This is an optimization exercise on Yosys and OpenROAD, whose aim is small area, not a production implementation.
Where RTL was checked, it was by simulation tests only, not by an equivalence proof against the original.
Not every run is shown, and edits may drop behaviour that the tests do not exercise.
Function not checked in run 6: the RTL went through the layout flow alone.

`flow/config.mk`:
```
export PLATFORM = sky130hd
export DESIGN_NAME = MazeRunner
export DESIGN_NICKNAME = MazeRunner
export VERILOG_FILES = /design/flow/design.v
export SDC_FILE = /design/flow/constraint.sdc
export NUM_CORES = 4
export LEC_CHECK = 0
export CAP_MARGIN = 20
export CORE_MARGIN = 2
export CORE_UTILIZATION = 40
export PLACE_DENSITY = 0.6
export SLEW_MARGIN = 20
```
`flow/constraint.sdc`:
```
create_clock -name core_clock -period 10.0 [get_ports {clk}]
set_input_delay 2.0000 -clock core_clock [delete_from_list [all_inputs] [get_ports {clk}]]
set_output_delay 2.0000 -clock core_clock [all_outputs]
set_load 0.01 [all_outputs]
```
`flow/design.v`:
```
module rst_synch(clk, rst_n, RST_n);
  input RST_n, clk;
  output rst_n;
  reg ff1, ff2;
  always_ff @(negedge clk, negedge RST_n)
    if (!RST_n) begin
      ff1 <= 1'b0;
      ff2 <= 1'b0;
    end else begin
      ff1 <= 1'b1;
      ff2 <= ff1;
    end
  assign rst_n = ff2;
endmodule
module PWM11(clk, rst_n, duty, PWM_sig);
  input clk, rst_n;
  input[10:0] duty;
  output reg PWM_sig;
  reg[10:0] cnt;
  always_ff @(posedge clk, negedge rst_n)
    if (!rst_n) begin
      cnt <= 1'b0;
      PWM_sig <= 1'b0;
    end else begin
      cnt <= cnt + 1;
      PWM_sig <= cnt < duty;
    end
endmodule
module mtr_drv(clk, rst_n, lft_duty, rght_duty, DIRL, DIRR, PWML, PWMR);
  input clk, rst_n;
  input[11:0] lft_duty, rght_duty;
  output PWML, PWMR, DIRL, DIRR;
  wire[10:0] abs_rght_duty, abs_lft_duty;
  assign DIRR = rght_duty[11];
  assign abs_rght_duty = DIRR ? (~rght_duty[10:0]) : rght_duty[10:0];
  assign DIRL = lft_duty[11];
  assign abs_lft_duty = DIRL ? (~lft_duty[10:0]) : lft_duty[10:0];
  PWM11 rght_PWM(.clk(clk), .rst_n(rst_n), .duty(abs_rght_duty), .PWM_sig(PWMR));
  PWM11 lft_PWM(.clk(clk), .rst_n(rst_n), .duty(abs_lft_duty), .PWM_sig(PWML));
endmodule
module err_compute_DP(clk,en_accum,clr_accum,sub,sel,IR_R0,IR_R1,IR_R2,IR_R3,
                    IR_L0,IR_L1,IR_L2,IR_L3,error);
  input clk;							 
  input en_accum,clr_accum;				 
  input sub;							 
  input [2:0] sel;						 
  input [11:0] IR_R0,IR_R1,IR_R2,IR_R3;  
  input [11:0] IR_L0,IR_L1,IR_L2,IR_L3;  
  output reg signed [15:0] error;	 
	wire [15:0] selected_IR; 
	assign selected_IR = (sel==3'b000) ? {4'h0, IR_R0} :
						(sel==3'b001) ? {4'h0, IR_L0} :
						(sel==3'b010) ? {3'h0, IR_R1, 1'b0} :
						(sel==3'b011) ? {3'h0, IR_L1, 1'b0} :
						(sel==3'b100) ? {2'h0, IR_R2, 2'h0} :
						(sel==3'b101) ? {2'h0, IR_L2, 2'h0} :
						(sel==3'b110) ? {1'b0, IR_R3, 3'h0} :
						{1'b0, IR_L3, 3'h0};
	wire [15:0] selected_IR_comp;
	assign selected_IR_comp = sub ? (~selected_IR + 1'b1) : selected_IR;
	wire [15:0] next_error;
	assign next_error = error + selected_IR_comp;
  always_ff @(posedge clk)
    if (clr_accum)
	  error <= 16'h0000;
	else if (en_accum)
	  error <= next_error;  
endmodule
module err_compute_SM(sel, err_vld, IR_vld, clr_accum, en_accum, clk, rst_n);
	typedef enum reg [1:0] {IDLE, ERR, ACCUM} state_t;
		state_t state, nxt_state;
	input IR_vld, clk, rst_n;
	output logic err_vld, clr_accum, en_accum;
	output logic [2:0] sel;
	logic inc_sel, clr_sel;  
	always_ff @(posedge clk, negedge rst_n)
		if(!rst_n)
			state <= IDLE;
		else
			state <= nxt_state;
	always_ff @(posedge clk, negedge rst_n)
		if(!rst_n)
			sel <= 3'h0;
		else if(clr_sel)
			sel <= 3'h0;
		else if(inc_sel)
			sel <= sel + 1;
	always_comb begin
		nxt_state = IDLE;
		err_vld = 0;
		clr_accum = 0;
		en_accum = 0;
		inc_sel = 0;
		clr_sel = 0;
		case(state)
			IDLE: if(IR_vld) begin  
					nxt_state = ERR;
					clr_accum = 1;  
				end
			ERR: begin
					nxt_state = ACCUM;
					en_accum = 1;  
				end
			ACCUM: if(sel == 3'h7) begin  
					nxt_state = IDLE;
					err_vld = 1;  
					clr_sel = 1;
				end else begin  
					nxt_state = ERR;
					inc_sel = 1;  
				end
			default: nxt_state = IDLE;  
		endcase
	end
endmodule
module err_compute(error, err_vld, IR_vld, clk, rst_n, IR_R0,IR_R1,IR_R2,IR_R3,
                    IR_L0,IR_L1,IR_L2,IR_L3);
	input [11:0] IR_R0,IR_R1,IR_R2,IR_R3;
	input [11:0] IR_L0,IR_L1,IR_L2,IR_L3;
	input IR_vld, clk, rst_n;
	output reg signed [15:0] error;
	output logic err_vld;
	logic en_accum, clr_accum;
	wire [2:0] sel;	
	err_compute_SM sm(.sel(sel), .err_vld(err_vld), .IR_vld(IR_vld), .clr_accum(clr_accum), .en_accum(en_accum), .clk(clk), .rst_n(rst_n));			
	err_compute_DP datapath(.clk(clk),.en_accum(en_accum),.clr_accum(clr_accum),.sub(sel[0]),.sel(sel),.IR_R0(IR_R0),.IR_R1(IR_R1),.IR_R2(IR_R2),.IR_R3(IR_R3),
                    .IR_L0(IR_L0),.IR_L1(IR_L1),.IR_L2(IR_L2),.IR_L3(IR_L3),.error(error));
endmodule
module SPI_mstr16(clk,rst_n,SS_n,SCLK,MOSI,MISO,wrt,cmd,done,rd_data);
  input clk,rst_n;
  input wrt;
  input [15:0] cmd;
  input MISO;
  output reg done;		 
  output reg SS_n;		 
  output SCLK, MOSI;
  output [15:0] rd_data;
  typedef enum reg[1:0] {IDLE, FRNT_PRCH, MAIN, BCK_PRCH} state_t;
  state_t state, nxt_state;
  reg [15:0] shft_reg;
  reg [4:0] sclk_div;
  reg MISO_smpl;
  reg [3:0] bit_cnt;
  logic set_done,initialize,rst_sclk_div,shft,smpl;
  wire SCLK_rise_nxt, SCLK_fall_nxt;
  always @(posedge clk)
    if (initialize)
	  shft_reg <= cmd;
	else if (shft)
	  shft_reg <= {shft_reg[14:0],MISO_smpl};
  assign rd_data = shft_reg;
  assign MOSI = shft_reg[15];
  always @(posedge clk)
    if (smpl)
	  MISO_smpl <= MISO;
  always @(posedge clk)
    if (rst_sclk_div)
	  sclk_div <= 5'b10111;
	else
	  sclk_div <= sclk_div + 1;
  assign SCLK = sclk_div[4];
  assign SCLK_fall_nxt = &sclk_div;
  assign SCLK_rise_nxt = ~sclk_div[4] & &sclk_div[3:0];
  always @(posedge clk)
    if (initialize)
	  bit_cnt <= 4'b0000;
	else if (shft)
	  bit_cnt <= bit_cnt + 1;
  always @(posedge clk,negedge rst_n)
    if (!rst_n)
	  done <= 1'b0;			 
	else if (set_done)
	  done <= 1'b1;
	else if (initialize)
	  done <= 1'b0;
  always @(posedge clk,negedge rst_n)
    if (!rst_n)
	  SS_n <= 1'b1;			 
	else if (set_done)
	  SS_n <= 1'b1;
	else if (initialize)
	  SS_n <= 1'b0;
  always @(posedge clk, negedge	rst_n)
    if (!rst_n)
	  state <= IDLE;
	else
	  state <= nxt_state;
  always_comb begin
    nxt_state = IDLE;
	initialize = 0;
	rst_sclk_div = 0;
	set_done = 0;
	shft = 0;
	smpl = 0;
	case (state)
	  IDLE : begin
	    if (wrt) begin
		  initialize = 1;
		  nxt_state = FRNT_PRCH;
		end	 
        rst_sclk_div = 1;			 
	  end
	  FRNT_PRCH : begin
	    if (SCLK_rise_nxt) begin
		  smpl = 1;
		  nxt_state = MAIN;
		end else
		  nxt_state = FRNT_PRCH;
	  end
	  MAIN : begin
	    smpl = SCLK_rise_nxt;
		shft = SCLK_fall_nxt;
		if (&bit_cnt & SCLK_rise_nxt)
		  nxt_state = BCK_PRCH;
		else
		  nxt_state = MAIN;
	  end
	  BCK_PRCH : begin
	    if (SCLK_fall_nxt) begin
		  rst_sclk_div = 1;			 
		  set_done = 1;
		  shft = 1;
		  nxt_state = IDLE;
		end else
		  nxt_state = BCK_PRCH;  
	  end
	endcase
  end
endmodule
module A2D_intf(res, cnv_cmplt, strt_cnv, chnnl, SS_n, SCLK, MOSI, MISO, clk, rst_n);
typedef enum reg [1:0] {IDLE, CMD1, WAIT, CMD2} state_t;
	state_t state, nxt_state;
input strt_cnv, clk, rst_n;
input [2:0] chnnl;
output logic cnv_cmplt;
output [11:0] res;
input MISO;
output SS_n, SCLK, MOSI;
logic wrt, cmplt;
wire done;
wire [15:0] rd_data;
assign res[11:0] = ~rd_data[11:0];  
SPI_mstr16 spi(.cmd({2'b00, chnnl, 11'h000}), .wrt(wrt), .done(done), .rd_data(rd_data),
				.SS_n(SS_n), .SCLK(SCLK), .MOSI(MOSI), .MISO(MISO), .clk(clk), .rst_n(rst_n));
always_ff @(posedge clk, negedge rst_n)
	if(!rst_n)
		state <= IDLE;
	else
		state <= nxt_state;
always_comb begin
	nxt_state = IDLE;
	wrt = 0;
	cmplt = 0;
	case(state)
		IDLE: if(strt_cnv) begin   
				nxt_state = CMD1;
				wrt = 1;           
			end
		CMD1: if(done)             
				nxt_state = WAIT;
			   else
				nxt_state = CMD1;
		WAIT: begin
				nxt_state = CMD2;  
				wrt = 1;           
			end
		CMD2: if(done) begin       
				nxt_state = IDLE;
				cmplt = 1;         
			end else begin
				nxt_state = CMD2;
			end
		default: nxt_state = IDLE;
	endcase
end
always_ff @(posedge clk, negedge rst_n)
	if(!rst_n) begin
		cnv_cmplt <= 0;
	end else if(strt_cnv) begin  
		cnv_cmplt <= 0;
	end else if(cmplt) begin  
		cnv_cmplt <= 1;
	end
endmodule
module IR_intf(clk, rst_n, IR_R0, IR_R1, IR_R2, IR_R3, IR_L0, IR_L1, IR_L2, IR_L3, IR_en, IR_vld, line_present, SS_n, SCLK, MOSI, MISO);
  localparam LINE_THRES = 12'h040;
  parameter FAST_SIM = 0;
  input MISO, clk, rst_n;
  output reg [11:0] IR_R0, IR_R1, IR_R2, IR_R3, IR_L0, IR_L1, IR_L2, IR_L3;
  output logic IR_en, IR_vld, line_present;
  output SS_n, SCLK, MOSI;
  reg [17:0] tmr;
  reg [11:0] IR_max;
  logic rst_tmr, strt_cnv, clr, EN_R0, EN_R1, EN_R2, EN_R3, EN_L0, EN_L1, EN_L2, EN_L3, inc_chnnl, clr_chnnl;
  logic [2:0] chnnl;
  wire nxt_round, settled, cnv_cmplt;
  wire [11:0] res;
  typedef enum reg [2:0] { IDLE, WAIT_TMR, IR_SETTLE, START_CNV, WAIT_CNV } state_t;
  state_t state, next_state;
  A2D_intf a2d(.clk(clk), .rst_n(rst_n), .chnnl(chnnl), .strt_cnv(strt_cnv), .SS_n(SS_n), .SCLK(SCLK), .MOSI(MOSI), .MISO(MISO), .cnv_cmplt(cnv_cmplt), .res(res));
  always_ff @(posedge clk)
    if (EN_R0)
      IR_R0 <= res;
  always_ff @(posedge clk)
    if (EN_R1)
      IR_R1 <= res;
  always_ff @(posedge clk)
    if (EN_R2)
      IR_R2 <= res;
  always_ff @(posedge clk)
    if (EN_R3)
      IR_R3 <= res;
  always_ff @(posedge clk)
    if (EN_L0)
      IR_L0 <= res;
  always_ff @(posedge clk)
    if (EN_L1)
      IR_L1 <= res;
  always_ff @(posedge clk)
    if (EN_L2)
      IR_L2 <= res;
  always_ff @(posedge clk)
    if (EN_L3)
      IR_L3 <= res;
  always_ff @(posedge clk, negedge rst_n)
	if(!rst_n)
	  chnnl <= 3'b000;
    else if (clr_chnnl)
      chnnl <= 3'b000;
    else if (inc_chnnl)
      chnnl <= chnnl + 1;
  always_ff @(posedge clk, negedge rst_n)
  	if(!rst_n)
	  tmr <= 18'h00000;
    else if (rst_tmr)
      tmr <= 18'h00000;
    else
      tmr <= tmr + 1;
  always_ff @(posedge clk, negedge rst_n)
    if (!rst_n)
      state <= IDLE;
    else
      state <= next_state;
  always_ff @(posedge clk, negedge rst_n)
    if (!rst_n)
      line_present <= 1'b0;
    else if (IR_vld) begin
      if (IR_max > LINE_THRES)
        line_present <= 1'b1;
      else
        line_present <= 1'b0;
    end
  always_ff @(posedge clk,negedge rst_n)
    if(!rst_n)
      IR_max <= 12'h000;
    else if (clr)
      IR_max <= 12'h000;
    else if (cnv_cmplt && res > IR_max)
      IR_max <= res;
  always_comb begin
	next_state = IDLE;
    clr = 0;
    IR_en = 0;
    IR_vld = 0;
    rst_tmr = 0;
    strt_cnv = 0;
    inc_chnnl = 0;
    clr_chnnl = 0;
    EN_R0 = 0;
    EN_R1 = 0;
    EN_R2 = 0;
    EN_R3 = 0;
    EN_L0 = 0;
    EN_L1 = 0;
    EN_L2 = 0;
    EN_L3 = 0;
    case(state)
      default : begin
        clr = 1;
        rst_tmr = 1;
        next_state = WAIT_TMR;
      end
      WAIT_TMR : if (nxt_round) begin
        rst_tmr = 1;
        next_state = IR_SETTLE;
        clr = 1;
      end else begin
        clr = 1;
        next_state = WAIT_TMR;
      end
      IR_SETTLE : if (settled) begin
        IR_en = 1;
        clr_chnnl = 1;
        next_state = START_CNV;
      end else begin
        IR_en = 1;
        next_state = IR_SETTLE;
      end
      START_CNV : begin
        IR_en = 1;
        strt_cnv = 1;
        next_state = WAIT_CNV;
      end
      WAIT_CNV : if (cnv_cmplt) begin
        case (chnnl)
          3'b001 : EN_R1 = 1;
          3'b010 : EN_R2 = 1;
          3'b011 : EN_R3 = 1;
          3'b100 : EN_L0 = 1;
          3'b101 : EN_L1 = 1;
          3'b110 : EN_L2 = 1;
          3'b111 : EN_L3 = 1;
          default : EN_R0 = 1;
        endcase
        inc_chnnl = 1;
        if (chnnl == 3'b111) begin
		      rst_tmr = 1;
          IR_vld = 1;
          next_state = IDLE;
        end else begin
          IR_en = 1;
          next_state = START_CNV;
        end
      end else begin
        IR_en = 1;
        next_state = WAIT_CNV;
      end
    endcase
  end
  generate 
    if (FAST_SIM) begin
      assign nxt_round = &tmr[13:0];
      assign settled = &tmr[10:0];
    end else begin
      assign nxt_round = &tmr;
      assign settled = &tmr[11:0];
    end 
  endgenerate
endmodule
module PID(lft_speed, rght_speed, moving, error, err_vld, go, line_present, clk, rst_n);
	parameter FAST_SIM = 0;       
	localparam P_coeff = 7'h06;   
	localparam I_coeff = 7'h01;   
	localparam D_coeff = 7'h38;   
	output [11:0] lft_speed;      
	output [11:0] rght_speed;     
	output wire moving;           
	input [15:0] error;
	input err_vld, go, line_present;
	input clk, rst_n;
	reg [10:0] FRWRD;             
	reg signed [14:0] P_term;
	reg signed [9:0] I_term;
	reg signed [14:0] D_term;
	reg signed [14:0] P_term_flopped;
	reg signed [9:0] I_term_flopped;
	reg signed [14:0] D_term_flopped;
	wire signed [14:0] PID;
	wire [11:0] FRWRD_sum;
	wire [11:0] FRWRD_diff;
	wire incr_en;
	assign PID = go ? (P_term_flopped + {{5{I_term_flopped[9]}},I_term_flopped} + D_term_flopped) : 15'h0000;
	assign moving = (FRWRD > 11'h080) ? 1'b1 : 1'b0;  
	assign lft_speed = moving ? FRWRD_sum : {1'b0, FRWRD};  
	assign rght_speed = moving ? FRWRD_diff : {1'b0, FRWRD};  
	assign FRWRD_sum = {1'b0, FRWRD} + PID[14:3];  
	assign FRWRD_diff = {1'b0, FRWRD} - PID[14:3];
	assign incr_en = err_vld && ~&FRWRD[9:8];  
	always_ff @(posedge clk) begin
		P_term_flopped <= P_term;
		I_term_flopped <= I_term;  
		D_term_flopped <= D_term;
	end
	generate
		if(FAST_SIM) begin
			always_ff @(posedge clk, negedge rst_n)
				if(!rst_n)
					FRWRD <= 11'h000;
				else if(!go)
					FRWRD <= 11'h000;
				else if(incr_en)
					FRWRD <= FRWRD + 6'h20;
		end else begin
			always_ff @(posedge clk, negedge rst_n)
				if(!rst_n)
					FRWRD <= 11'h000;
				else if(!go)
					FRWRD <= 11'h000;
				else if(incr_en)
					FRWRD <= FRWRD + 6'h04;
		end
	endgenerate
	wire signed [10:0] err_sat;
	assign err_sat = (!error[15] && |error[14:10]) ? 11'h3ff :
						(error[15] && ~&error[14:10]) ? 11'h400 :
						error[10:0];
	assign P_term = $signed(P_coeff)*err_sat;  
	logic [10:0] err_sat_flopped, prev_err;
	wire [10:0] D_diff;
	wire signed [7:0] D_diff_sat;
	always_ff @(posedge clk, negedge rst_n)
		if(!rst_n) begin
			err_sat_flopped <= 11'h000;
			prev_err <= 11'h000;
		end else if(err_vld) begin
			err_sat_flopped <= err_sat;
			prev_err <= err_sat_flopped;
		end
	assign D_diff = err_sat - prev_err;
	assign D_diff_sat = (!D_diff[10] && |D_diff[9:7]) ? 8'h7f :
						(D_diff[10] && ~&D_diff[9:7]) ? 8'h80 :
						D_diff[7:0];
	assign D_term = $signed(D_coeff)*D_diff_sat;
	logic signed [15:0] integrator;
    logic [15:0] ext_err_sat;  
    logic [15:0] temp_sum;  
    logic [15:0] res_sum;  
    logic overflow_sel;  
    logic res_sel;  
    assign ext_err_sat = { {5{err_sat[10]}}, err_sat[10:0] };
    assign temp_sum = integrator + ext_err_sat;  
    assign res_sum = (~overflow_sel && err_vld) ? temp_sum : integrator;  
	assign I_term = $signed(I_coeff)*integrator[15:6];
    always_ff @(posedge clk, negedge rst_n)
        if (!rst_n)
            integrator <= 0;
        else if (res_sel)
            integrator <= 0;
        else
            integrator <= res_sum;
    always_comb begin
        overflow_sel = 0;
        if (ext_err_sat[15] == integrator[15] && ext_err_sat[15] != temp_sum[15]) begin
            overflow_sel = 1;
        end
    end
    logic prev_line;  
    always_ff @(posedge clk, negedge rst_n)
        if (!rst_n) 
            prev_line <= 0;
        else
            prev_line <= line_present;
    logic pos_edge;  
    assign pos_edge = (prev_line == 0) && (line_present == 1);
    assign res_sel = pos_edge | (~go) | (~moving);
endmodule
module UART_rcv(rdy, rx_data, clr_rdy, RX, clk, rst_n);
typedef enum reg [1:0] {IDLE, START, RXS} state_t;
	state_t state, nxt_state;
input clk, rst_n;
input clr_rdy;
output [7:0] rx_data;
input RX;
output reg rdy;
reg [12:0] baud_cnt;
reg [3:0] bit_cnt;
reg [8:0] rx_shft_reg;
reg RX_metastable, RX_stable, RX_previous;
reg start, shift, receiving, set_rdy;  
always_ff @(posedge clk)
	if(start)
		bit_cnt <= 4'h0;
	else if(shift)
		bit_cnt <= bit_cnt+1;
always_ff @(posedge clk)
	if(start)
		baud_cnt <= 13'h0000;
	else if(shift)
		baud_cnt <= 13'h0000;
	else if(receiving)
		baud_cnt <= baud_cnt+1;
assign shift = (baud_cnt == 13'h1458);  
always_ff @(posedge clk)
	RX_metastable <= RX;
always_ff @(posedge clk) begin
	RX_stable <= RX_metastable;
	RX_previous <= RX_stable;  
end
always_ff @(posedge clk)
	if(shift)
		rx_shft_reg <= {RX_stable, rx_shft_reg} >> 1;  
assign rx_data = rx_shft_reg;
always_ff @(posedge clk, negedge rst_n)
	if(!rst_n)
		rdy <= 1'b0;
	else if(clr_rdy || start)
		rdy <= 1'b0;
	else if(set_rdy)
		rdy <= 1'b1;
always_ff @(posedge clk, negedge rst_n)
	if(!rst_n)
		state <= IDLE;
	else
		state <= nxt_state;
always_comb begin
	nxt_state = IDLE;
	start = 0;
	receiving = 0;
	set_rdy = 0;
	case(state)
		IDLE: if(!RX_stable && RX_previous) begin  
				nxt_state = START;
				start = 1;
			end
		START: begin
			nxt_state = RXS;
			receiving = 1;
			end
		RXS: if(bit_cnt == 4'h9) begin  
				nxt_state = IDLE;
				set_rdy = 1;
			end else begin
				nxt_state = RXS;
				receiving = 1;
			end
		default: nxt_state = IDLE;  
	endcase
end
endmodule
module UART_wrapper(cmd_rdy, clr_cmd_rdy, cmd, RX, clk, rst_n);
typedef enum reg [1:0] {BYTE1, BYTE2} state_t;
	state_t state, nxt_state;
input clr_cmd_rdy, RX, clk, rst_n;
output logic [15:0] cmd;
output logic cmd_rdy;
wire rx_rdy;
wire [7:0] rx_data;
logic clr_rx_rdy, set_cmd_rdy, shft_byte;
UART_rcv UART_rx(.clk(clk),.rst_n(rst_n),.RX(RX),.rdy(rx_rdy),.rx_data(rx_data),.clr_rdy(clr_rx_rdy));
always_ff @(posedge clk)
	if(shft_byte)
		cmd <= {cmd[7:0],rx_data[7:0]};  
always_ff @(posedge clk, negedge rst_n)
	if(!rst_n)
		state <= BYTE1;
	else
		state <= nxt_state;
always_comb begin
	nxt_state = BYTE1;
	clr_rx_rdy = 0;
	shft_byte = 0;
	set_cmd_rdy = 0;
	case(state)
		BYTE1: if(rx_rdy) begin  
			shft_byte = 1;  
			clr_rx_rdy = 1;  
			nxt_state = BYTE2;
		end
		BYTE2: if(rx_rdy) begin  
			shft_byte = 1;  
			clr_rx_rdy = 1;  
			set_cmd_rdy = 1;  
			nxt_state = BYTE1;
		end else
			nxt_state = BYTE2;
		default: nxt_state = BYTE1;
	endcase
end
always_ff @(posedge clk, negedge rst_n)
	if(!rst_n)
		cmd_rdy <= 0;
	else if(clr_cmd_rdy)
		cmd_rdy <= 0;
	else if(set_cmd_rdy)
		cmd_rdy <= 1;
endmodule
module cmd_proc(clk,rst_n,BMPL_n,BMPR_n,go,err_opn_lp,line_present,buzz,RX);
input clk,rst_n,BMPL_n,BMPR_n,RX,line_present;
output logic go;
output logic buzz;
output reg [15:0] err_opn_lp;
logic last_veer_right, nxt_cmd, cmd_rdy, cap_cmd, rst_tmr;
logic [15:0] cmd;
logic [1:0] cmd_reg;
logic [15:0] cmd_shft_reg;
logic [25:0] tmr;
logic REV_tmr1, REV_tmr2, BMP_DBNC_tmr;
logic shft;
logic en_buzz;
logic [14:0] buzz_cntr;
parameter FAST_SIM = 0;
UART_wrapper UART(.cmd(cmd), .cmd_rdy(cmd_rdy), .clr_cmd_rdy(cap_cmd), .RX(RX), .clk(clk), .rst_n(rst_n));
always_ff @(posedge clk, negedge rst_n)begin 
	if(!rst_n)
		cmd_shft_reg[15:0] <= 16'h0000;
	else if(cap_cmd) begin 
		cmd_shft_reg[15:0] <= cmd[15:0];
	end else if(shft) begin 
		cmd_shft_reg[15:0] <= {2'b0 , cmd_shft_reg[15:2]}; 
	end 
end 
assign cmd_reg[1:0] = cmd_shft_reg[1:0];
always_ff@(posedge clk, negedge rst_n) begin 
	if(!rst_n)
		buzz_cntr <= 15'b000000000000000;
	else if(en_buzz)
		buzz_cntr <= buzz_cntr + 1;
end 
assign buzz = buzz_cntr[14];
always_ff @(posedge clk, negedge rst_n) begin 
	if(!rst_n)
		last_veer_right <= 0;
	else if(nxt_cmd)
		last_veer_right <= cmd_reg[0];
end 
always_ff @(posedge clk, negedge rst_n) begin
	if(!rst_n)
		tmr <= 0;
	else if(rst_tmr)
		tmr <= 0;
	else
		tmr <= tmr + 1;
end 
typedef enum reg [3:0] { IDLE, READY, CLR_GO, ASSERT_ERR_OPN_LP_1,ASSERT_ERR_OPN_LP_2, RST_ERR_OPN_LP, ASSERT_LFT_RGHT_ERR,BUZZ_100MS, BUZZ, REGULAR_VEER} state_t;
state_t state, next_state;
  always_ff @(posedge clk, negedge rst_n)
    if (!rst_n)
      state <= IDLE;
    else
      state <= next_state;
assign shft = nxt_cmd;
always_comb begin 
	next_state = IDLE;
	nxt_cmd = 0;
	cap_cmd = 0;
	err_opn_lp = 0;
	go = 0;
	rst_tmr = 0;
	en_buzz = 0;
	case (state) 
	IDLE : begin 
		if(cmd_rdy && line_present) begin 
			next_state = READY;
			cap_cmd = 1;
			go = 1;
		end else
			next_state = IDLE;
	end 
	READY : begin
		cap_cmd = 0;
		if(line_present) begin 
			if(!BMPL_n || !BMPR_n) begin 
				go = 0;
				rst_tmr = 1;
				en_buzz = 1;
				next_state = BUZZ_100MS;
				if(BMPL_n && BMPR_n)
					next_state = READY;
				else
					next_state = BUZZ;
			end else begin
				go = 1;
				next_state = READY;
			end
		end else if(cmd_shft_reg[1:0] == 2'b11) begin 
			go = 0;
			rst_tmr = 1;
			next_state = ASSERT_ERR_OPN_LP_1;
		end else if(|cmd_shft_reg[1:0]) begin
			go = 1;
			rst_tmr = 1;
			next_state = REGULAR_VEER;
		end else begin 
			go = 0;
			rst_tmr = 1;
			next_state = IDLE;
		end 
	end
	REGULAR_VEER : begin
		go = 1;
		if(cmd_shft_reg[0]) begin
			err_opn_lp = 16'h340;
			next_state = REGULAR_VEER;
		end else begin
			err_opn_lp = -16'h340;
			next_state = REGULAR_VEER;
		end 
		if(line_present) begin 
			nxt_cmd = 1;
			next_state = READY;
		end else
			next_state = REGULAR_VEER;
	end
	ASSERT_ERR_OPN_LP_1 : begin 
		go = 1;
		if(!last_veer_right) begin 
			if(!REV_tmr1) begin 
				err_opn_lp = -16'h1E0;
				next_state = ASSERT_ERR_OPN_LP_1;
			end else begin 
				go = 0;
				rst_tmr = 1;
				next_state = ASSERT_ERR_OPN_LP_2;
			end 
		end else begin 
			if(!REV_tmr1) begin 
				err_opn_lp = 16'h1E0;
				next_state = ASSERT_ERR_OPN_LP_1;
			end else begin 
				go = 0;
				rst_tmr = 1;
				next_state = ASSERT_ERR_OPN_LP_2;
			end 
		end
	end 
	ASSERT_ERR_OPN_LP_2 : begin 
		go = 1;
		if(!last_veer_right) begin 
			if(!REV_tmr2) begin 
				err_opn_lp = 16'h380;
				next_state = ASSERT_ERR_OPN_LP_2;
			end else begin 
				rst_tmr = 1;
				next_state = RST_ERR_OPN_LP;
			end 
		end else begin 
			if(!REV_tmr2) begin 
				err_opn_lp = -16'h380;
				next_state = ASSERT_ERR_OPN_LP_2;
			end else begin 
				rst_tmr = 1;
				next_state = RST_ERR_OPN_LP;
			end 
		end
	end 
	RST_ERR_OPN_LP : begin
		go = 1; 
		err_opn_lp = 0;
		if(line_present) begin
			nxt_cmd = 1;
			next_state = READY;
		end	else
			next_state = RST_ERR_OPN_LP;
	end 
	BUZZ_100MS : begin
		en_buzz = 1;
		if(BMP_DBNC_tmr) begin 
			if(BMPL_n && BMPR_n) begin 
				en_buzz = 0;
				next_state = READY;
			end else begin 
				next_state = BUZZ;
			end
		end else
			next_state = BUZZ_100MS;
	end 
	BUZZ : begin
		en_buzz = 1;
		if(BMPL_n && BMPR_n) begin 
			en_buzz = 0;
			next_state = READY;
		end else begin 
			next_state = BUZZ;
		end
	end 
	endcase
end 
 generate 
    if (FAST_SIM) begin
      assign REV_tmr1 = tmr[20:16] == 5'h0A ? 1'b1 : 1'b0;
      assign REV_tmr2 = tmr[20:16] == 5'h10 ? 1'b1 : 1'b0;
	  assign BMP_DBNC_tmr = &tmr[16:0];
    end else begin
      assign REV_tmr1 = tmr[20:16] == 5'h16 ? 1'b1 : 1'b0;
      assign REV_tmr2 = tmr[25:21] == 5'h1F ? 1'b1 : 1'b0;
	  assign BMP_DBNC_tmr = &tmr[21:0];
    end 
  endgenerate
endmodule 
module MazeRunner(clk,RST_n,SS_n,MOSI,MISO,SCLK,PWMR,PWML,
                  DIRR,DIRL,IR_EN,BMPL_n,BMPR_n,buzz,
				  buzz_n,RX,LED);
  input clk;		 
  input RST_n;		 
  output SS_n;		 
  output MOSI;		 
  output SCLK;		 
  input MISO;		 
  output PWMR;		 
  output PWML;		 
  output DIRR;		 
  output DIRL;		 
  output IR_EN;		 
  input BMPL_n;		 
  input BMPR_n;		 
  output buzz;		 
  output buzz_n;
  input RX;			 
  output [7:0] LED;	 
  wire rst_n;		 
  wire send_resp;	 
  wire cmd_rdy;		 
  wire [15:0] cmd;	 
  wire clr_cmd_rdy;	 
  wire [11:0] IR_R0,IR_R1,IR_R2,IR_R3;
  wire [11:0] IR_L0,IR_L1,IR_L2,IR_L3;
  wire moving;
  wire IR_vld;					 
  wire line_present;		 
  wire err_vld;				 
  wire go;
  wire [15:0] err_raw;		 
  wire [15:0] err_opn_lp;	 
  wire [15:0] error;		 
  wire signed [11:0] lft_spd,rght_spd;
  wire bmp_raw;				 
  localparam FAST_SIM = 1;		 
  rst_synch iRST(.clk(clk),.RST_n(RST_n),.rst_n(rst_n));
  mtr_drv iDRV(.clk(clk), .rst_n(rst_n), .lft_duty(lft_spd), .rght_duty(rght_spd), .DIRL(DIRL), .DIRR(DIRR), .PWML(PWML), .PWMR(PWMR));
  IR_intf #(.FAST_SIM(FAST_SIM)) iINTF(.clk(clk), .rst_n(rst_n), .IR_R0(IR_R0), .IR_R1(IR_R1), .IR_R2(IR_R2), .IR_R3(IR_R3), .IR_L0(IR_L0), .IR_L1(IR_L1), .IR_L2(IR_L2), .IR_L3(IR_L3), .IR_en(IR_EN), .IR_vld(IR_vld), .line_present(line_present), .SS_n(SS_n), .SCLK(SCLK), .MOSI(MOSI), .MISO(MISO));
  err_compute iERR(.error(err_raw), .err_vld(err_vld), .IR_R0(IR_R0), .IR_L0(IR_L0), .IR_R1(IR_R1), .IR_L1(IR_L1), .IR_R2(IR_R2), .IR_L2(IR_L2), .IR_R3(IR_R3), .IR_L3(IR_L3), .IR_vld(IR_vld), .clk(clk), .rst_n(rst_n));
  cmd_proc #(FAST_SIM) iCMDPROC(.clk(clk), .rst_n(rst_n), .BMPL_n(BMPL_n), .BMPR_n(BMPR_n), .go(go), .err_opn_lp(err_opn_lp), .line_present(line_present), .buzz(buzz), .RX(RX));
  assign buzz_n = ~buzz;
  assign error = (line_present) ? err_raw : err_opn_lp;	 
  PID #(.FAST_SIM(FAST_SIM)) iPID(.clk(clk), .rst_n(rst_n), .lft_speed(lft_spd), .rght_speed(rght_spd), .moving(moving), .error(error), .err_vld(err_vld), .go(go), .line_present(line_present));
  assign LED = 0;  
endmodule
```
`flow/run.sh`:
```
#!/bin/bash
# synth_recipe.tcl (not shown) runs the flow's synth.tcl, then flattens the netlist and writes it again
# the make line also repeats each setting of config.mk as NAME=value (left out here)
make -C /OpenROAD-flow-scripts/flow DESIGN_CONFIG=/design/flow/config.mk WORK_HOME=/design/flow/orfs CLKGATE_MAP_FILE= SYNTH_SCRIPT=/design/flow/synth_recipe.tcl finish
```
Run 1, signal routing as the flow saved it:
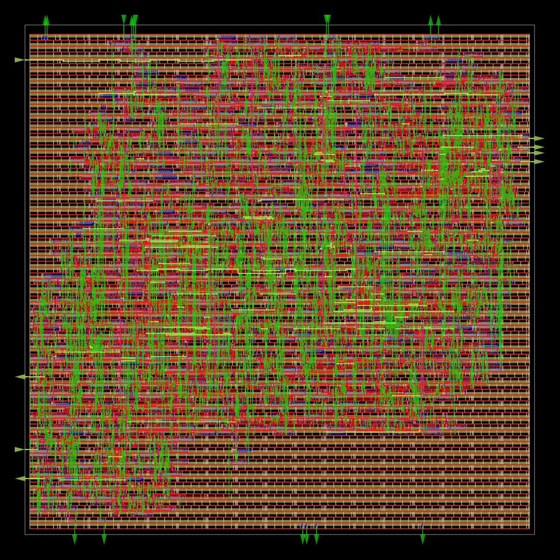
final wirelength: 44900 um
gr usage total: 16.4%
met2 WL: 22100 um
DR WL met3: 1620 um

Run 1, the metal 2 layer:
Scale bar: 50 um.
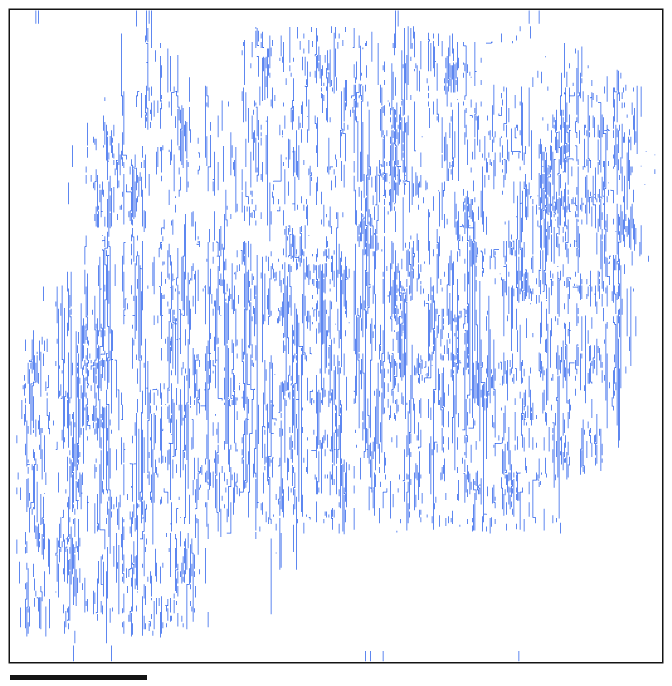
nets with wire on the layer: 1986
main direction: vertical
wire length on this layer: 22.1 mm
longest straight run: 92.5 um

Run 1, placed standard cells:
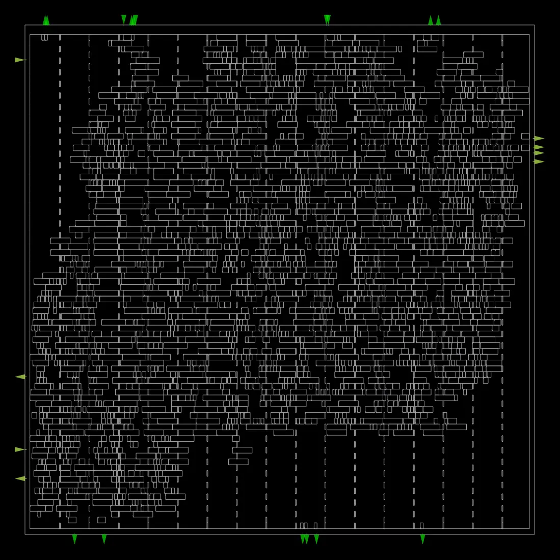
post-route insts no fill: 2931
FILL cells: 5003
core area: 54000 um2
num rows: 85

==> results.yml, run 1 <==
outcome:
  status: "no timing/DRC/antenna violations"
timing:
  tightest_slew_ns: 0.950
  setup_viol: 0
  fin_crit_sh_pct: 81.2
  layout_min_cycle_time_ns: 8.12
  whs_ns: 0.298
  drv_slew: 0
  hold_violations: 0
  finalWorstSetupSlack_ns: 1.88
  maxSlewHeadroom_pct: 36.7
  finalClockSkew_ns: 0.0206
  rsz0062_at_grt: "false"
critical_path:
  cp_num_buf_inv: 2
  r2r-start: "iERR.datapath.error[11]$_SDFFE_PP0N_"
  r2r_end: "iPID.D_term_flopped[14]$_DFF_P_"
  rr_worst_depth: 27
  criticalPathCategory: "in2out"
  cp_top_family: "compound AO/OA/AOI/OAI gates"
  slowest_stage: "xnor2_2"
  reg2reg_slack_ns: 3.01
  endpoint_kind: "output port"
  cp_cell_sequence: "clkdlybuf4s50_1 -> nand3_1 -> o21ai_0 -> a2111o_1 -> nand2_1 -> ha_1 -> a21o_1 -> nand2_1 -> o21ai_0 -> a311oi_1 -> o41a_1 -> xnor2_2 -> nor2_1 -> clkdlybuf4s50_1"
  critPathMaxStageDelay_ns: 0.66
  required_ns: 8.00
  cp_max_fo: 13
global_route:
  grt_antenna_before_repair: 1
  overflow: 0
  use_met1_pct: 20.2
  grt.busiest_layer: "met2"
  grtUsageMet3_pct: 2.67
  grt_max_degree: 135
layout:
  finish.utilization_pct: 45.5
  top_register: "iCMDPROC.tmr"
  layout_common_cells: "nand2_1 (210), nor2_1 (202), dfrtp_1 (175)"
  diodes: 0
  drive_gt1_share_pct: 6.17
  final_area_um2: 24600
  largest_register_ffs: 21
  final_common_cell: "nand2_1"
cts:
  cts_resized: 0
  numCtsBuffers: 46
  clk_pin_slew_ns: 0.04
  post_cts_buffers: 0
  cts_tree: "done"
  cts.sinks: 396
  cts_max_path_buffers: 3
  htree_levels: 2
synthesis:
  synth_ff_type: "dfrtp_1"
  yosysTopAreaCell: "dfrtp_1"
  yosys.area.top_type_share_pct: 19.9
  synth.distinct_cells: 95
  netlist_area_um2: 22000
  synth_compound_area_share_pct: 13.2
  synthTopCellsByArea: "dfrtp_1 (20%), edfxtp_1 (17%), ha_1 (9.8%), dfxtp_1 (8.5%), xnor2_1 (4.5%)"
  yosysSeqAreaShare_pct: 45.8
  synthArstFlopShare_pct: 44.9
  yosys.area_share.xor_xnor_pct: 7.67
  yosys.area_share.simple_pct: 15.0
  synth.mux.area_fraction_pct: 2.36
  syn_area_per_cell_um2: 10.1
placement:
  hpwlAfterDp_um: 32000
  placed_cells: 2846
  post_dp_cell_area_um2: 22900
  place.port_buffers: 15
floorplan:
  die_y_um: 238
  start_util_pct: 40.7
  die_area_um2: 56800
  io_pins: 24
hold_path:
  hold_depth: 0
  min_from: "iRST.ff1$_DFF_NN0_"
  min_to: "iRST.ff2$_DFF_NN0_"
drt:
  first_pass_iters: 5
  drc_errors: 0
  met1Wirelength_um: 20000
  drtIter0Drc: 821
  num_vias: 15339
-- run 1: how the worst max path moves through the flow --
stage	from	endpoint	slack, ns	cells after the start
final	BMPR_n	DIRR	1.88	14
after global routing	BMPR_n	DIRR	1.50	14
after CTS	BMPR_n	DIRR	1.86	14
after detailed placement	BMPR_n	DIRR	1.89	14
after global placement	BMPL_n	DIRR	1.99	13
after floorplan	iRST.ff2$_DFF_NN0_	iCMDPROC.UART.UART_rx.rdy$_DFFE_PN0P_	-0.40	0
-- run 1: layout make-up --
class                           instances  area (um2)
Clock buffer                           59        1250
Clock inverter                         26         424
Fill cell                            5003       29500
Inverter                              139         522
Multi-Input combinational cell       1575       11100
Sequential cell                       396       10100
Tap cell                              696         871
Timing Repair Buffer                   40         350
-- run 1: cells in the mapped netlist (all sizes together) (10+ instances only) --
cell	n
nand3	61
xnor2	114
a21oi	130
nor3	26
o21bai	18
o21a	14
xor2	74
dfxtp	93
o22ai	13
o21ai	98
a22oi	15
and3	36
a211oi	11
nand2b	20
dfrtp	175
nor2	203
inv	138
nor2b	32
o31ai	11
clkbuf	51
a21o	41
buf	28
mux2i	44
a221oi	10
nand4	28
fa	22
nand2	210
edfxtp	125
and2	14
ha	172
a31oi	11
Run 1, cell area per tile:
Scale bar: 50 um. The die is cut into 24 by 24 equal tiles; dark purple is low, yellow is high, 0 to 100% covered.
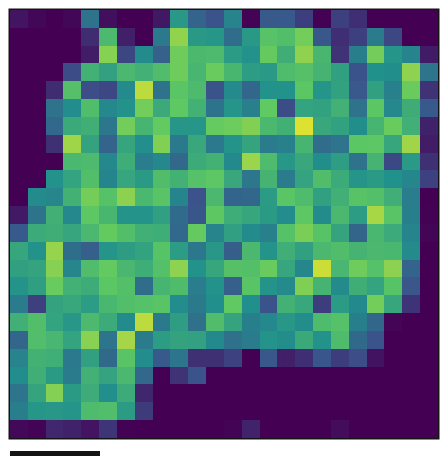

==> run 2: a larger rewrite; changed files in full <==
==> flow/design.v <==
module rst_synch(clk, rst_n, RST_n);
  input RST_n, clk;
  output rst_n;
  reg ff1, ff2;
  always_ff @(negedge clk, negedge RST_n)
    if (!RST_n) begin
      ff1 <= 1'b0;
      ff2 <= 1'b0;
    end else begin
      ff1 <= 1'b1;
      ff2 <= ff1;
    end
  assign rst_n = ff2;
endmodule
module mtr_drv(clk, rst_n, lft_duty, rght_duty, DIRL, DIRR, PWML, PWMR);
  input clk, rst_n;
  input [11:0] lft_duty, rght_duty;
  output PWML, PWMR, DIRL, DIRR;
  reg [10:0] cnt;
  reg PWML, PWMR;
  assign DIRR = rght_duty[11];
  assign DIRL = lft_duty[11];
  wire [10:0] abs_rght = DIRR ? ~rght_duty[10:0] : rght_duty[10:0];
  wire [10:0] abs_lft  = DIRL ? ~lft_duty[10:0]  : lft_duty[10:0];
  always_ff @(posedge clk, negedge rst_n)
    if (!rst_n) begin
      cnt  <= 11'h000;
      PWMR <= 1'b0;
      PWML <= 1'b0;
    end else begin
      cnt  <= cnt + 1'b1;
      PWMR <= cnt < abs_rght;
      PWML <= cnt < abs_lft;
    end
endmodule
module IR_intf(clk, rst_n, MISO, SS_n, SCLK, MOSI, IR_en, line_present, error, err_vld);
  input clk, rst_n, MISO;
  output SS_n, SCLK, MOSI, IR_en;
  output reg line_present;
  output reg [15:0] error;
  output err_vld;
  localparam [2:0] IDLE = 3'd0, WAIT_TMR = 3'd1, SETTLE = 3'd2, START = 3'd3, CONV = 3'd4;
  reg [2:0] state;
  reg [13:0] tmr;		 
  reg [2:0] chnnl;
  reg [11:0] sh;		 
  reg flag;			 
  reg acc;			 
  reg [11:0] r0, r1, r2, r3;	 
  reg [11:0] l0, l1, l2;	 
  wire s_idle   = (state == IDLE);
  wire s_wait   = (state == WAIT_TMR);
  wire s_settle = (state == SETTLE);
  wire s_start  = (state == START);
  wire s_conv   = (state == CONV);
  wire gap   = ~tmr[9] & ~tmr[8];
  wire xfer  = s_conv & ~gap;
  wire w2    = s_conv & gap & tmr[0] & ~tmr[11];	 
  wire cmplt = s_conv & gap & tmr[0] & tmr[11];	 
  wire last  = &chnnl;
  wire ir_vld = cmplt & last;
  wire smpl  = xfer & (tmr[4:0] == 5'b01111);
  assign SS_n = ~xfer;
  assign SCLK = ~xfer | tmr[4];
  assign MOSI = ((tmr[8:5] == 4'd2) & chnnl[2]) | ((tmr[8:5] == 4'd3) & chnnl[1]) | ((tmr[8:5] == 4'd4) & chnnl[0]);
  assign IR_en = s_settle | s_start | (s_conv & ~ir_vld);
  always_ff @(posedge clk, negedge rst_n)
    if (!rst_n)
      state <= IDLE;
    else case (state)
      IDLE:     state <= WAIT_TMR;
      WAIT_TMR: if (&tmr) state <= SETTLE;
      SETTLE:   if (&tmr[10:0]) state <= START;
      START:    state <= CONV;
      CONV:     if (cmplt) state <= last ? IDLE : START;
      default:  state <= IDLE;
    endcase
  always_ff @(posedge clk)
    if (s_idle)
      tmr <= 14'h0000;
    else if (s_start)
      tmr <= 14'h01F7;
    else if (w2)
      tmr <= 14'h05F7;
    else
      tmr <= tmr + 1'b1;
  always_ff @(posedge clk)
    if (s_settle)
      chnnl <= 3'b000;
    else if (cmplt)
      chnnl <= chnnl + 1'b1;
  always_ff @(posedge clk)
    if (smpl)
      sh <= {sh[10:0], ~MISO};
  wire gt = (sh > 12'h040);
  always_ff @(posedge clk, negedge rst_n)
    if (!rst_n)
      flag <= 1'b0;
    else if (cmplt)
      flag <= gt | (flag & ~last);
  always_ff @(posedge clk, negedge rst_n)
    if (!rst_n)
      line_present <= 1'b0;
    else if (ir_vld)
      line_present <= flag;
  wire [3:0] selp = tmr[3:0] + 1'b1;
  wire [2:0] sel = s_idle ? 3'd0 : selp[3:1];
  wire en = acc & (s_idle | (s_wait & tmr[0]));
  assign err_vld = acc & s_wait & (tmr[3:1] == 3'b111);
  wire sub = sel[0];
  always_ff @(posedge clk, negedge rst_n)
    if (!rst_n)
      acc <= 1'b0;
    else if (ir_vld)
      acc <= 1'b1;
    else if (err_vld)
      acc <= 1'b0;
  wire shift_r = (cmplt & ~chnnl[2]) | (en & ~sub);
  wire shift_l = (cmplt & chnnl[2] & ~last) | (en & sub);
  always_ff @(posedge clk)
    if (shift_r) begin
      r0 <= r1; r1 <= r2; r2 <= r3; r3 <= sh;
    end
  always_ff @(posedge clk)
    if (shift_l) begin
      l0 <= l1; l1 <= l2; l2 <= sh;
    end
  wire [11:0] x = sub ? l0 : r0;
  reg [14:0] xs;
  always_comb
    case (sel[2:1])
      2'd0: xs = {3'b000, x};
      2'd1: xs = {2'b00, x, 1'b0};
      2'd2: xs = {1'b0, x, 2'b00};
      default: xs = {x, 3'b000};
    endcase
  wire [15:0] op = {1'b0, xs} ^ {16{sub}};
  always_ff @(posedge clk)
    if (ir_vld)
      error <= 16'h0000;
    else if (en)
      error <= error + op + sub;
endmodule
module PID(lft_speed, rght_speed, moving, error, err_vld, go, line_present, clk, rst_n);
	output [11:0] lft_speed;
	output [11:0] rght_speed;
	output wire moving;
	input [15:0] error;
	input err_vld, go, line_present;
	input clk, rst_n;
	reg [4:0] frwrd;
	always_ff @(posedge clk, negedge rst_n)
		if (!rst_n)
			frwrd <= 5'h00;
		else if (!go)
			frwrd <= 5'h00;
		else if (err_vld && ~&frwrd[4:3])
			frwrd <= frwrd + 1'b1;
	assign moving = frwrd > 5'd4;
	wire [10:0] err_sat = (!error[15] && |error[14:10]) ? 11'h3ff :
	                      (error[15] && ~&error[14:10]) ? 11'h400 :
	                      error[10:0];
	reg [10:0] err_sat_flopped, prev_err;
	always_ff @(posedge clk)
		if (err_vld) begin
			err_sat_flopped <= err_sat;
			prev_err <= err_sat_flopped;
		end
	wire [10:0] D_diff = err_sat - prev_err;
	wire [7:0] D_diff_sat = (!D_diff[10] && |D_diff[9:7]) ? 8'h7f :
	                        (D_diff[10] && ~&D_diff[9:7]) ? 8'h80 :
	                        D_diff[7:0];
	reg [15:0] integrator;
	reg prev_line;
	wire [15:0] ext_err_sat = {{5{err_sat[10]}}, err_sat};
	wire [15:0] temp_sum = integrator + ext_err_sat;
	wire overflow = (ext_err_sat[15] == integrator[15]) && (ext_err_sat[15] != temp_sum[15]);
	wire res_sel = (~prev_line & line_present) | ~go | ~moving;
	always_ff @(posedge clk) begin
		prev_line <= line_present;
		if (res_sel)
			integrator <= 16'h0000;
		else if (err_vld && !overflow)
			integrator <= temp_sum;
	end
	wire [14:0] P_term = {{4{err_sat[10]}}, err_sat} * 15'd6;
	wire [14:0] D_term = {{7{D_diff_sat[7]}}, D_diff_sat} * 15'd56;
	wire [14:0] I_term = {{5{integrator[15]}}, integrator[15:6]};
	wire [14:0] PID_sum = P_term + I_term + D_term;
	reg [11:0] PID_q;
	always_ff @(posedge clk)
		PID_q <= PID_sum[14:3];
	wire [11:0] PID = go ? PID_q : 12'h000;
	wire [11:0] F = {2'b00, frwrd, 5'b00000};
	assign lft_speed  = moving ? F + PID : F;
	assign rght_speed = moving ? F - PID : F;
endmodule
module cmd_proc(clk,rst_n,BMPL_n,BMPR_n,go,err_opn_lp,line_present,buzz,RX);
input clk,rst_n,BMPL_n,BMPR_n,RX,line_present;
output logic go;
output logic buzz;
output logic [10:0] err_opn_lp;
reg [12:0] baud_cnt;
reg [3:0] bit_cnt;
reg [7:0] rx_data;
reg RX_meta, RX_stable, RX_prev;
reg rx_busy;
reg rx_rdy;
wire rx_start = ~rx_busy & ~RX_stable & RX_prev;
wire rx_shift = (baud_cnt == 13'h1458);
wire rx_done = rx_busy & (bit_cnt == 4'h9);
always_ff @(posedge clk) begin
	RX_meta <= RX;
	RX_stable <= RX_meta;
	RX_prev <= RX_stable;
end
always_ff @(posedge clk)
	if (rx_start | rx_shift)
		baud_cnt <= 13'h0000;
	else
		baud_cnt <= baud_cnt + 1'b1;
always_ff @(posedge clk)
	if (rx_start)
		bit_cnt <= 4'h0;
	else if (rx_shift)
		bit_cnt <= bit_cnt + 1'b1;
always_ff @(posedge clk)
	if (rx_shift & ~bit_cnt[3])
		rx_data <= {RX_stable, rx_data[7:1]};
always_ff @(posedge clk, negedge rst_n)
	if (!rst_n)
		rx_busy <= 1'b0;
	else if (rx_start)
		rx_busy <= 1'b1;
	else if (rx_done)
		rx_busy <= 1'b0;
always_ff @(posedge clk, negedge rst_n)
	if (!rst_n)
		rx_rdy <= 1'b0;
	else
		rx_rdy <= rx_done;
reg [15:0] cmd;
reg byte2;
reg cmd_rdy;
logic cap_cmd;
always_ff @(posedge clk)
	if (rx_rdy)
		cmd <= {cmd[7:0], rx_data};
always_ff @(posedge clk, negedge rst_n)
	if (!rst_n)
		byte2 <= 1'b0;
	else if (rx_rdy)
		byte2 <= ~byte2;
always_ff @(posedge clk, negedge rst_n)
	if (!rst_n)
		cmd_rdy <= 1'b0;
	else if (cap_cmd)
		cmd_rdy <= 1'b0;
	else if (rx_rdy & byte2)
		cmd_rdy <= 1'b1;
localparam [2:0] IDLE = 3'd0, READY = 3'd1, VEER = 3'd2, LP1 = 3'd3, LP2 = 3'd4, RST_LP = 3'd5, BUZZ = 3'd6;
reg [2:0] state;
reg [15:0] cmd_shft_reg;
reg last_veer_right;
reg [20:0] tmr;
reg [14:0] buzz_cntr;
logic nxt_cmd, en_buzz, rst_tmr;
logic [2:0] next_state;
wire bump = ~BMPL_n | ~BMPR_n;
wire REV_tmr1 = tmr[19] & tmr[17];	 
wire REV_tmr2 = tmr[20];		 
always_ff @(posedge clk)
	if (cap_cmd)
		cmd_shft_reg <= cmd;
	else if (nxt_cmd)
		cmd_shft_reg <= {2'b00, cmd_shft_reg[15:2]};
always_ff @(posedge clk, negedge rst_n)
	if (!rst_n)
		last_veer_right <= 1'b0;
	else if (nxt_cmd)
		last_veer_right <= cmd_shft_reg[0];
always_ff @(posedge clk)
	if (rst_tmr)
		tmr <= 21'h000000;
	else
		tmr <= tmr + 1'b1;
always_ff @(posedge clk, negedge rst_n)
	if (!rst_n)
		buzz_cntr <= 15'h0000;
	else if (en_buzz)
		buzz_cntr <= buzz_cntr + 1'b1;
assign buzz = buzz_cntr[14];
always_ff @(posedge clk, negedge rst_n)
	if (!rst_n)
		state <= IDLE;
	else
		state <= next_state;
always_comb begin
	next_state = state;
	nxt_cmd = 0;
	cap_cmd = 0;
	err_opn_lp = 11'h000;
	go = 0;
	rst_tmr = 0;
	en_buzz = 0;
	case (state)
	IDLE: if (cmd_rdy && line_present) begin
			next_state = READY;
			cap_cmd = 1;
			go = 1;
		end
	READY: begin
		rst_tmr = 1;
		if (line_present) begin
			if (bump) begin
				en_buzz = 1;
				next_state = BUZZ;
			end else
				go = 1;
		end else if (cmd_shft_reg[1:0] == 2'b11)
			next_state = LP1;
		else if (|cmd_shft_reg[1:0]) begin
			go = 1;
			next_state = VEER;
		end else
			next_state = IDLE;
	end
	VEER: begin
		go = 1;
		err_opn_lp = cmd_shft_reg[0] ? 11'h340 : 11'h4c0;
		if (line_present) begin
			nxt_cmd = 1;
			next_state = READY;
		end
	end
	LP1: if (!REV_tmr1) begin
			go = 1;
			err_opn_lp = last_veer_right ? 11'h1e0 : 11'h620;
		end else begin
			rst_tmr = 1;
			next_state = LP2;
		end
	LP2: begin
		go = 1;
		if (!REV_tmr2)
			err_opn_lp = last_veer_right ? 11'h480 : 11'h380;
		else
			next_state = RST_LP;
	end
	RST_LP: begin
		go = 1;
		if (line_present) begin
			nxt_cmd = 1;
			next_state = READY;
		end
	end
	BUZZ: if (bump)
			en_buzz = 1;
		else
			next_state = READY;
	default: next_state = IDLE;
	endcase
end
endmodule
module MazeRunner(clk,RST_n,SS_n,MOSI,MISO,SCLK,PWMR,PWML,
                  DIRR,DIRL,IR_EN,BMPL_n,BMPR_n,buzz,
				  buzz_n,RX,LED);
  input clk;		 
  input RST_n;		 
  output SS_n;		 
  output MOSI;		 
  output SCLK;		 
  input MISO;		 
  output PWMR;		 
  output PWML;		 
  output DIRR;		 
  output DIRL;		 
  output IR_EN;		 
  input BMPL_n;		 
  input BMPR_n;		 
  output buzz;		 
  output buzz_n;
  input RX;			 
  output [7:0] LED;	 
  wire rst_n;
  wire line_present, err_vld, go, moving;
  wire [15:0] err_raw;
  wire [10:0] err_opn_lp;
  wire [11:0] lft_spd, rght_spd;
  rst_synch iRST(.clk(clk), .RST_n(RST_n), .rst_n(rst_n));
  mtr_drv iDRV(.clk(clk), .rst_n(rst_n), .lft_duty(lft_spd), .rght_duty(rght_spd),
               .DIRL(DIRL), .DIRR(DIRR), .PWML(PWML), .PWMR(PWMR));
  IR_intf iINTF(.clk(clk), .rst_n(rst_n), .MISO(MISO), .SS_n(SS_n), .SCLK(SCLK), .MOSI(MOSI),
                .IR_en(IR_EN), .line_present(line_present), .error(err_raw), .err_vld(err_vld));
  cmd_proc iCMDPROC(.clk(clk), .rst_n(rst_n), .BMPL_n(BMPL_n), .BMPR_n(BMPR_n), .go(go),
                    .err_opn_lp(err_opn_lp), .line_present(line_present), .buzz(buzz), .RX(RX));
  assign buzz_n = ~buzz;
  wire [15:0] error = line_present ? err_raw : {{5{err_opn_lp[10]}}, err_opn_lp};
  PID iPID(.clk(clk), .rst_n(rst_n), .lft_speed(lft_spd), .rght_speed(rght_spd), .moving(moving),
           .error(error), .err_vld(err_vld), .go(go), .line_present(line_present));
  assign LED = 8'h00;
endmodule
Run 2, cell area per tile:
Scale bar: 50 um. The die is cut into 21 by 21 equal tiles; dark purple is low, yellow is high, 0 to 100% covered.
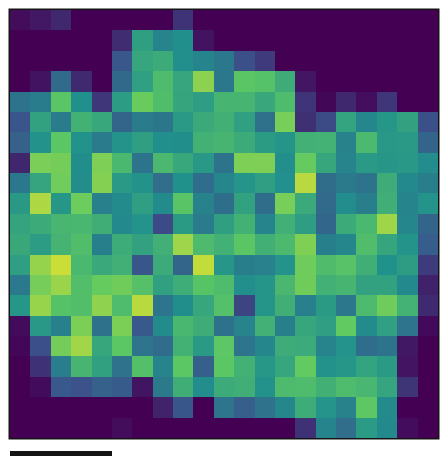
fullest tile: 92%
mean over tiles: 41%
emptiest ninth of the die: upper right
densest ninth of the die: middle left
tiles over 75% full: 8.4%
nearly empty tiles: 20%

Run 2, placed standard cells:
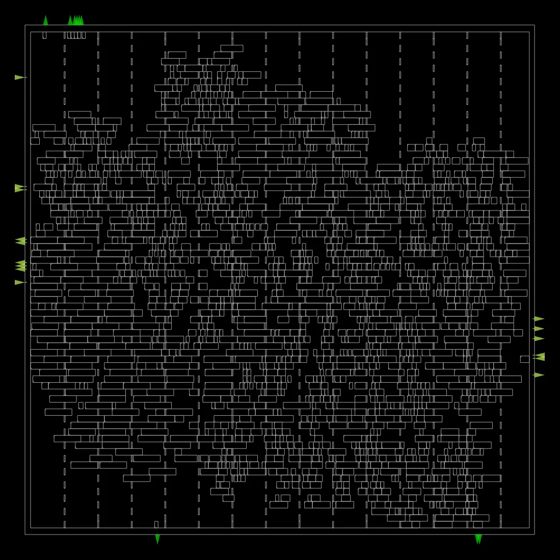
core area: 41900 um2
FILL cells: 3927
Well Taps: 539
sequential cell area share: 42.7%

Run 2, the metal 2 layer:
Scale bar: 50 um.
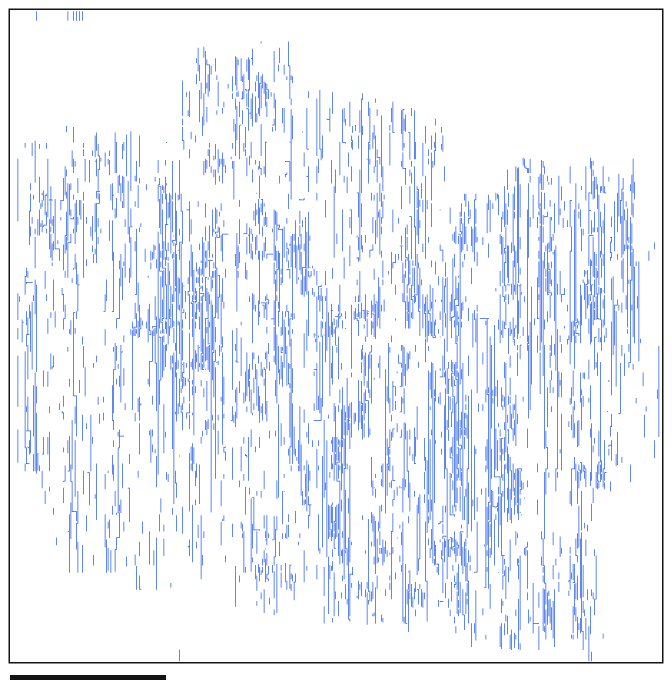
wire length on this layer: 15600 um
main direction: vertical
longest straight run: 77.9 um

Run 2, metal 1:
Scale bar: 50 um. Supply wires on this layer in grey.
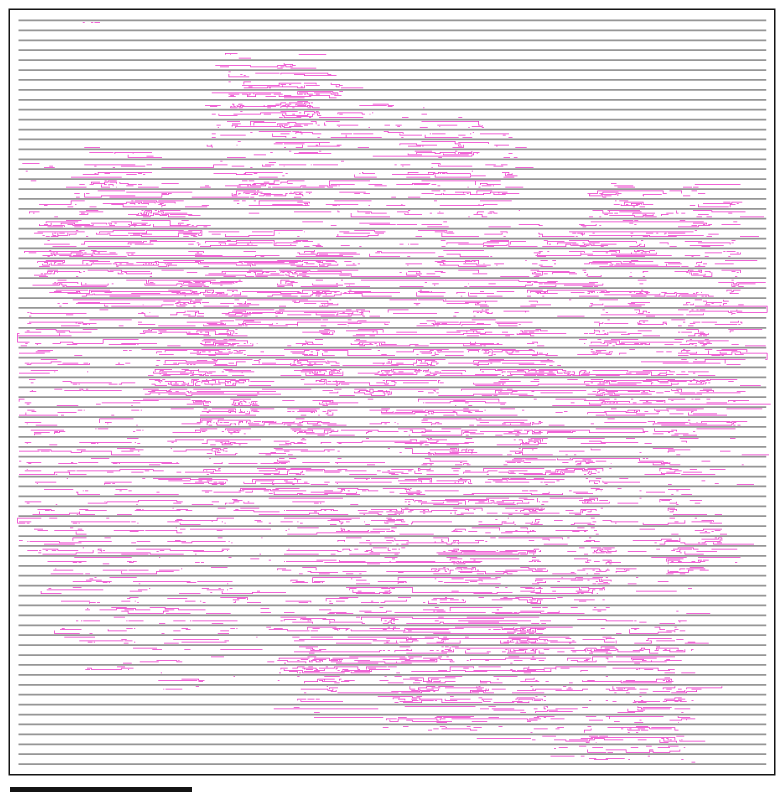
main direction: horizontal
nets with wire on the layer: 1713
share of all routed wire: 47%
longest straight run: 49.7 um

==> run 2 against run 1 <==
Effect of this change:
- clock-buffer cell count shrank 16
- maximum frequency shrank 8.1%
- wire length shrank 24%
- highest routed layer unchanged
- first-iteration DRC count shrank 19%
- global-route usage shrank 0.21 points
==> results.yml, run 2 <==
outcome:
  status: "no timing/DRC/antenna violations"
drt:
  drc_errors: 0
  drtIter0Drc: 661
  wl_per_cell_um: 15.3
  finalWirelength_um: 34100
  met1Wirelength_um: 16000
  num_vias: 11502
  first_pass_iters: 6
  maxUsedRoutingLayer: "met4"
  wl_met3_um: 1200
  routed-wl-met2_um: 15600
timing:
  finalClockSkew_ns: 0.0213
  whs_ns: 0.299
  setup_viol: 0
  finalWorstSetupSlack_ns: 1.17
  drv_slew: 0
  layout_min_cycle_time_ns: 8.83
  hold_violations: 0
  fin_tns_setup_ns: 0
  rsz0062_at_grt: "false"
  maxSlewHeadroom_pct: 34.3
  fin_crit_sh_pct: 88.3
  tightest_slew_ns: 0.976
layout:
  largest_register_ffs: 21
  layout_common_cells: "nand2_1 (168), edfxtp_1 (158), nor2_1 (149)"
  fin_nets: 1815
  drive_gt1_share_pct: 5.72
  final_area_um2: 18800
  final-instance-count-excl-fill: 2236
  final_common_cell: "nand2_1"
  area_growth_pct: 11.4
  top_register: "iCMDPROC.tmr"
  finish.utilization_pct: 45.0
synthesis:
  synthArstFlopShare_pct: 15.8
  netlist_area_um2: 16900
  yosys.area.top_type_share_pct: 28.1
  synth.distinct_cells: 73
  post-synth-top-count-cell: "nand2_1"
  synthTopCellsByArea: "edfxtp_1 (28%), dfxtp_1 (12%), ha_1 (8.7%), dfrtp_1 (7.0%), xnor2_1 (5.5%)"
  synth_edf_count: 158
  yosysTopAreaCell: "edfxtp_1"
  synth_ff_type: "edfxtp_1"
  synthTopCellsByCount: "nand2_1 (168), edfxtp_1 (158), nor2_1 (149)"
  yosysSeqAreaShare_pct: 47.5
  syn_area_per_cell_um2: 10.2
  synth-seq-cells: 310
global_route:
  first_global_vias: 11510
  grtUsageMet2_pct: 26.7
  use_met1_pct: 20.9
  grt_antenna_before_repair: 1
  grt_pass1_wl_um: 57800
  grt_util_all_layers_pct: 16.2
  grt_max_degree: 49
  overflow: 0
  grt.busiest_layer: "met2"
  grtUsageMet3_pct: 2.71
cts:
  cts_max_path_buffers: 3
  cts.sinks: 310
  numCtsBuffers: 35
  cts_tree: "done"
  post_cts_buffers: 0
  clk_latency_ns: 0.56
  ctsHoldBuffers: 0
  cts-root-buf: "clkbuf_16"
  htree_levels: 2
  clk_pin_slew_ns: 0.05
  cts_resized: 0
critical_path:
  rr_worst_depth: 35
  crit_end: "iPID.PID_q[11]$_DFF_P_"
  endpoint_kind: "register"
  startpoint: "iINTF.line_present$_DFFE_PN0P_"
  critPathMaxStageDelay_ns: 0.63
  slowest_stage: "a311oi_1"
  r2r-start: "iINTF.line_present$_DFFE_PN0P_"
  reg2reg_slack_ns: 1.17
  r2r_end: "iPID.PID_q[11]$_DFF_P_"
  cp_max_fo: 15
  critPathLaunchType: "register"
  required_ns: 10.42
  criticalPathCategory: "reg2reg"
floorplan:
  die_area_um2: 43900
  die_y_um: 210
  start_util_pct: 40.4
  io_pins: 24
  rows: 75
placement:
  post_dp_cell_area_um2: 17600
  place.port_buffers: 15
  placed_cells: 2170
  hpwlAfterDp_um: 24900
  post-place-ws_ns: 1.18
hold_path:
  min_to: "iRST.ff2$_DFF_NN0_"
  min_from: "iRST.ff1$_DFF_NN0_"
  hold_depth: 0
run:
  max-cap-violations: 0
run 2: cell count changes after synthesis, sizes merged, moves of 37 or more:
cell and change:
nand2 -42, o21ai -39, dfrtp -128, inv -37
nor2 -54, ha -54
run 2: final cells by class:
| cell class | instances | area [um2] | area share [%] |
|---|---|---|---|
| Antenna cell | 1 | 2.50 | 0.0133 |
| Clock buffer | 43 | 946 | 5.02 |
| Clock inverter | 21 | 226 | 1.20 |
| Inverter | 101 | 379 | 2.01 |
| Multi-Input combinational cell | 1189 | 8270 | 43.9 |
| Sequential cell | 310 | 8030 | 42.7 |
| Tap cell | 539 | 674 | 3.58 |
| Timing Repair Buffer | 32 | 298 | 1.58 |
run 2: kinds of logic after synthesis:
family	after synthesis	share of synthesized area, %
simple gates	512	14.0
compound gates	324	12.4
flops	310	47.5
xor+xnor	170	8.81
buf+inv	159	3.85
fa+ha+maj	140	11.3
mux	34	2.04
other cells	2	0.0444
run 2: critical path: cells and delay by family (launching register included):
family,cells,cell delay [ns]
flops,1,0.62
xor+xnor,3,0.47
buf+inv,5,0.69
simple gates,7,0.97
fa+ha+maj,7,2.54
compound gates,13,3.41
Run 2, signal routing as the flow saved it:
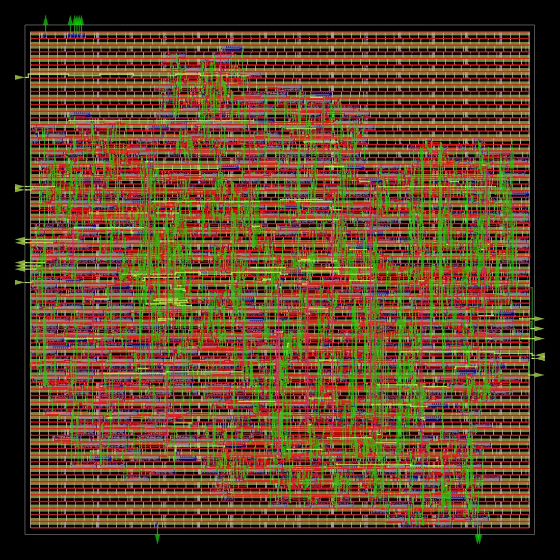

--- run 3 (diff from run 2) ---
--- a/flow/design.v
+++ b/flow/design.v
@@ -46,8 +46,7 @@
   reg [11:0] sh;		 
   reg flag;			 
   reg acc;			 
-  reg [11:0] r0, r1, r2, r3;	 
-  reg [11:0] l0, l1, l2;	 
+  reg [11:0] ring [0:6];
   wire s_idle   = (state == IDLE);
   wire s_wait   = (state == WAIT_TMR);
   wire s_settle = (state == SETTLE);
@@ -115,17 +114,13 @@
       acc <= 1'b1;
     else if (err_vld)
       acc <= 1'b0;
-  wire shift_r = (cmplt & ~chnnl[2]) | (en & ~sub);
-  wire shift_l = (cmplt & chnnl[2] & ~last) | (en & sub);
-  always_ff @(posedge clk)
-    if (shift_r) begin
-      r0 <= r1; r1 <= r2; r2 <= r3; r3 <= sh;
-    end
-  always_ff @(posedge clk)
-    if (shift_l) begin
-      l0 <= l1; l1 <= l2; l2 <= sh;
-    end
-  wire [11:0] x = sub ? l0 : r0;
+  wire wr = s_start & (chnnl != 3'd0);
+  always_ff @(posedge clk) begin
+    ring[0] <= ring[1]; ring[1] <= ring[2]; ring[2] <= ring[3];
+    ring[3] <= ring[4]; ring[4] <= ring[5]; ring[5] <= ring[6];
+    ring[6] <= wr ? sh : ring[0];
+  end
+  wire [11:0] x = (sel == 3'd7) ? sh : ring[0];
   reg [14:0] xs;
   always_comb
     case (sel[2:1])
@@ -207,18 +202,19 @@
 reg rx_busy;
 reg rx_rdy;
 wire rx_start = ~rx_busy & ~RX_stable & RX_prev;
-wire rx_shift = (baud_cnt == 13'h1458);
+wire rx_shift = &baud_cnt;
 wire rx_done = rx_busy & (bit_cnt == 4'h9);
 always_ff @(posedge clk) begin
 	RX_meta <= RX;
 	RX_stable <= RX_meta;
 	RX_prev <= RX_stable;
 end
+localparam [12:0] BAUD_SEED = 13'h1475;
 always_ff @(posedge clk)
 	if (rx_start | rx_shift)
-		baud_cnt <= 13'h0000;
+		baud_cnt <= BAUD_SEED;
 	else
-		baud_cnt <= baud_cnt + 1'b1;
+		baud_cnt <= {baud_cnt[11:0], baud_cnt[12] ^ baud_cnt[11] ^ baud_cnt[10] ^ baud_cnt[7]};
 always_ff @(posedge clk)
 	if (rx_start)
 		bit_cnt <= 4'h0;
@@ -234,11 +230,8 @@
 		rx_busy <= 1'b1;
 	else if (rx_done)
 		rx_busy <= 1'b0;
-always_ff @(posedge clk, negedge rst_n)
-	if (!rst_n)
-		rx_rdy <= 1'b0;
-	else
-		rx_rdy <= rx_done;
+always_ff @(posedge clk)
+	rx_rdy <= rx_done;
 reg [15:0] cmd;
 reg byte2;
 reg cmd_rdy;
@@ -263,12 +256,16 @@
 reg [15:0] cmd_shft_reg;
 reg last_veer_right;
 reg [20:0] tmr;
-reg [14:0] buzz_cntr;
+reg [13:0] buzz_cntr;
+reg buzz_q;
 logic nxt_cmd, en_buzz, rst_tmr;
 logic [2:0] next_state;
 wire bump = ~BMPL_n | ~BMPR_n;
-wire REV_tmr1 = tmr[19] & tmr[17];	 
-wire REV_tmr2 = tmr[20];		 
+localparam [20:0] TMR_SEED1 = 21'h1530aa;
+localparam [20:0] TMR_SEED2 = 21'h155400;
+wire tmr_done = &tmr;
+wire REV_tmr1 = tmr_done;
+wire REV_tmr2 = tmr_done;
 always_ff @(posedge clk)
 	if (cap_cmd)
 		cmd_shft_reg <= cmd;
@@ -281,15 +278,20 @@
 		last_veer_right <= cmd_shft_reg[0];
 always_ff @(posedge clk)
 	if (rst_tmr)
-		tmr <= 21'h000000;
+		tmr <= (state == LP1) ? TMR_SEED2 : TMR_SEED1;
 	else
-		tmr <= tmr + 1'b1;
+		tmr <= {tmr[19:0], tmr[20] ^ tmr[18]};
+wire buzz_z = ~|buzz_cntr[12:0];
 always_ff @(posedge clk, negedge rst_n)
-	if (!rst_n)
-		buzz_cntr <= 15'h0000;
-	else if (en_buzz)
-		buzz_cntr <= buzz_cntr + 1'b1;
-assign buzz = buzz_cntr[14];
+	if (!rst_n) begin
+		buzz_cntr <= 14'h0000;
+		buzz_q <= 1'b0;
+	end else if (en_buzz) begin
+		buzz_cntr <= {buzz_cntr[12:0], buzz_cntr[13] ^ buzz_cntr[12] ^ buzz_cntr[11] ^ buzz_cntr[1] ^ buzz_z};
+		if (buzz_z & buzz_cntr[13])
+			buzz_q <= ~buzz_q;
+	end
+assign buzz = buzz_q;
 always_ff @(posedge clk, negedge rst_n)
 	if (!rst_n)
 		state <= IDLE;
--- a/flow/config.mk
+++ b/flow/config.mk
@@ -8,5 +8,8 @@
 export CAP_MARGIN = 20
 export CORE_MARGIN = 2
 export CORE_UTILIZATION = 40
+export CTS_BUF_LIST = sky130_fd_sc_hd__clkbuf_16
+export CTS_CLUSTER_DIAMETER = 100
+export CTS_CLUSTER_SIZE = 30
 export PLACE_DENSITY = 0.6
 export SLEW_MARGIN = 20
Run 3, signal routing as the flow saved it:
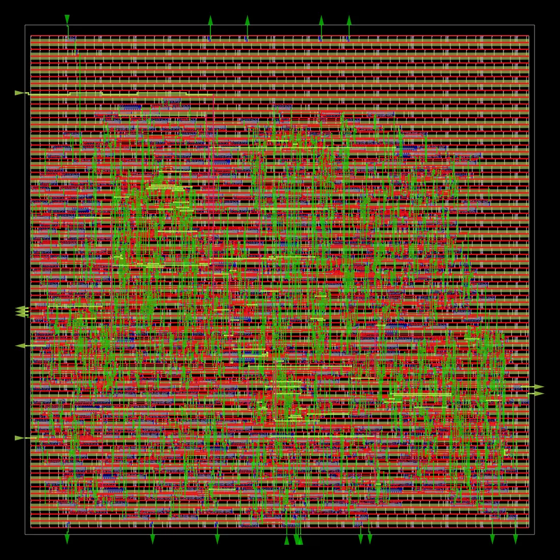
DR WL met3: 906 um
met2 WL: 14800 um

Run 3, register map, names as in the netlist:
Other sequential cells in the stronger grey, the rest of the logic in the fainter grey.
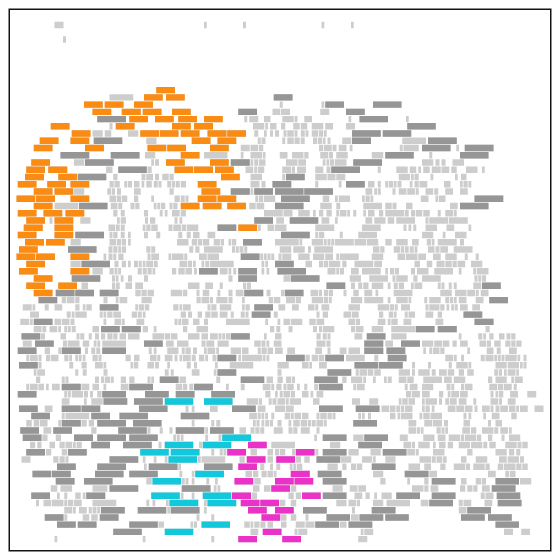
legend:
  orange:
    netlist_name: `iINTF.ring`
    sequential_cells: 84
  magenta:
    netlist_name: `iCMDPROC.tmr`
    sequential_cells: 21
    where: bottom centre
  cyan:
    netlist_name: `iCMDPROC.cmd_shft_reg`
    sequential_cells: 16

==> run 3 against run 2 <==
Effect of this change:
- critical path type unchanged
- global-route usage fell by 1.1 points
- maximum frequency rose by 4.4%
- still clean
- wire length decreased by 8.8%
- largest cell class unchanged
- sequential share of layout area down 0.32 points
- core utilization down 1.3 points
- via count fell by 4.0%
- sequential cell count unchanged
- clock skew is 0.0087 ns higher
- synthesized cell count shrank 1.1%
==> results.yml, run 3 <==
global_route:
  grt_antenna_before_repair: 0
critical_path:
  slowest_stage: "dfrtp_1"
  cp_top_family: "compound AO/OA/AOI/OAI gates"
  endpoint_kind: "register"
  cp.depth: 32
  rr_worst_depth: 32
  reg2reg_slack_ns: 1.54
  cp_num_buf_inv: 3
  crit_end: "iPID.PID_q[10]$_DFF_P_"
  startpoint: "iINTF.line_present$_DFFE_PN0P_"
  required_ns: 10.43
synthesis:
  synthTopCellsByArea: "dfxtp_1 (24%), edfxtp_1 (14%), ha_1 (8.9%), dfrtp_1 (7.3%), xnor2_1 (4.9%)"
  post-synth-top-count-cell: "dfxtp_1"
  synth.distinct_cells: 77
  yosysSeqAreaShare_pct: 45.5
  synth_edf_count: 74
  synth_ff_type: "dfxtp_1"
  syn_area_per_cell_um2: 9.68
  synthArstFlopShare_pct: 15.5
cts:
  cts_resized: 0
  cts-root-buf: "clkbuf_16"
  cts_max_path_buffers: 3
  post_cts_buffers: 0
floorplan:
  start_util_pct: 40.7
layout:
  final_area_um2: 17000
  diodes: 0
  final-instance-count-excl-fill: 2161
  largest_register_ffs: 84
  layout_common_cells: "dfxtp_1 (188), nand2_1 (174), nor2_1 (147)"
drt:
  finalWirelength_um: 31100
  met1Wirelength_um: 15000
  first_pass_iters: 5
  drc_errors: 0
  drtIter0Drc: 638
timing:
  whs_ns: 0.303
  setup_viol: 0
  maxSlewHeadroom_pct: 30.9
  layout_min_cycle_time_ns: 8.46
  rsz0062_at_grt: "false"
outcome:
  status: "no timing/DRC/antenna violations"
hold_path:
  min_to: "iRST.ff2$_DFF_NN0_"
placement:
  hpwlAfterDp_um: 22900
  place.port_buffers: 15
  placed_cells: 2136
Run 3, placed standard cells:
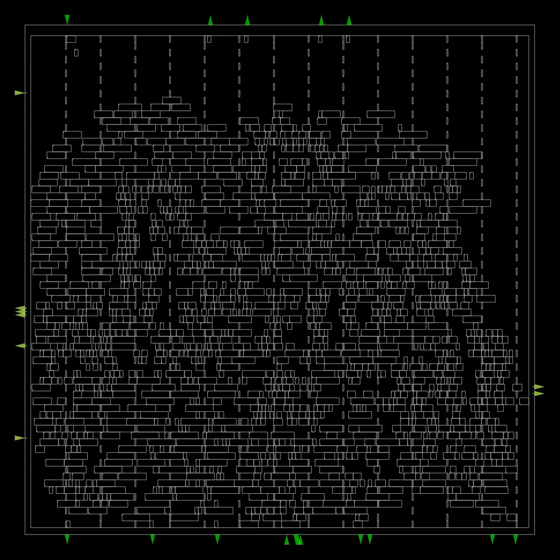
Well Taps: 518
core area: 38800 um2

Run 3, the metal 2 layer:
Scale bar: 50 um.
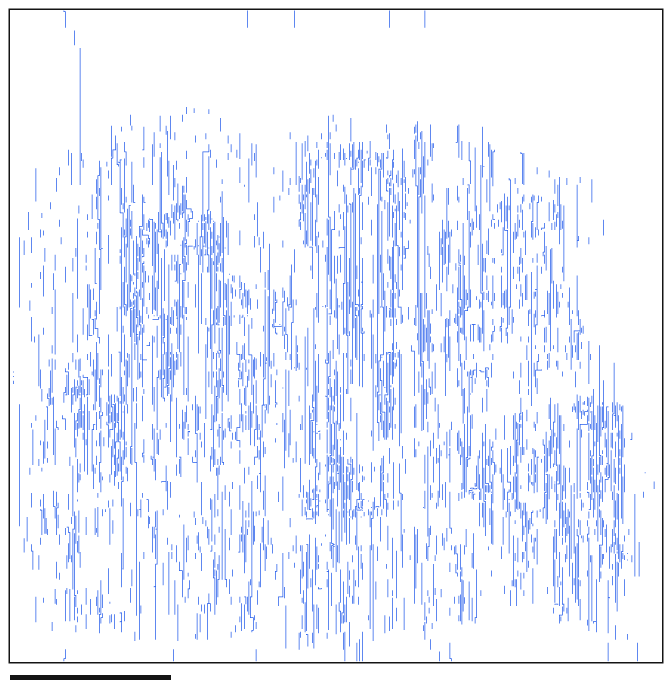
longest straight run: 59.3 um
share of all routed wire: 47%
wire length on this layer: 14800 um
nets with wire on the layer: 1419
main direction: vertical

==> run 3: routing by layer <==
metal / vias to the layer above / global-route usage (%)
met5: - / 0
met4: 0 / 2.76
met3: 31 / 1.54
met2: 158 / 25.8
met1: 5181 / 20.7
li1: 5673 / -
==> run 3: logic make-up after synthesis <==
family / Yosys count / share of synthesized area (%)
multiplexers: 39 / 2.66
buffers and inverters: 151 / 3.81
flip-flops: 310 / 45.5
adder cells (fa/ha/maj): 136 / 11.9
other: 2 / 0.0475
AO/OA/AOI/OAI: 373 / 14.9
XOR/XNOR: 126 / 6.98
AND/OR/NAND/NOR: 496 / 14.2
==> run 3: cell type report <==
class / instances / area (um2)
repair buffers: 31 / 270
clock inverters: 10 / 80.1
well taps: 518 / 648
flip-flops and latches: 310 / 7190
clock buffers: 15 / 375
fillers: 3735 / 21800
inverters: 98 / 368
multi-input cells: 1179 / 8050
==> run 3: worst register-to-register path, delay by kind of cell (launching register included) <==
kind / cells / cell delay [ns]
buf+inv: 3 / 0.47
simple gates: 5 / 0.89
fa+ha+maj: 6 / 2.28
xor+xnor: 3 / 0.62
flops: 1 / 0.72
compound gates: 15 / 3.40
Run 3, cell area per tile:
Scale bar: 50 um. The die is cut into 20 by 20 equal tiles; dark purple is low, yellow is high, 0 to 100% covered.
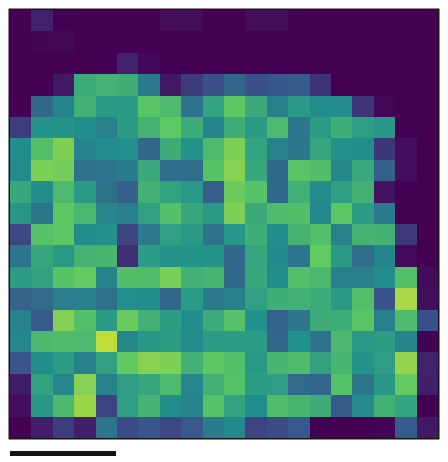

--- run 4 (diff from run 3) ---
--- a/flow/config.mk
+++ b/flow/config.mk
@@ -8,8 +8,5 @@
 export CAP_MARGIN = 20
 export CORE_MARGIN = 2
 export CORE_UTILIZATION = 40
-export CTS_BUF_LIST = sky130_fd_sc_hd__clkbuf_16
-export CTS_CLUSTER_DIAMETER = 100
-export CTS_CLUSTER_SIZE = 30
 export PLACE_DENSITY = 0.6
 export SLEW_MARGIN = 20
Run 4, cell area per tile:
Scale bar: 50 um. The die is cut into 20 by 20 equal tiles; dark purple is low, yellow is high, 0 to 100% covered.
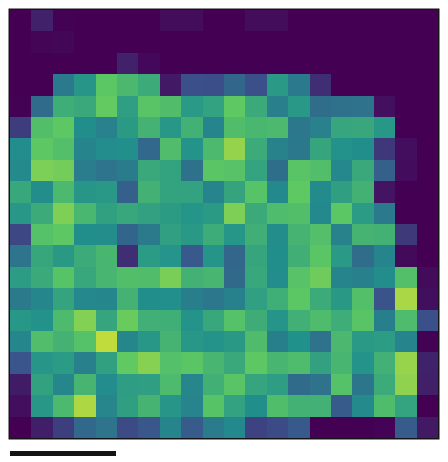
fullest tile: 90%
nearly empty tiles: 20%
emptiest ninth of the die: upper right

Run 4, the metal 2 layer:
Scale bar: 50 um.
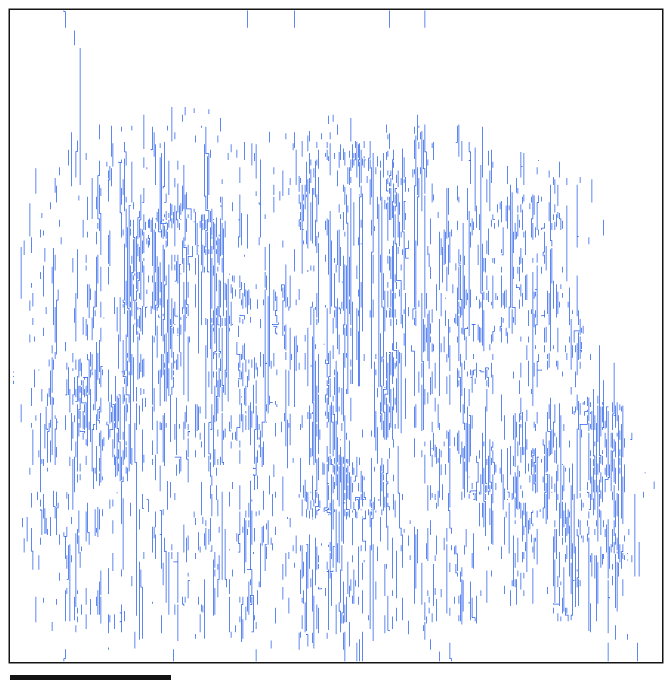
wire length on this layer: 14900 um
longest straight run: 58.8 um

Run 4, signal routing as the flow saved it:
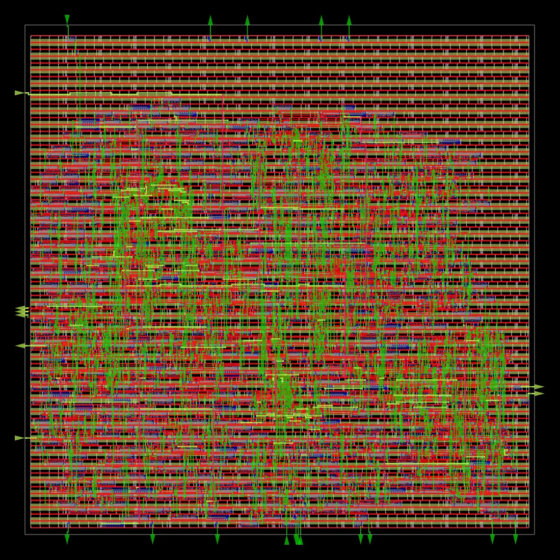
met2 WL: 14900 um
final wirelength: 31700 um
DR WL met3: 1080 um
top routing layer in use: met4

Run 4, register map, names as in the netlist:
Other sequential cells in the stronger grey, the rest of the logic in the fainter grey.
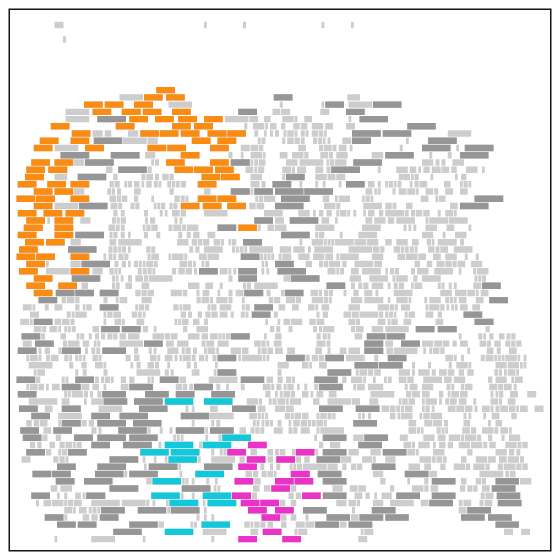
legend:
  magenta:
    netlist_name: `iCMDPROC.tmr`
    sequential_cells: 21
    where: bottom centre
  cyan:
    netlist_name: `iCMDPROC.cmd_shft_reg`
    sequential_cells: 16
  orange:
    netlist_name: `iINTF.ring`
    sequential_cells: 84
not coloured: 189

==> run 4 against run 3 <==
Effect of this change:
- critical path depth unchanged
- design area grew 4.1%
- maximum frequency is 0.45% higher
- core utilization is 1.8 points higher
- sequential cell count did not move
- clock skew fell by 0.0016 ns
- wire length grew 1.9%
- register-to-register slack better by 0.04 ns
- critical path type unchanged
==> results.yml, run 4 <==
outcome:
  status: "no timing/DRC/antenna violations"
layout:
  area_growth_pct: 11.8
  largest_register_ffs: 84
  fin_nets: 1796
  layout_common_cells: "dfxtp_1 (188), nand2_1 (174), nor2_1 (147)"
  finish.utilization_pct: 45.5
  final_area_um2: 17700
  diodes: 0
  final-instance-count-excl-fill: 2197
  reg_top3: "iINTF.ring: 84 flops, iCMDPROC.tmr: 21 flops"
synthesis:
  synth-adder-area-share_pct: 11.9
  synth.distinct_cells: 77
  syn_area_per_cell_um2: 9.68
  yosys.area_share.simple_pct: 14.2
  synth_ff_type: "dfxtp_1"
  synthTopCellsByCount: "dfxtp_1 (188), nand2_1 (174), nor2_1 (148)"
  synthArstFlopShare_pct: 15.5
  synth_compound_area_share_pct: 14.9
  synthTopCellsByArea: "dfxtp_1 (24%), edfxtp_1 (14%), ha_1 (8.9%), dfrtp_1 (7.3%), xnor2_1 (4.9%)"
  post-synth-top-count-cell: "dfxtp_1"
  synthCells: 1633
  synth_top_family_by_area: "compound AO/OA/AOI/OAI gates"
  yosysSeqAreaShare_pct: 45.5
  synth_edf_count: 74
  netlist_area_um2: 15800
  synth.mux.area_fraction_pct: 2.66
  yosys.area_share.xor_xnor_pct: 6.98
  yosysTopAreaCell: "dfxtp_1"
cts:
  htree_levels: 2
  cts-root-buf: "clkbuf_16"
  cts_resized: 0
  post_cts_buffers: 0
  clk_pin_slew_ns: 0.06
  clk_latency_ns: 0.53
  cts_max_path_buffers: 3
  cts_tree: "done"
  ctsHoldBuffers: 0
floorplan:
  die_area_um2: 41100
  core_um2: 38800
  start_util_pct: 40.7
  io_pins: 24
  rows: 72
timing:
  fin_crit_sh_pct: 84.2
  maxSlewHeadroom_pct: 30.4
  fmax_mhz: 119
  setup_viol: 0
  layout_min_cycle_time_ns: 8.42
  rsz0062_at_grt: "false"
  whs_ns: 0.301
  tightest_slew_ns: 1.04
global_route:
  grt_antenna_before_repair: 0
  overflow: 0
  grt_pass1_wl_um: 53000
  first_global_vias: 10755
critical_path:
  crit_end: "iPID.PID_q[10]$_DFF_P_"
  critPathLaunchType: "register"
  reg2reg_slack_ns: 1.58
  cp.depth: 32
  required_ns: 10.44
  criticalPathCategory: "reg2reg"
  cp_top_family: "compound AO/OA/AOI/OAI gates"
  slowest_stage: "dfrtp_1"
  startpoint: "iINTF.line_present$_DFFE_PN0P_"
  rr_worst_depth: 32
  endpoint_kind: "register"
  cp.arrival_ns: 8.86
  cp_num_buf_inv: 3
drt:
  drtIter0Drc: 637
  drtAntennaViolNets: 0
  via_per_inst: 5.10
  first_pass_iters: 5
  drc_errors: 0
  wl_per_cell_um: 14.4
placement:
  place.port_buffers: 15
  placed_cells: 2136
  post-place-ws_ns: 1.63
  hpwlAfterDp_um: 22900
  gp_congestion: 0.870
hold_path:
  hold_path.class: "reg2reg"
  min_from: "iRST.ff1$_DFF_NN0_"
  hold_depth: 0
  min_to: "iRST.ff2$_DFF_NN0_"
-- run 4: cell counts after synthesis --
No cell type changed its count.
-- run 4: kinds of logic after synthesis --
group | Yosys count
AND/OR/NAND/NOR | 496
AO/OA/AOI/OAI | 373
flip-flops | 310
buffers and inverters | 151
adder cells (fa/ha/maj) | 136
XOR/XNOR | 126
multiplexers | 39
other | 2
-- run 4: final cells by class --
class                      count  area, um2
multi-input combinational   1179       8050
tap                          518        648
fill                        3677      21200
timing repair buffer          31        270
sequential                   310       7190
clock buffer                  44        951
inverter                      98        368
clock inverter                17        196
-- run 4: worst register-to-register path, delay by kind of cell, from the launching register on --
family	cells	cell delay [ns]
AOI/OAI and AO/OA	15	3.40
adders and majority gates	6	2.28
and+or+nand+nor	5	0.89
DFF	1	0.69
xor gates and xnor gates	3	0.62
buffers and inverters	3	0.46
-- run 4: routing by layer --
layer  routed length [um]  vias up  global-route usage, %
met4                  648        0                   4.35
met2                14900      173                   25.9
met5                    0        -                      0
met3                 1080       45                   2.25
met1                15100     5243                   20.9
li1                     -     5735                      -
Run 4, placed standard cells:
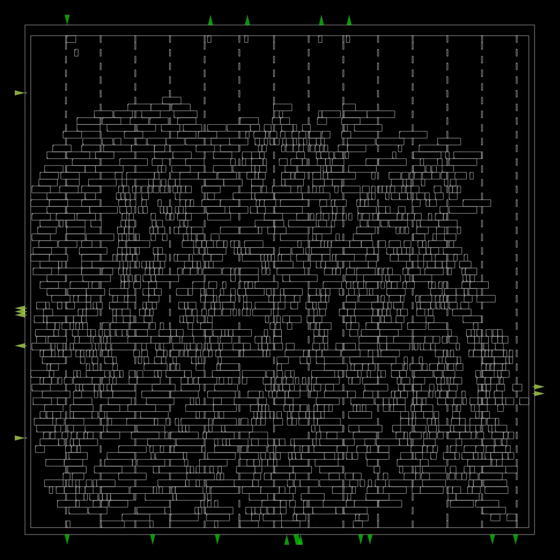

--- run 5 (diff from run 4) ---
--- a/flow/design.v
+++ b/flow/design.v
@@ -22,17 +22,61 @@
   assign DIRL = lft_duty[11];
   wire [10:0] abs_rght = DIRR ? ~rght_duty[10:0] : rght_duty[10:0];
   wire [10:0] abs_lft  = DIRL ? ~lft_duty[10:0]  : lft_duty[10:0];
+  wire [10:0] cnt_inc;
+  wire lt_r, lt_l;
+  inc #(11) iCNT(.a(cnt), .s(cnt_inc));
+  ltu #(11) iLTR(.a(cnt), .b(abs_rght), .lt(lt_r));
+  ltu #(11) iLTL(.a(cnt), .b(abs_lft), .lt(lt_l));
   always_ff @(posedge clk, negedge rst_n)
     if (!rst_n) begin
       cnt  <= 11'h000;
       PWMR <= 1'b0;
       PWML <= 1'b0;
     end else begin
-      cnt  <= cnt + 1'b1;
-      PWMR <= cnt < abs_rght;
-      PWML <= cnt < abs_lft;
+      cnt  <= cnt_inc;
+      PWMR <= lt_r;
+      PWML <= lt_l;
     end
 endmodule
+module rca #(parameter W = 8) (input [W-1:0] a, input [W-1:0] b, input ci, output [W-1:0] s, output co);
+  wire [W:0] c;
+  assign c[0] = ci;
+  genvar i;
+  generate
+    for (i = 0; i < W; i = i + 1) begin : bit_
+      assign s[i] = a[i] ^ b[i] ^ c[i];
+      assign c[i+1] = (a[i] & b[i]) | (a[i] & c[i]) | (b[i] & c[i]);
+    end
+  endgenerate
+  assign co = c[W];
+endmodule
+module inc #(parameter W = 8) (input [W-1:0] a, output [W-1:0] s);
+  wire [W:0] c;
+  assign c[0] = 1'b1;
+  genvar i;
+  generate
+    for (i = 0; i < W; i = i + 1) begin : bit_
+      assign s[i] = a[i] ^ c[i];
+      assign c[i+1] = a[i] & c[i];
+    end
+  endgenerate
+endmodule
+module ltu #(parameter W = 8) (input [W-1:0] a, input [W-1:0] b, output lt);
+  wire [W:0] c;
+  assign c[0] = 1'b0;
+  genvar i;
+  generate
+    for (i = 0; i < W; i = i + 1) begin : bit_
+      assign c[i+1] = (~a[i] & b[i]) | (~a[i] & c[i]) | (b[i] & c[i]);
+    end
+  endgenerate
+  assign lt = c[W];
+endmodule
+module csa #(parameter W = 8) (input [W-1:0] a, input [W-1:0] b, input [W-1:0] c, output [W-1:0] s, output [W-1:0] cy);
+  assign s = a ^ b ^ c;
+  wire [W-1:0] m = (a & b) | (a & c) | (b & c);
+  assign cy = {m[W-2:0], 1'b0};
+endmodule
 module IR_intf(clk, rst_n, MISO, SS_n, SCLK, MOSI, IR_en, line_present, error, err_vld);
   input clk, rst_n, MISO;
   output SS_n, SCLK, MOSI, IR_en;
@@ -74,6 +118,8 @@
       CONV:     if (cmplt) state <= last ? IDLE : START;
       default:  state <= IDLE;
     endcase
+  wire [13:0] tmr_inc;
+  inc #(14) iTMR(.a(tmr), .s(tmr_inc));
   always_ff @(posedge clk)
     if (s_idle)
       tmr <= 14'h0000;
@@ -82,16 +128,16 @@
     else if (w2)
       tmr <= 14'h05F7;
     else
-      tmr <= tmr + 1'b1;
+      tmr <= tmr_inc;
   always_ff @(posedge clk)
     if (s_settle)
       chnnl <= 3'b000;
     else if (cmplt)
-      chnnl <= chnnl + 1'b1;
+      chnnl <= {chnnl[2] ^ (chnnl[1] & chnnl[0]), chnnl[1] ^ chnnl[0], ~chnnl[0]};
   always_ff @(posedge clk)
     if (smpl)
       sh <= {sh[10:0], ~MISO};
-  wire gt = (sh > 12'h040);
+  wire gt = (|sh[11:7]) | (sh[6] & (|sh[5:0]));
   always_ff @(posedge clk, negedge rst_n)
     if (!rst_n)
       flag <= 1'b0;
@@ -102,8 +148,8 @@
       line_present <= 1'b0;
     else if (ir_vld)
       line_present <= flag;
-  wire [3:0] selp = tmr[3:0] + 1'b1;
-  wire [2:0] sel = s_idle ? 3'd0 : selp[3:1];
+  wire [2:0] selp = {tmr[3] ^ (tmr[2] & tmr[1]), tmr[2] ^ tmr[1], ~tmr[1]};
+  wire [2:0] sel = s_idle ? 3'd0 : selp;
   wire en = acc & (s_idle | (s_wait & tmr[0]));
   assign err_vld = acc & s_wait & (tmr[3:1] == 3'b111);
   wire sub = sel[0];
@@ -130,11 +176,14 @@
       default: xs = {x, 3'b000};
     endcase
   wire [15:0] op = {1'b0, xs} ^ {16{sub}};
+  wire [15:0] err_nxt;
+  wire err_co;
+  rca #(16) iACC(.a(error), .b(op), .ci(sub), .s(err_nxt), .co(err_co));
   always_ff @(posedge clk)
     if (ir_vld)
       error <= 16'h0000;
     else if (en)
-      error <= error + op + sub;
+      error <= err_nxt;
 endmodule
 module PID(lft_speed, rght_speed, moving, error, err_vld, go, line_present, clk, rst_n);
 	output [11:0] lft_speed;
@@ -150,8 +199,10 @@
 		else if (!go)
 			frwrd <= 5'h00;
 		else if (err_vld && ~&frwrd[4:3])
-			frwrd <= frwrd + 1'b1;
-	assign moving = frwrd > 5'd4;
+			frwrd <= frwrd_inc;
+	wire [4:0] frwrd_inc;
+	inc #(5) iFRW(.a(frwrd), .s(frwrd_inc));
+	assign moving = frwrd[4] | frwrd[3] | (frwrd[2] & (frwrd[1] | frwrd[0]));
 	wire [10:0] err_sat = (!error[15] && |error[14:10]) ? 11'h3ff :
 	                      (error[15] && ~&error[14:10]) ? 11'h400 :
 	                      error[10:0];
@@ -161,14 +212,18 @@
 			err_sat_flopped <= err_sat;
 			prev_err <= err_sat_flopped;
 		end
-	wire [10:0] D_diff = err_sat - prev_err;
+	wire [10:0] D_diff;
+	wire d_co;
+	rca #(11) iDD(.a(err_sat), .b(~prev_err), .ci(1'b1), .s(D_diff), .co(d_co));
 	wire [7:0] D_diff_sat = (!D_diff[10] && |D_diff[9:7]) ? 8'h7f :
 	                        (D_diff[10] && ~&D_diff[9:7]) ? 8'h80 :
 	                        D_diff[7:0];
 	reg [15:0] integrator;
 	reg prev_line;
 	wire [15:0] ext_err_sat = {{5{err_sat[10]}}, err_sat};
-	wire [15:0] temp_sum = integrator + ext_err_sat;
+	wire [15:0] temp_sum;
+	wire i_co;
+	rca #(16) iINT(.a(integrator), .b(ext_err_sat), .ci(1'b0), .s(temp_sum), .co(i_co));
 	wire overflow = (ext_err_sat[15] == integrator[15]) && (ext_err_sat[15] != temp_sum[15]);
 	wire res_sel = (~prev_line & line_present) | ~go | ~moving;
 	always_ff @(posedge clk) begin
@@ -178,17 +233,26 @@
 		else if (err_vld && !overflow)
 			integrator <= temp_sum;
 	end
-	wire [14:0] P_term = {{4{err_sat[10]}}, err_sat} * 15'd6;
-	wire [14:0] D_term = {{7{D_diff_sat[7]}}, D_diff_sat} * 15'd56;
+	wire [14:0] e15 = {{4{err_sat[10]}}, err_sat};
 	wire [14:0] I_term = {{5{integrator[15]}}, integrator[15:6]};
-	wire [14:0] PID_sum = P_term + I_term + D_term;
+	wire [14:0] u_s, u_c, u;
+	wire u_co;
+	csa #(15) iU1(.a({e15[12:0], 2'b00}), .b({e15[13:0], 1'b0}), .c(I_term), .s(u_s), .cy(u_c));
+	rca #(15) iU2(.a(u_s), .b(u_c), .ci(1'b0), .s(u), .co(u_co));
+	wire [11:0] d12 = {{4{D_diff_sat[7]}}, D_diff_sat};
+	wire [11:0] v_s, v_c, PID_s;
+	wire v_co;
+	csa #(12) iV1(.a(u[14:3]), .b({d12[8:0], 3'b000}), .c(~d12), .s(v_s), .cy(v_c));
+	rca #(12) iV2(.a(v_s), .b(v_c), .ci(1'b1), .s(PID_s), .co(v_co));
 	reg [11:0] PID_q;
 	always_ff @(posedge clk)
-		PID_q <= PID_sum[14:3];
+		PID_q <= PID_s;
 	wire [11:0] PID = go ? PID_q : 12'h000;
 	wire [11:0] F = {2'b00, frwrd, 5'b00000};
-	assign lft_speed  = moving ? F + PID : F;
-	assign rght_speed = moving ? F - PID : F;
+	wire [11:0] PIDm = moving ? PID : 12'h000;
+	wire l_co, r_co;
+	rca #(12) iL(.a(F), .b(PIDm), .ci(1'b0), .s(lft_speed), .co(l_co));
+	rca #(12) iR(.a(F), .b(~PIDm), .ci(1'b1), .s(rght_speed), .co(r_co));
 endmodule
 module cmd_proc(clk,rst_n,BMPL_n,BMPR_n,go,err_opn_lp,line_present,buzz,RX);
 input clk,rst_n,BMPL_n,BMPR_n,RX,line_present;
@@ -219,7 +283,7 @@
 	if (rx_start)
 		bit_cnt <= 4'h0;
 	else if (rx_shift)
-		bit_cnt <= bit_cnt + 1'b1;
+		bit_cnt <= {bit_cnt[3] ^ (&bit_cnt[2:0]), bit_cnt[2] ^ (&bit_cnt[1:0]), bit_cnt[1] ^ bit_cnt[0], ~bit_cnt[0]};
 always_ff @(posedge clk)
 	if (rx_shift & ~bit_cnt[3])
 		rx_data <= {RX_stable, rx_data[7:1]};
--- a/flow/config.mk
+++ b/flow/config.mk
@@ -7,6 +7,9 @@
 export LEC_CHECK = 0
 export CAP_MARGIN = 20
 export CORE_MARGIN = 2
-export CORE_UTILIZATION = 40
-export PLACE_DENSITY = 0.6
+export CORE_UTILIZATION = 70
+export CTS_BUF_LIST = sky130_fd_sc_hd__clkbuf_16
+export CTS_CLUSTER_DIAMETER = 60
+export CTS_CLUSTER_SIZE = 30
+export PLACE_DENSITY = 0.8
 export SLEW_MARGIN = 20
Run 5, placed standard cells:
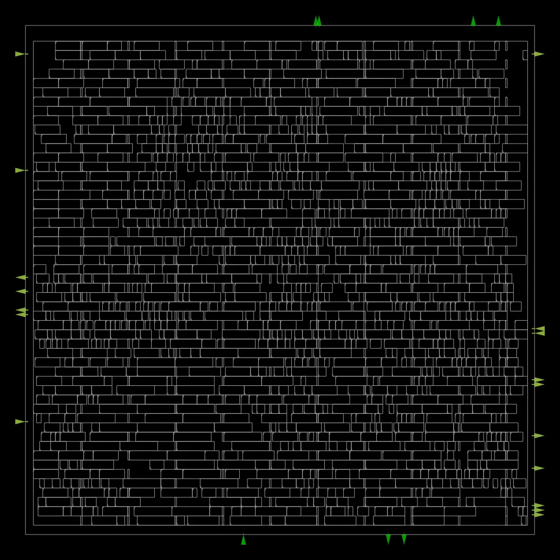
Well Taps: 270
Layout Utilization: 77.8%
sequential cell area share: 45.2%
FFs & Latches: 310
FILL cells: 1341

Run 5, metal 1:
Scale bar: 50 um. Supply wires on this layer in grey.
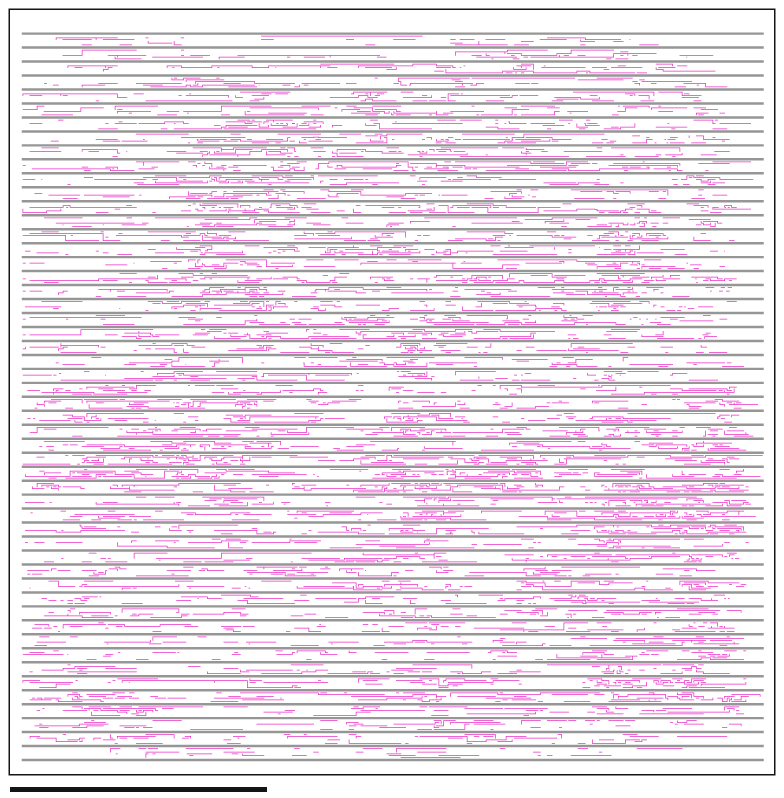
share of all routed wire: 43%
main direction: horizontal
longest straight run: 31.3 um
wire length on this layer: 11800 um
nets with wire on the layer: 1395

Run 5, cell area per tile:
Scale bar: 50 um. The die is cut into 15 by 15 equal tiles; dark purple is low, yellow is high, 0 to 100% covered.
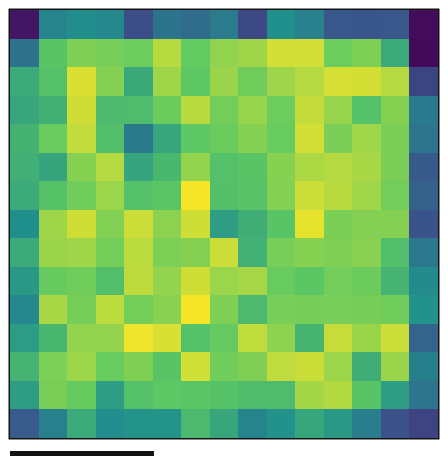
tiles over 75% full: 55%
mean over tiles: 70%
fullest tile: 99%

Run 5, signal routing as the flow saved it:
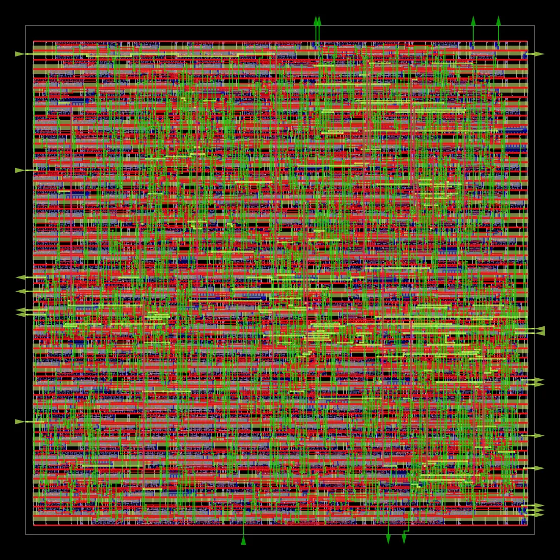
final wirelength: 27200 um
DR WL met3: 1200 um
WL met1: 11800 um
vias: 9361
met2 WL: 13500 um

==> run 5 against run 4 <==
Effect of this change:
- critical path depth is 11 lower
- synthesized cell count fell by 20%
- critical path type is now in2out
- non-clock buffer count up 18
- final cell count shrank 26%
- via count is 16% lower
- sequential cell count unchanged
- clock skew is 0.012 ns higher
- highest routed layer unchanged
- worst setup slack got worse by 1.3 ns
==> results.yml, run 5 <==
floorplan:
  io_pins: 24
  start_util_pct: 71.8
  core_um2: 20400
  die_area_um2: 22100
  rows: 52
synthesis:
  synthCells: 1314
  syn_area_per_cell_um2: 11.2
  synthTopCellsByArea: "dfxtp_1 (26%), edfxtp_1 (15%), fa_1 (11%), dfrtp_1 (7.8%), ha_1 (4.3%)"
  synth_edf_count: 74
  synthTopCellsByCount: "dfxtp_1 (188), inv_1 (140), nor2_1 (116)"
  yosysSeqAreaShare_pct: 49.0
  netlist_area_um2: 14700
  synth-seq-cells: 310
  synth.distinct_cells: 73
  yosysTopAreaCell: "dfxtp_1"
  synthArstFlopShare_pct: 15.5
  post-synth-top-count-cell: "dfxtp_1"
  synth_ff_type: "dfxtp_1"
timing:
  finalClockSkew_ns: 0.0408
  layout_min_cycle_time_ns: 9.70
  fmax_mhz: 103
  rsz0062_at_grt: "false"
  fin_crit_sh_pct: 97.0
  drv_slew: 0
  setup_viol: 0
  hold_violations: 0
  maxSlewHeadroom_pct: 30.8
  tightest_slew_ns: 1.03
  whs_ns: 0.298
layout:
  final_area_um2: 15900
  reg_top3: "iINTF.ring: 84 flops, iCMDPROC.tmr: 21 flops"
  layout_common_cells: "dfxtp_1 (188), inv_1 (141), nor2_1 (115)"
  area_growth_pct: 8.39
  final-instance-count-excl-fill: 1616
  diodes: 0
  fin_nets: 1474
  largest_register_ffs: 84
drt:
  via_per_inst: 5.79
  first_pass_iters: 5
  wl_per_cell_um: 16.8
  drtAntennaViolNets: 0
  maxUsedRoutingLayer: "met4"
  drc_errors: 0
  drtIter0Drc: 614
global_route:
  overflow: 0
  grt_pass1_wl_um: 45400
  first_global_vias: 9514
  grt_antenna_before_repair: 0
  grt.busiest_layer: "met2"
  grtUsageMet3_pct: 3.36
  use_met1_pct: 33.9
  grtUsageMet2_pct: 43.8
  grt_util_all_layers_pct: 25.4
placement:
  post_dp_cell_area_um2: 15200
  gp_congestion: 0.922
  place.port_buffers: 15
  post-place-ws_ns: -0.289
  placed_cells: 1579
  hpwlAfterDp_um: 19300
hold_path:
  hold_depth: 0
  min_from: "iRST.ff1$_DFF_NN0_"
  hold_path.class: "reg2reg"
  min_to: "iRST.ff2$_DFF_NN0_"
run:
  max-cap-violations: 0
critical_path:
  required_ns: 8.00
  critPathLaunchType: "input pin"
  r2r-start: "iINTF.error[13]$_SDFFE_PP0P_"
  cp.arrival_ns: 7.70
  reg2reg_slack_ns: 0.41
  rr_worst_depth: 36
  startpoint: "BMPR_n"
  crit_end: "DIRR"
  slowest_stage: "clkdlybuf4s50_1"
  cp_max_fo: 7
  endpoint_kind: "output port"
  criticalPathCategory: "in2out"
cts:
  htree_levels: 1
  clk_pin_slew_ns: 0.07
  cts_tree: "done"
  cts_max_path_buffers: 3
  cts_resized: 5
  post_cts_buffers: 4
  cts-root-buf: "clkbuf_16"
  ctsHoldBuffers: 0
  clk_latency_ns: 0.53
outcome:
  status: "no timing/DRC/antenna violations"
-- run 5: cell types whose count changed after synthesis, sizes merged, moves of 28 or more --
cell   change
nand2     -97
xnor2     -57
nor2      -33
inv       +42
a21o      -28
fa        +60
ha        -62
a21oi     -84
-- run 5: cells by family after synthesis --
family / synth area share [%]
mux: 4.64
flops: 49.0
compound gates: 10.7
buf+inv: 5.31
xor+xnor: 4.70
fa+ha+maj: 15.7
simple gates: 9.86
other cells: 0.0512
-- run 5: layout make-up --
class / count / area (um2)
sequential: 310 / 7190
clock buffer: 19 / 475
clock inverter: 14 / 184
tap: 270 / 338
multi-input combinational: 813 / 6780
timing repair buffer: 49 / 405
fill: 1341 / 4530
inverter: 141 / 529
-- run 5: critical path: cells and delay by family --
| family | cells | cell delay (ns) |
|---|---|---|
| adder cells (fa/ha/maj) | 10 | 2.77 |
| AND/OR/NAND/NOR | 2 | 0.27 |
| buffers and inverters | 5 | 1.58 |
| AO/OA/AOI/OAI | 3 | 0.81 |
| XOR/XNOR | 1 | 0.25 |
Run 5, the metal 2 layer:
Scale bar: 50 um.
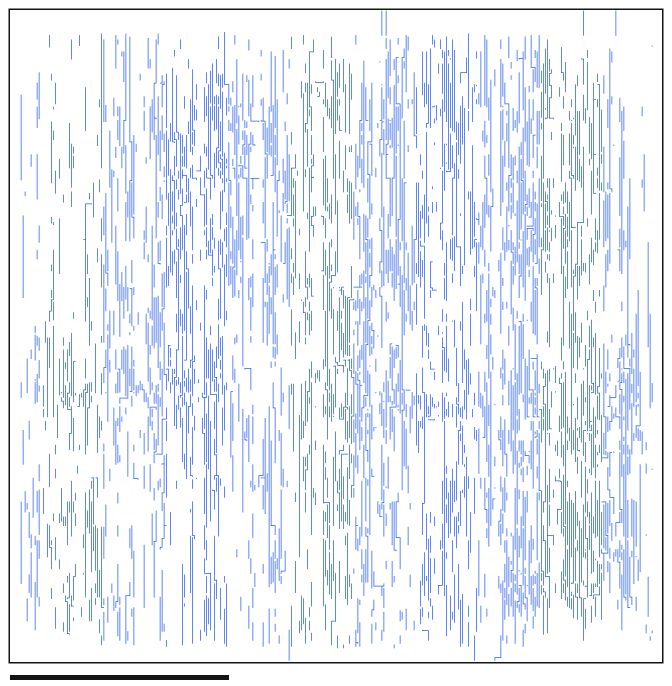

--- run 6 (diff from run 5) ---
--- a/flow/design.v
+++ b/flow/design.v
@@ -161,12 +161,13 @@
     else if (err_vld)
       acc <= 1'b0;
   wire wr = s_start & (chnnl != 3'd0);
+  wire use_sh = wr | (acc & (sel == 3'd7));
+  wire [11:0] x = use_sh ? sh : ring[0];
   always_ff @(posedge clk) begin
     ring[0] <= ring[1]; ring[1] <= ring[2]; ring[2] <= ring[3];
     ring[3] <= ring[4]; ring[4] <= ring[5]; ring[5] <= ring[6];
-    ring[6] <= wr ? sh : ring[0];
+    ring[6] <= x;
   end
-  wire [11:0] x = (sel == 3'd7) ? sh : ring[0];
   reg [14:0] xs;
   always_comb
     case (sel[2:1])
@@ -193,10 +194,8 @@
 	input err_vld, go, line_present;
 	input clk, rst_n;
 	reg [4:0] frwrd;
-	always_ff @(posedge clk, negedge rst_n)
-		if (!rst_n)
-			frwrd <= 5'h00;
-		else if (!go)
+	always_ff @(posedge clk)
+		if (!go)
 			frwrd <= 5'h00;
 		else if (err_vld && ~&frwrd[4:3])
 			frwrd <= frwrd_inc;
--- a/flow/config.mk
+++ b/flow/config.mk
@@ -5,6 +5,7 @@
 export SDC_FILE = /design/flow/constraint.sdc
 export NUM_CORES = 4
 export LEC_CHECK = 0
+export ABC_AREA = 1
 export CAP_MARGIN = 20
 export CORE_MARGIN = 2
 export CORE_UTILIZATION = 70
Run 6, the metal 2 layer:
Scale bar: 50 um.
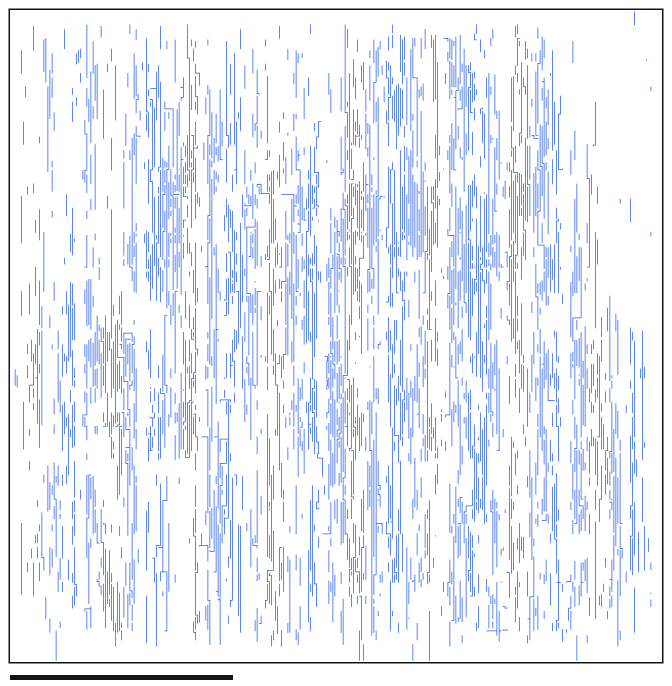
main direction: vertical
share of all routed wire: 50%

Run 6, cell area per tile:
Scale bar: 50 um. The die is cut into 15 by 15 equal tiles; dark purple is low, yellow is high, 0 to 100% covered.
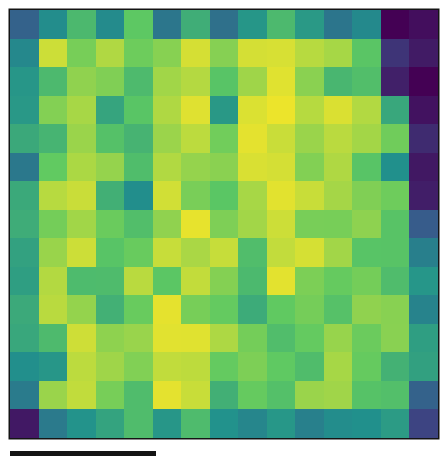
emptiest ninth of the die: upper right
fullest tile: 97%
nearly empty tiles: 0.90%
tiles over 75% full: 55%

Run 6, metal 1:
Scale bar: 50 um. Supply wires on this layer in grey.
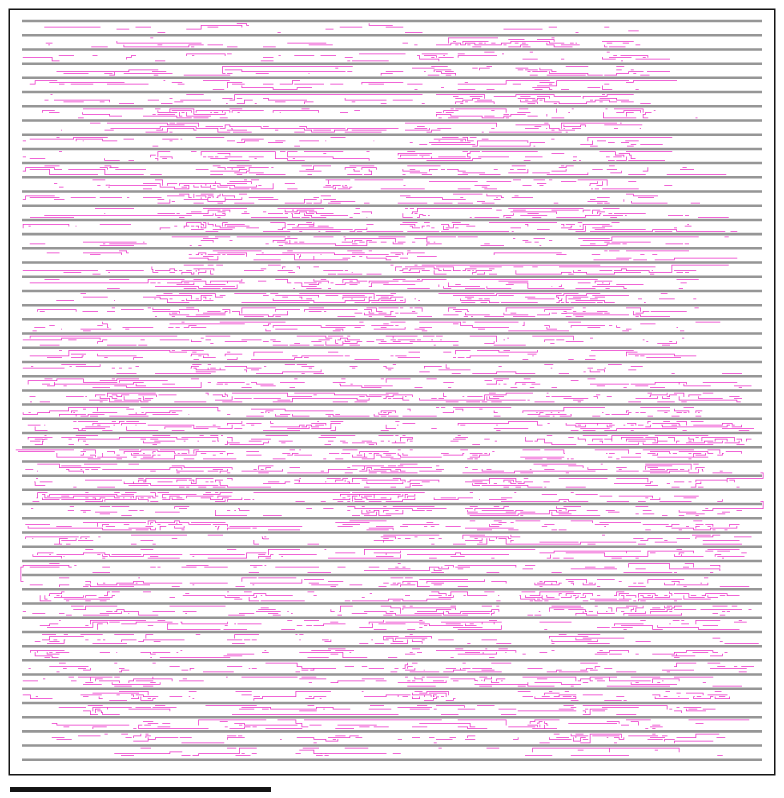
wire length on this layer: 10400 um
nets with wire on the layer: 1492
longest straight run: 35.9 um
main direction: horizontal
share of all routed wire: 43%

Run 6, signal routing as the flow saved it:
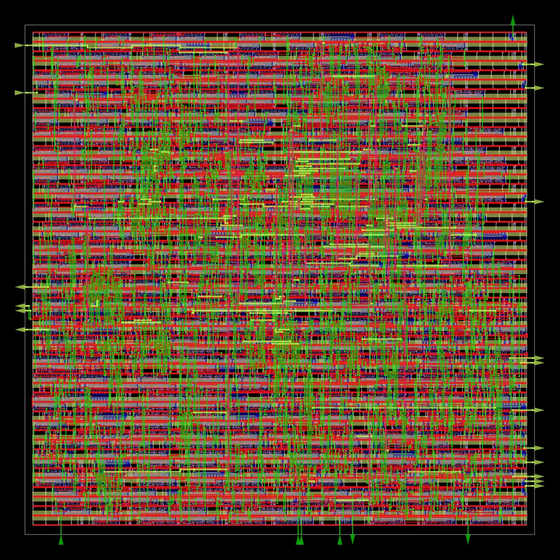
met2 WL: 12200 um
WL met1: 10400 um
DR WL met3: 914 um
gr usage total: 23.9%

==> run 6 against run 5 <==
Effect of this change:
- register-to-register slack worse by 0.14 ns
- first-iteration DRC count is 14% lower
- wire length is 10% lower
==> results.yml, run 6 <==
outcome:
  status: "no timing/DRC/antenna violations"
critical_path:
  cp.arrival_ns: 10.14
  criticalPathCategory: "reg2reg"
  cp_num_buf_inv: 5
  r2r-start: "iCMDPROC.state[1]$_DFFE_PN0P_"
  cp.depth: 40
  cp_max_fo: 5
  rr_worst_depth: 40
  startpoint: "iCMDPROC.state[1]$_DFFE_PN0P_"
  cp_top_family: "adder cells"
cts:
  cts-root-buf: "clkbuf_16"
  cts_max_path_buffers: 3
  ctsHoldBuffers: 0
  htree_levels: 1
drt:
  finalWirelength_um: 24400
  drtAntennaViolNets: 0
  drc_errors: 0
  wl_per_cell_um: 14.2
synthesis:
  synthTopCellsByArea: "dfxtp_1 (27%), edfxtp_1 (16%), fa_1 (12%), dfrtp_1 (7.2%), inv_1 (6.9%)"
  synthTopCellsByCount: "inv_1 (259), nand2_1 (206), dfxtp_1 (193)"
  synth_ff_type: "dfxtp_1"
  post-synth-top-count-cell: "inv_1"
  yosysSeqAreaShare_pct: 50.5
  syn_area_per_cell_um2: 10.1
  yosysTopAreaCell: "dfxtp_1"
  synth.distinct_cells: 56
global_route:
  grt_pass1_wl_um: 42000
  grtUsageMet2_pct: 41.6
  grtUsageMet3_pct: 3.03
layout:
  diodes: 0
  finish.utilization_pct: 77.5
  largest_register_ffs: 84
  layout_common_cells: "inv_1 (262), nand2_1 (203), dfxtp_1 (187)"
placement:
  post-place-ws_ns: -0.232
  post_dp_cell_area_um2: 14600
timing:
  maxSlewHeadroom_pct: 30.7
  layout_min_cycle_time_ns: 9.73
[run 6: worst reg2reg max path, delay by kind of cell, from the launching register on]
family	cells	cell delay, ns
adder cells (fa/ha/maj)	21	6.88
AO/OA/AOI/OAI	5	0.72
AND/OR/NAND/NOR	6	0.65
XOR/XNOR	3	0.54
buffers and inverters	5	0.41
flip-flops	1	0.40
[run 6: logic make-up (layout without fill, tap and decap cells)]
kind of cell | Yosys count | in the layout | synth area share (%)
xor gates and xnor gates | 47 | 47 | 3.22
AOI/OAI and AO/OA | 193 | 193 | 7.91
adders and majority gates | 134 | 134 | 16.3
other | 2 | 9 | 0.0530
buffers and inverters | 315 | 357 | 8.83
and+or+nand+nor | 377 | 377 | 11.6
DFF | 310 | 310 | 50.5
muxes | 19 | 19 | 1.51
[run 6: area by class of cell]
| cell class | count | area (um2) | area share (%) |
|---|---|---|---|
| clock inverters | 17 | 205 | 1.32 |
| inverters | 283 | 1070 | 6.87 |
| clock buffers | 21 | 526 | 3.38 |
| repair buffers | 36 | 312 | 2.01 |
| well taps | 270 | 338 | 2.18 |
| flip-flops and latches | 310 | 7170 | 46.2 |
| multi-input cells | 779 | 5910 | 38.1 |
Run 6, placed standard cells:
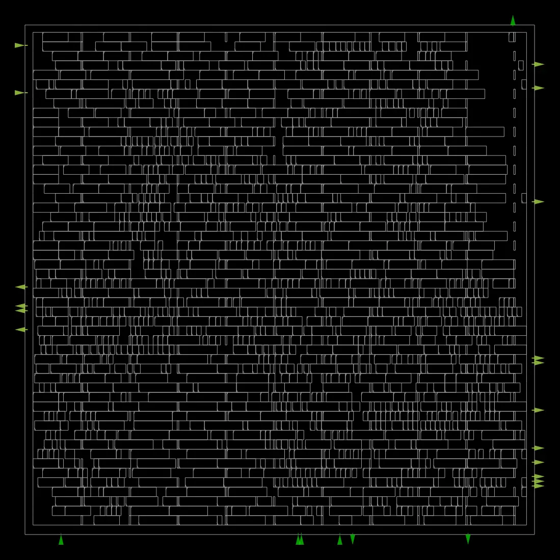

--- run 7 (diff from run 6) ---
--- a/flow/design.v
+++ b/flow/design.v
@@ -161,13 +161,12 @@
     else if (err_vld)
       acc <= 1'b0;
   wire wr = s_start & (chnnl != 3'd0);
-  wire use_sh = wr | (acc & (sel == 3'd7));
-  wire [11:0] x = use_sh ? sh : ring[0];
   always_ff @(posedge clk) begin
     ring[0] <= ring[1]; ring[1] <= ring[2]; ring[2] <= ring[3];
     ring[3] <= ring[4]; ring[4] <= ring[5]; ring[5] <= ring[6];
-    ring[6] <= x;
+    ring[6] <= wr ? sh : ring[0];
   end
+  wire [11:0] x = (sel == 3'd7) ? sh : ring[0];
   reg [14:0] xs;
   always_comb
     case (sel[2:1])
@@ -194,8 +193,10 @@
 	input err_vld, go, line_present;
 	input clk, rst_n;
 	reg [4:0] frwrd;
-	always_ff @(posedge clk)
-		if (!go)
+	always_ff @(posedge clk, negedge rst_n)
+		if (!rst_n)
+			frwrd <= 5'h00;
+		else if (!go)
 			frwrd <= 5'h00;
 		else if (err_vld && ~&frwrd[4:3])
 			frwrd <= frwrd_inc;
==> flow/config.mk (replaced) <==
export PLATFORM = sky130hd
export DESIGN_NAME = MazeRunner
export DESIGN_NICKNAME = MazeRunner
export VERILOG_FILES = /design/flow/design.v
export SDC_FILE = /design/flow/constraint.sdc
export NUM_CORES = 4
export LEC_CHECK = 0
export CAP_MARGIN = 20
export CORE_MARGIN = 2
export CORE_UTILIZATION = 40
export CTS_BUF_LIST = sky130_fd_sc_hd__clkbuf_16
export CTS_CLUSTER_DIAMETER = 100
export CTS_CLUSTER_SIZE = 25
export PLACE_DENSITY = 0.6
export SLEW_MARGIN = 20
Run 7, placed standard cells:
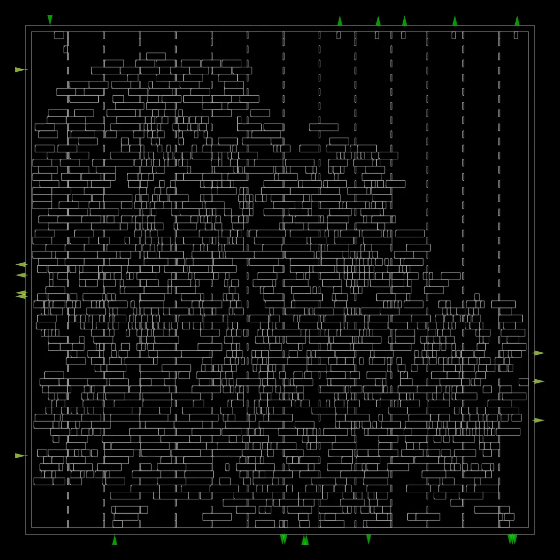
sequential cell area share: 44.9%
FILL cells: 3386

Run 7, register map, names as in the netlist:
Other sequential cells in the stronger grey, the rest of the logic in the fainter grey.
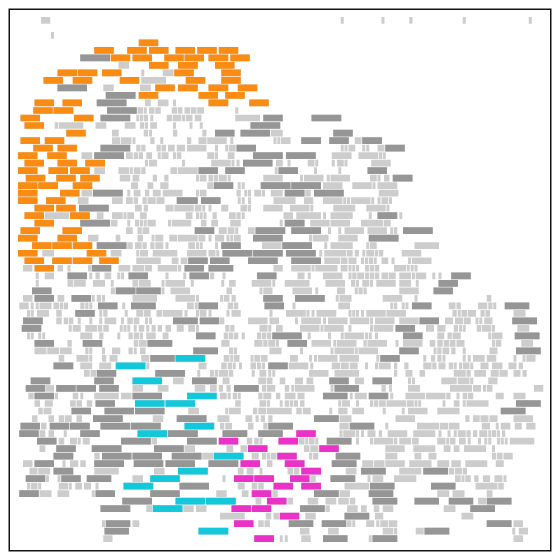
legend:
  orange:
    netlist_name: `iINTF.ring`
    sequential_cells: 84
    where: upper left
  cyan:
    netlist_name: `iCMDPROC.cmd_shft_reg`
    sequential_cells: 16
  magenta:
    netlist_name: `iCMDPROC.tmr`
    sequential_cells: 21
    where: bottom centre
not coloured: 189

Run 7, the metal 2 layer:
Scale bar: 50 um.
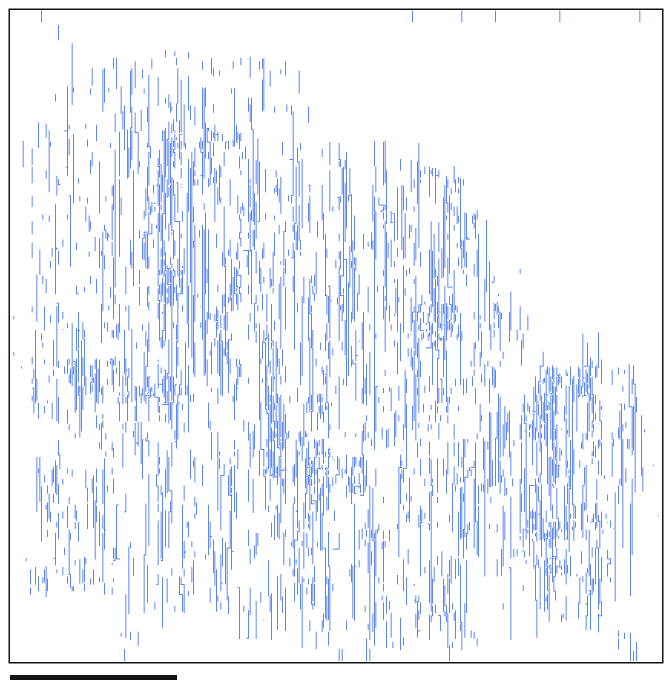
share of all routed wire: 47%
wire length on this layer: 12600 um
nets with wire on the layer: 1207
main direction: vertical

Run 7, metal 1:
Scale bar: 50 um. Supply wires on this layer in grey.
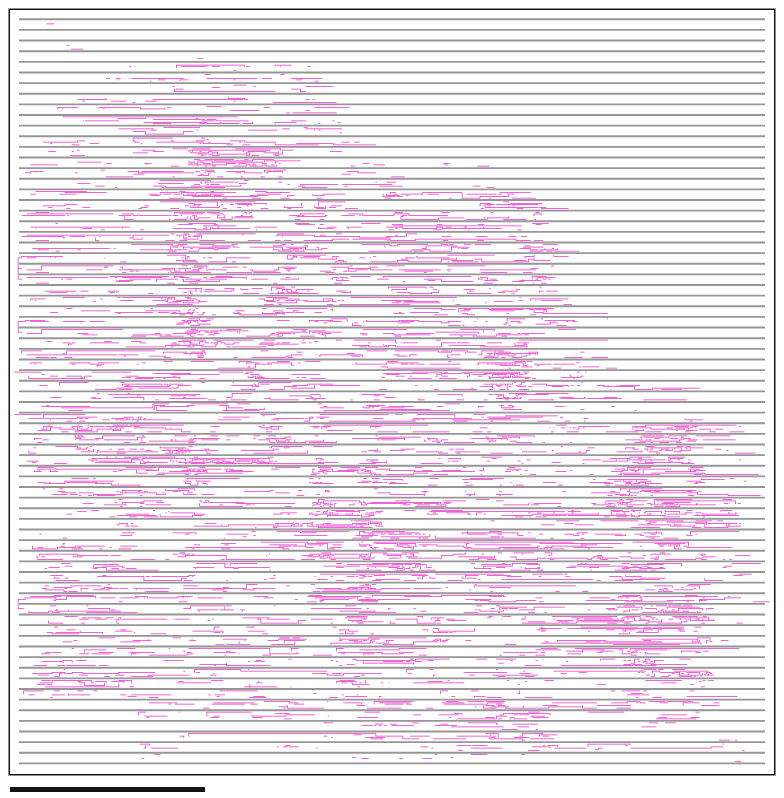
wire length on this layer: 12500 um
main direction: horizontal
nets with wire on the layer: 1410
longest straight run: 51.1 um
share of all routed wire: 47%

==> run 7 against run 6 <==
Effect of this change:
- worst hold slack improved by 0.0055 ns
- wire length rose by 9.3%
- still clean
- critical path depth fell by 19
- die area rose by 79%
- maximum frequency rose by 1.2%
- worst setup slack improved by 0.11 ns
- critical path type is now in2out
- global-route usage fell by 9.6 points
- synthesized cell count fell by 5.9%
- highest routed layer unchanged
- sequential share of layout area fell by 1.3 points
- core utilization fell by 33 points
==> results.yml, run 7 <==
cts:
  htree_levels: 1
  cts_max_path_buffers: 3
  ctsHoldBuffers: 0
  cts-root-buf: "clkbuf_16"
  clk_latency_ns: 0.53
  cts.sinks: 310
drt:
  drtIter0Drc: 487
  finalWirelength_um: 26600
  drc_errors: 0
  wl_per_cell_um: 14.7
  drtAntennaViolNets: 0
  first_pass_iters: 5
critical_path:
  cp.depth: 21
  reg2reg_slack_ns: 0.52
  r2r-start: "iINTF.error[11]$_SDFFE_PP0P_"
  crit_end: "DIRR"
  cp_cell_sequence: "clkdlybuf4s50_1 -> nand3_1 -> a21boi_1 -> o221a_4 -> a21oi_1 -> buf_4 -> nand2_1 -> ha_1 -> ha_1 -> ha_1 -> inv_1 -> fa_1 -> inv_1 -> fa_1 -> fa_1 -> fa_1 -> fa_1 -> ha_1 -> xnor2_1 -> clkinv_1 -> clkdlybuf4s50_1"
  critPathLaunchType: "input pin"
  cp_num_buf_inv: 6
  rr_worst_depth: 34
  cp.arrival_ns: 7.62
  cp_top_family: "adder cells"
  crit_top_cell: "fa_1"
  r2r_end: "iPID.PID_q[11]$_DFF_P_"
  cp_max_fo: 13
  startpoint: "BMPR_n"
  criticalPathCategory: "in2out"
global_route:
  grt_pass1_wl_um: 45200
  grt_antenna_before_repair: 0
  overflow: 0
  grt_util_all_layers_pct: 14.3
  first_global_vias: 9158
  grt_max_degree: 47
timing:
  fmax_mhz: 104
  layout_min_cycle_time_ns: 9.62
  finalWorstSetupSlack_ns: 0.381
  fin_crit_sh_pct: 96.2
  drv_slew: 0
  setup_viol: 0
  whs_ns: 0.302
  hold_violations: 0
  maxSlewHeadroom_pct: 30.0
synthesis:
  ys.warnings.count: 6
  synth.distinct_cells: 73
  netlist_area_um2: 14700
  yosysTopAreaCell: "dfxtp_1"
  synthCells: 1314
  post-synth-top-count-cell: "dfxtp_1"
  synthTopCellsByCount: "dfxtp_1 (188), inv_1 (140), nor2_1 (116)"
  syn_area_per_cell_um2: 11.2
  synth_edf_count: 74
  synthTopCellsByArea: "dfxtp_1 (26%), edfxtp_1 (15%), fa_1 (11%), dfrtp_1 (7.8%), ha_1 (4.3%)"
  yosys.area.top_type_share_pct: 25.7
  yosysSeqAreaShare_pct: 49.0
  synth-seq-cells: 310
  synth_ff_type: "dfxtp_1"
outcome:
  status: "no timing/DRC/antenna violations"
floorplan:
  start_util_pct: 40.4
  die_area_um2: 38200
  die_x_um: 196
  io_pins: 24
placement:
  place.port_buffers: 15
  post_dp_cell_area_um2: 15400
  post-place-ws_ns: -0.191
  placed_cells: 1780
  hpwlAfterDp_um: 19400
layout:
  diodes: 0
  final-seq-area_um2: 7190
  final_area_um2: 16000
  finish.utilization_pct: 44.1
  fin_nets: 1473
  multi_input_area_um2: 6790
  reg_top3: "iINTF.ring: 84 flops, iCMDPROC.tmr: 21 flops"
  drive_gt1_share_pct: 10.6
  largest_register_ffs: 84
  final_common_cell: "dfxtp_1"
  area_growth_pct: 9.20
  layout_common_cells: "dfxtp_1 (187), inv_1 (147), nor2_1 (114)"
hold_path:
  hold_depth: 0
  min_to: "iRST.ff2$_DFF_NN0_"
## run 7: cell families (layout without fill, tap and decap cells)
kind of cell             Yosys count  in the layout  share of synthesized area (%)
AO/OA/AOI/OAI                    235            235                           10.7
XOR/XNOR                          59             59                           4.70
adder cells (fa/ha/maj)          134            134                           15.7
buffers and inverters            198            221                           5.31
flip-flops                       310            310                           49.0
multiplexers                      62             62                           4.64
other                              2              9                         0.0512
AND/OR/NAND/NOR                  314            314                           9.86
## run 7: what timing repair did
item | in CTS | in global routing
pin swaps | 1 | 3
buffers inserted | 1 | 0
setup endpoints to repair | 2 | 2
gates resized for setup | 3 | 14
## run 7: layer usage
layer / vias to the layer above / part of all wire (%) / GRT usage, %
met5: - / 0 / 0
met4: 0 / 2.0 / 3.45
met3: 49 / 3.6 / 1.97
met2: 144 / 47 / 24.4
met1: 4306 / 47 / 19.5
li1: 4471 / - / -
## run 7: final cells by class
cell class                 instances  area share, %
sequential                       310           44.9
multi-input combinational        813           42.4
timing repair buffer              50           2.58
inverter                         141           3.30
clock inverter                    13          0.523
tap                              468           3.66
clock buffer                      17           2.66
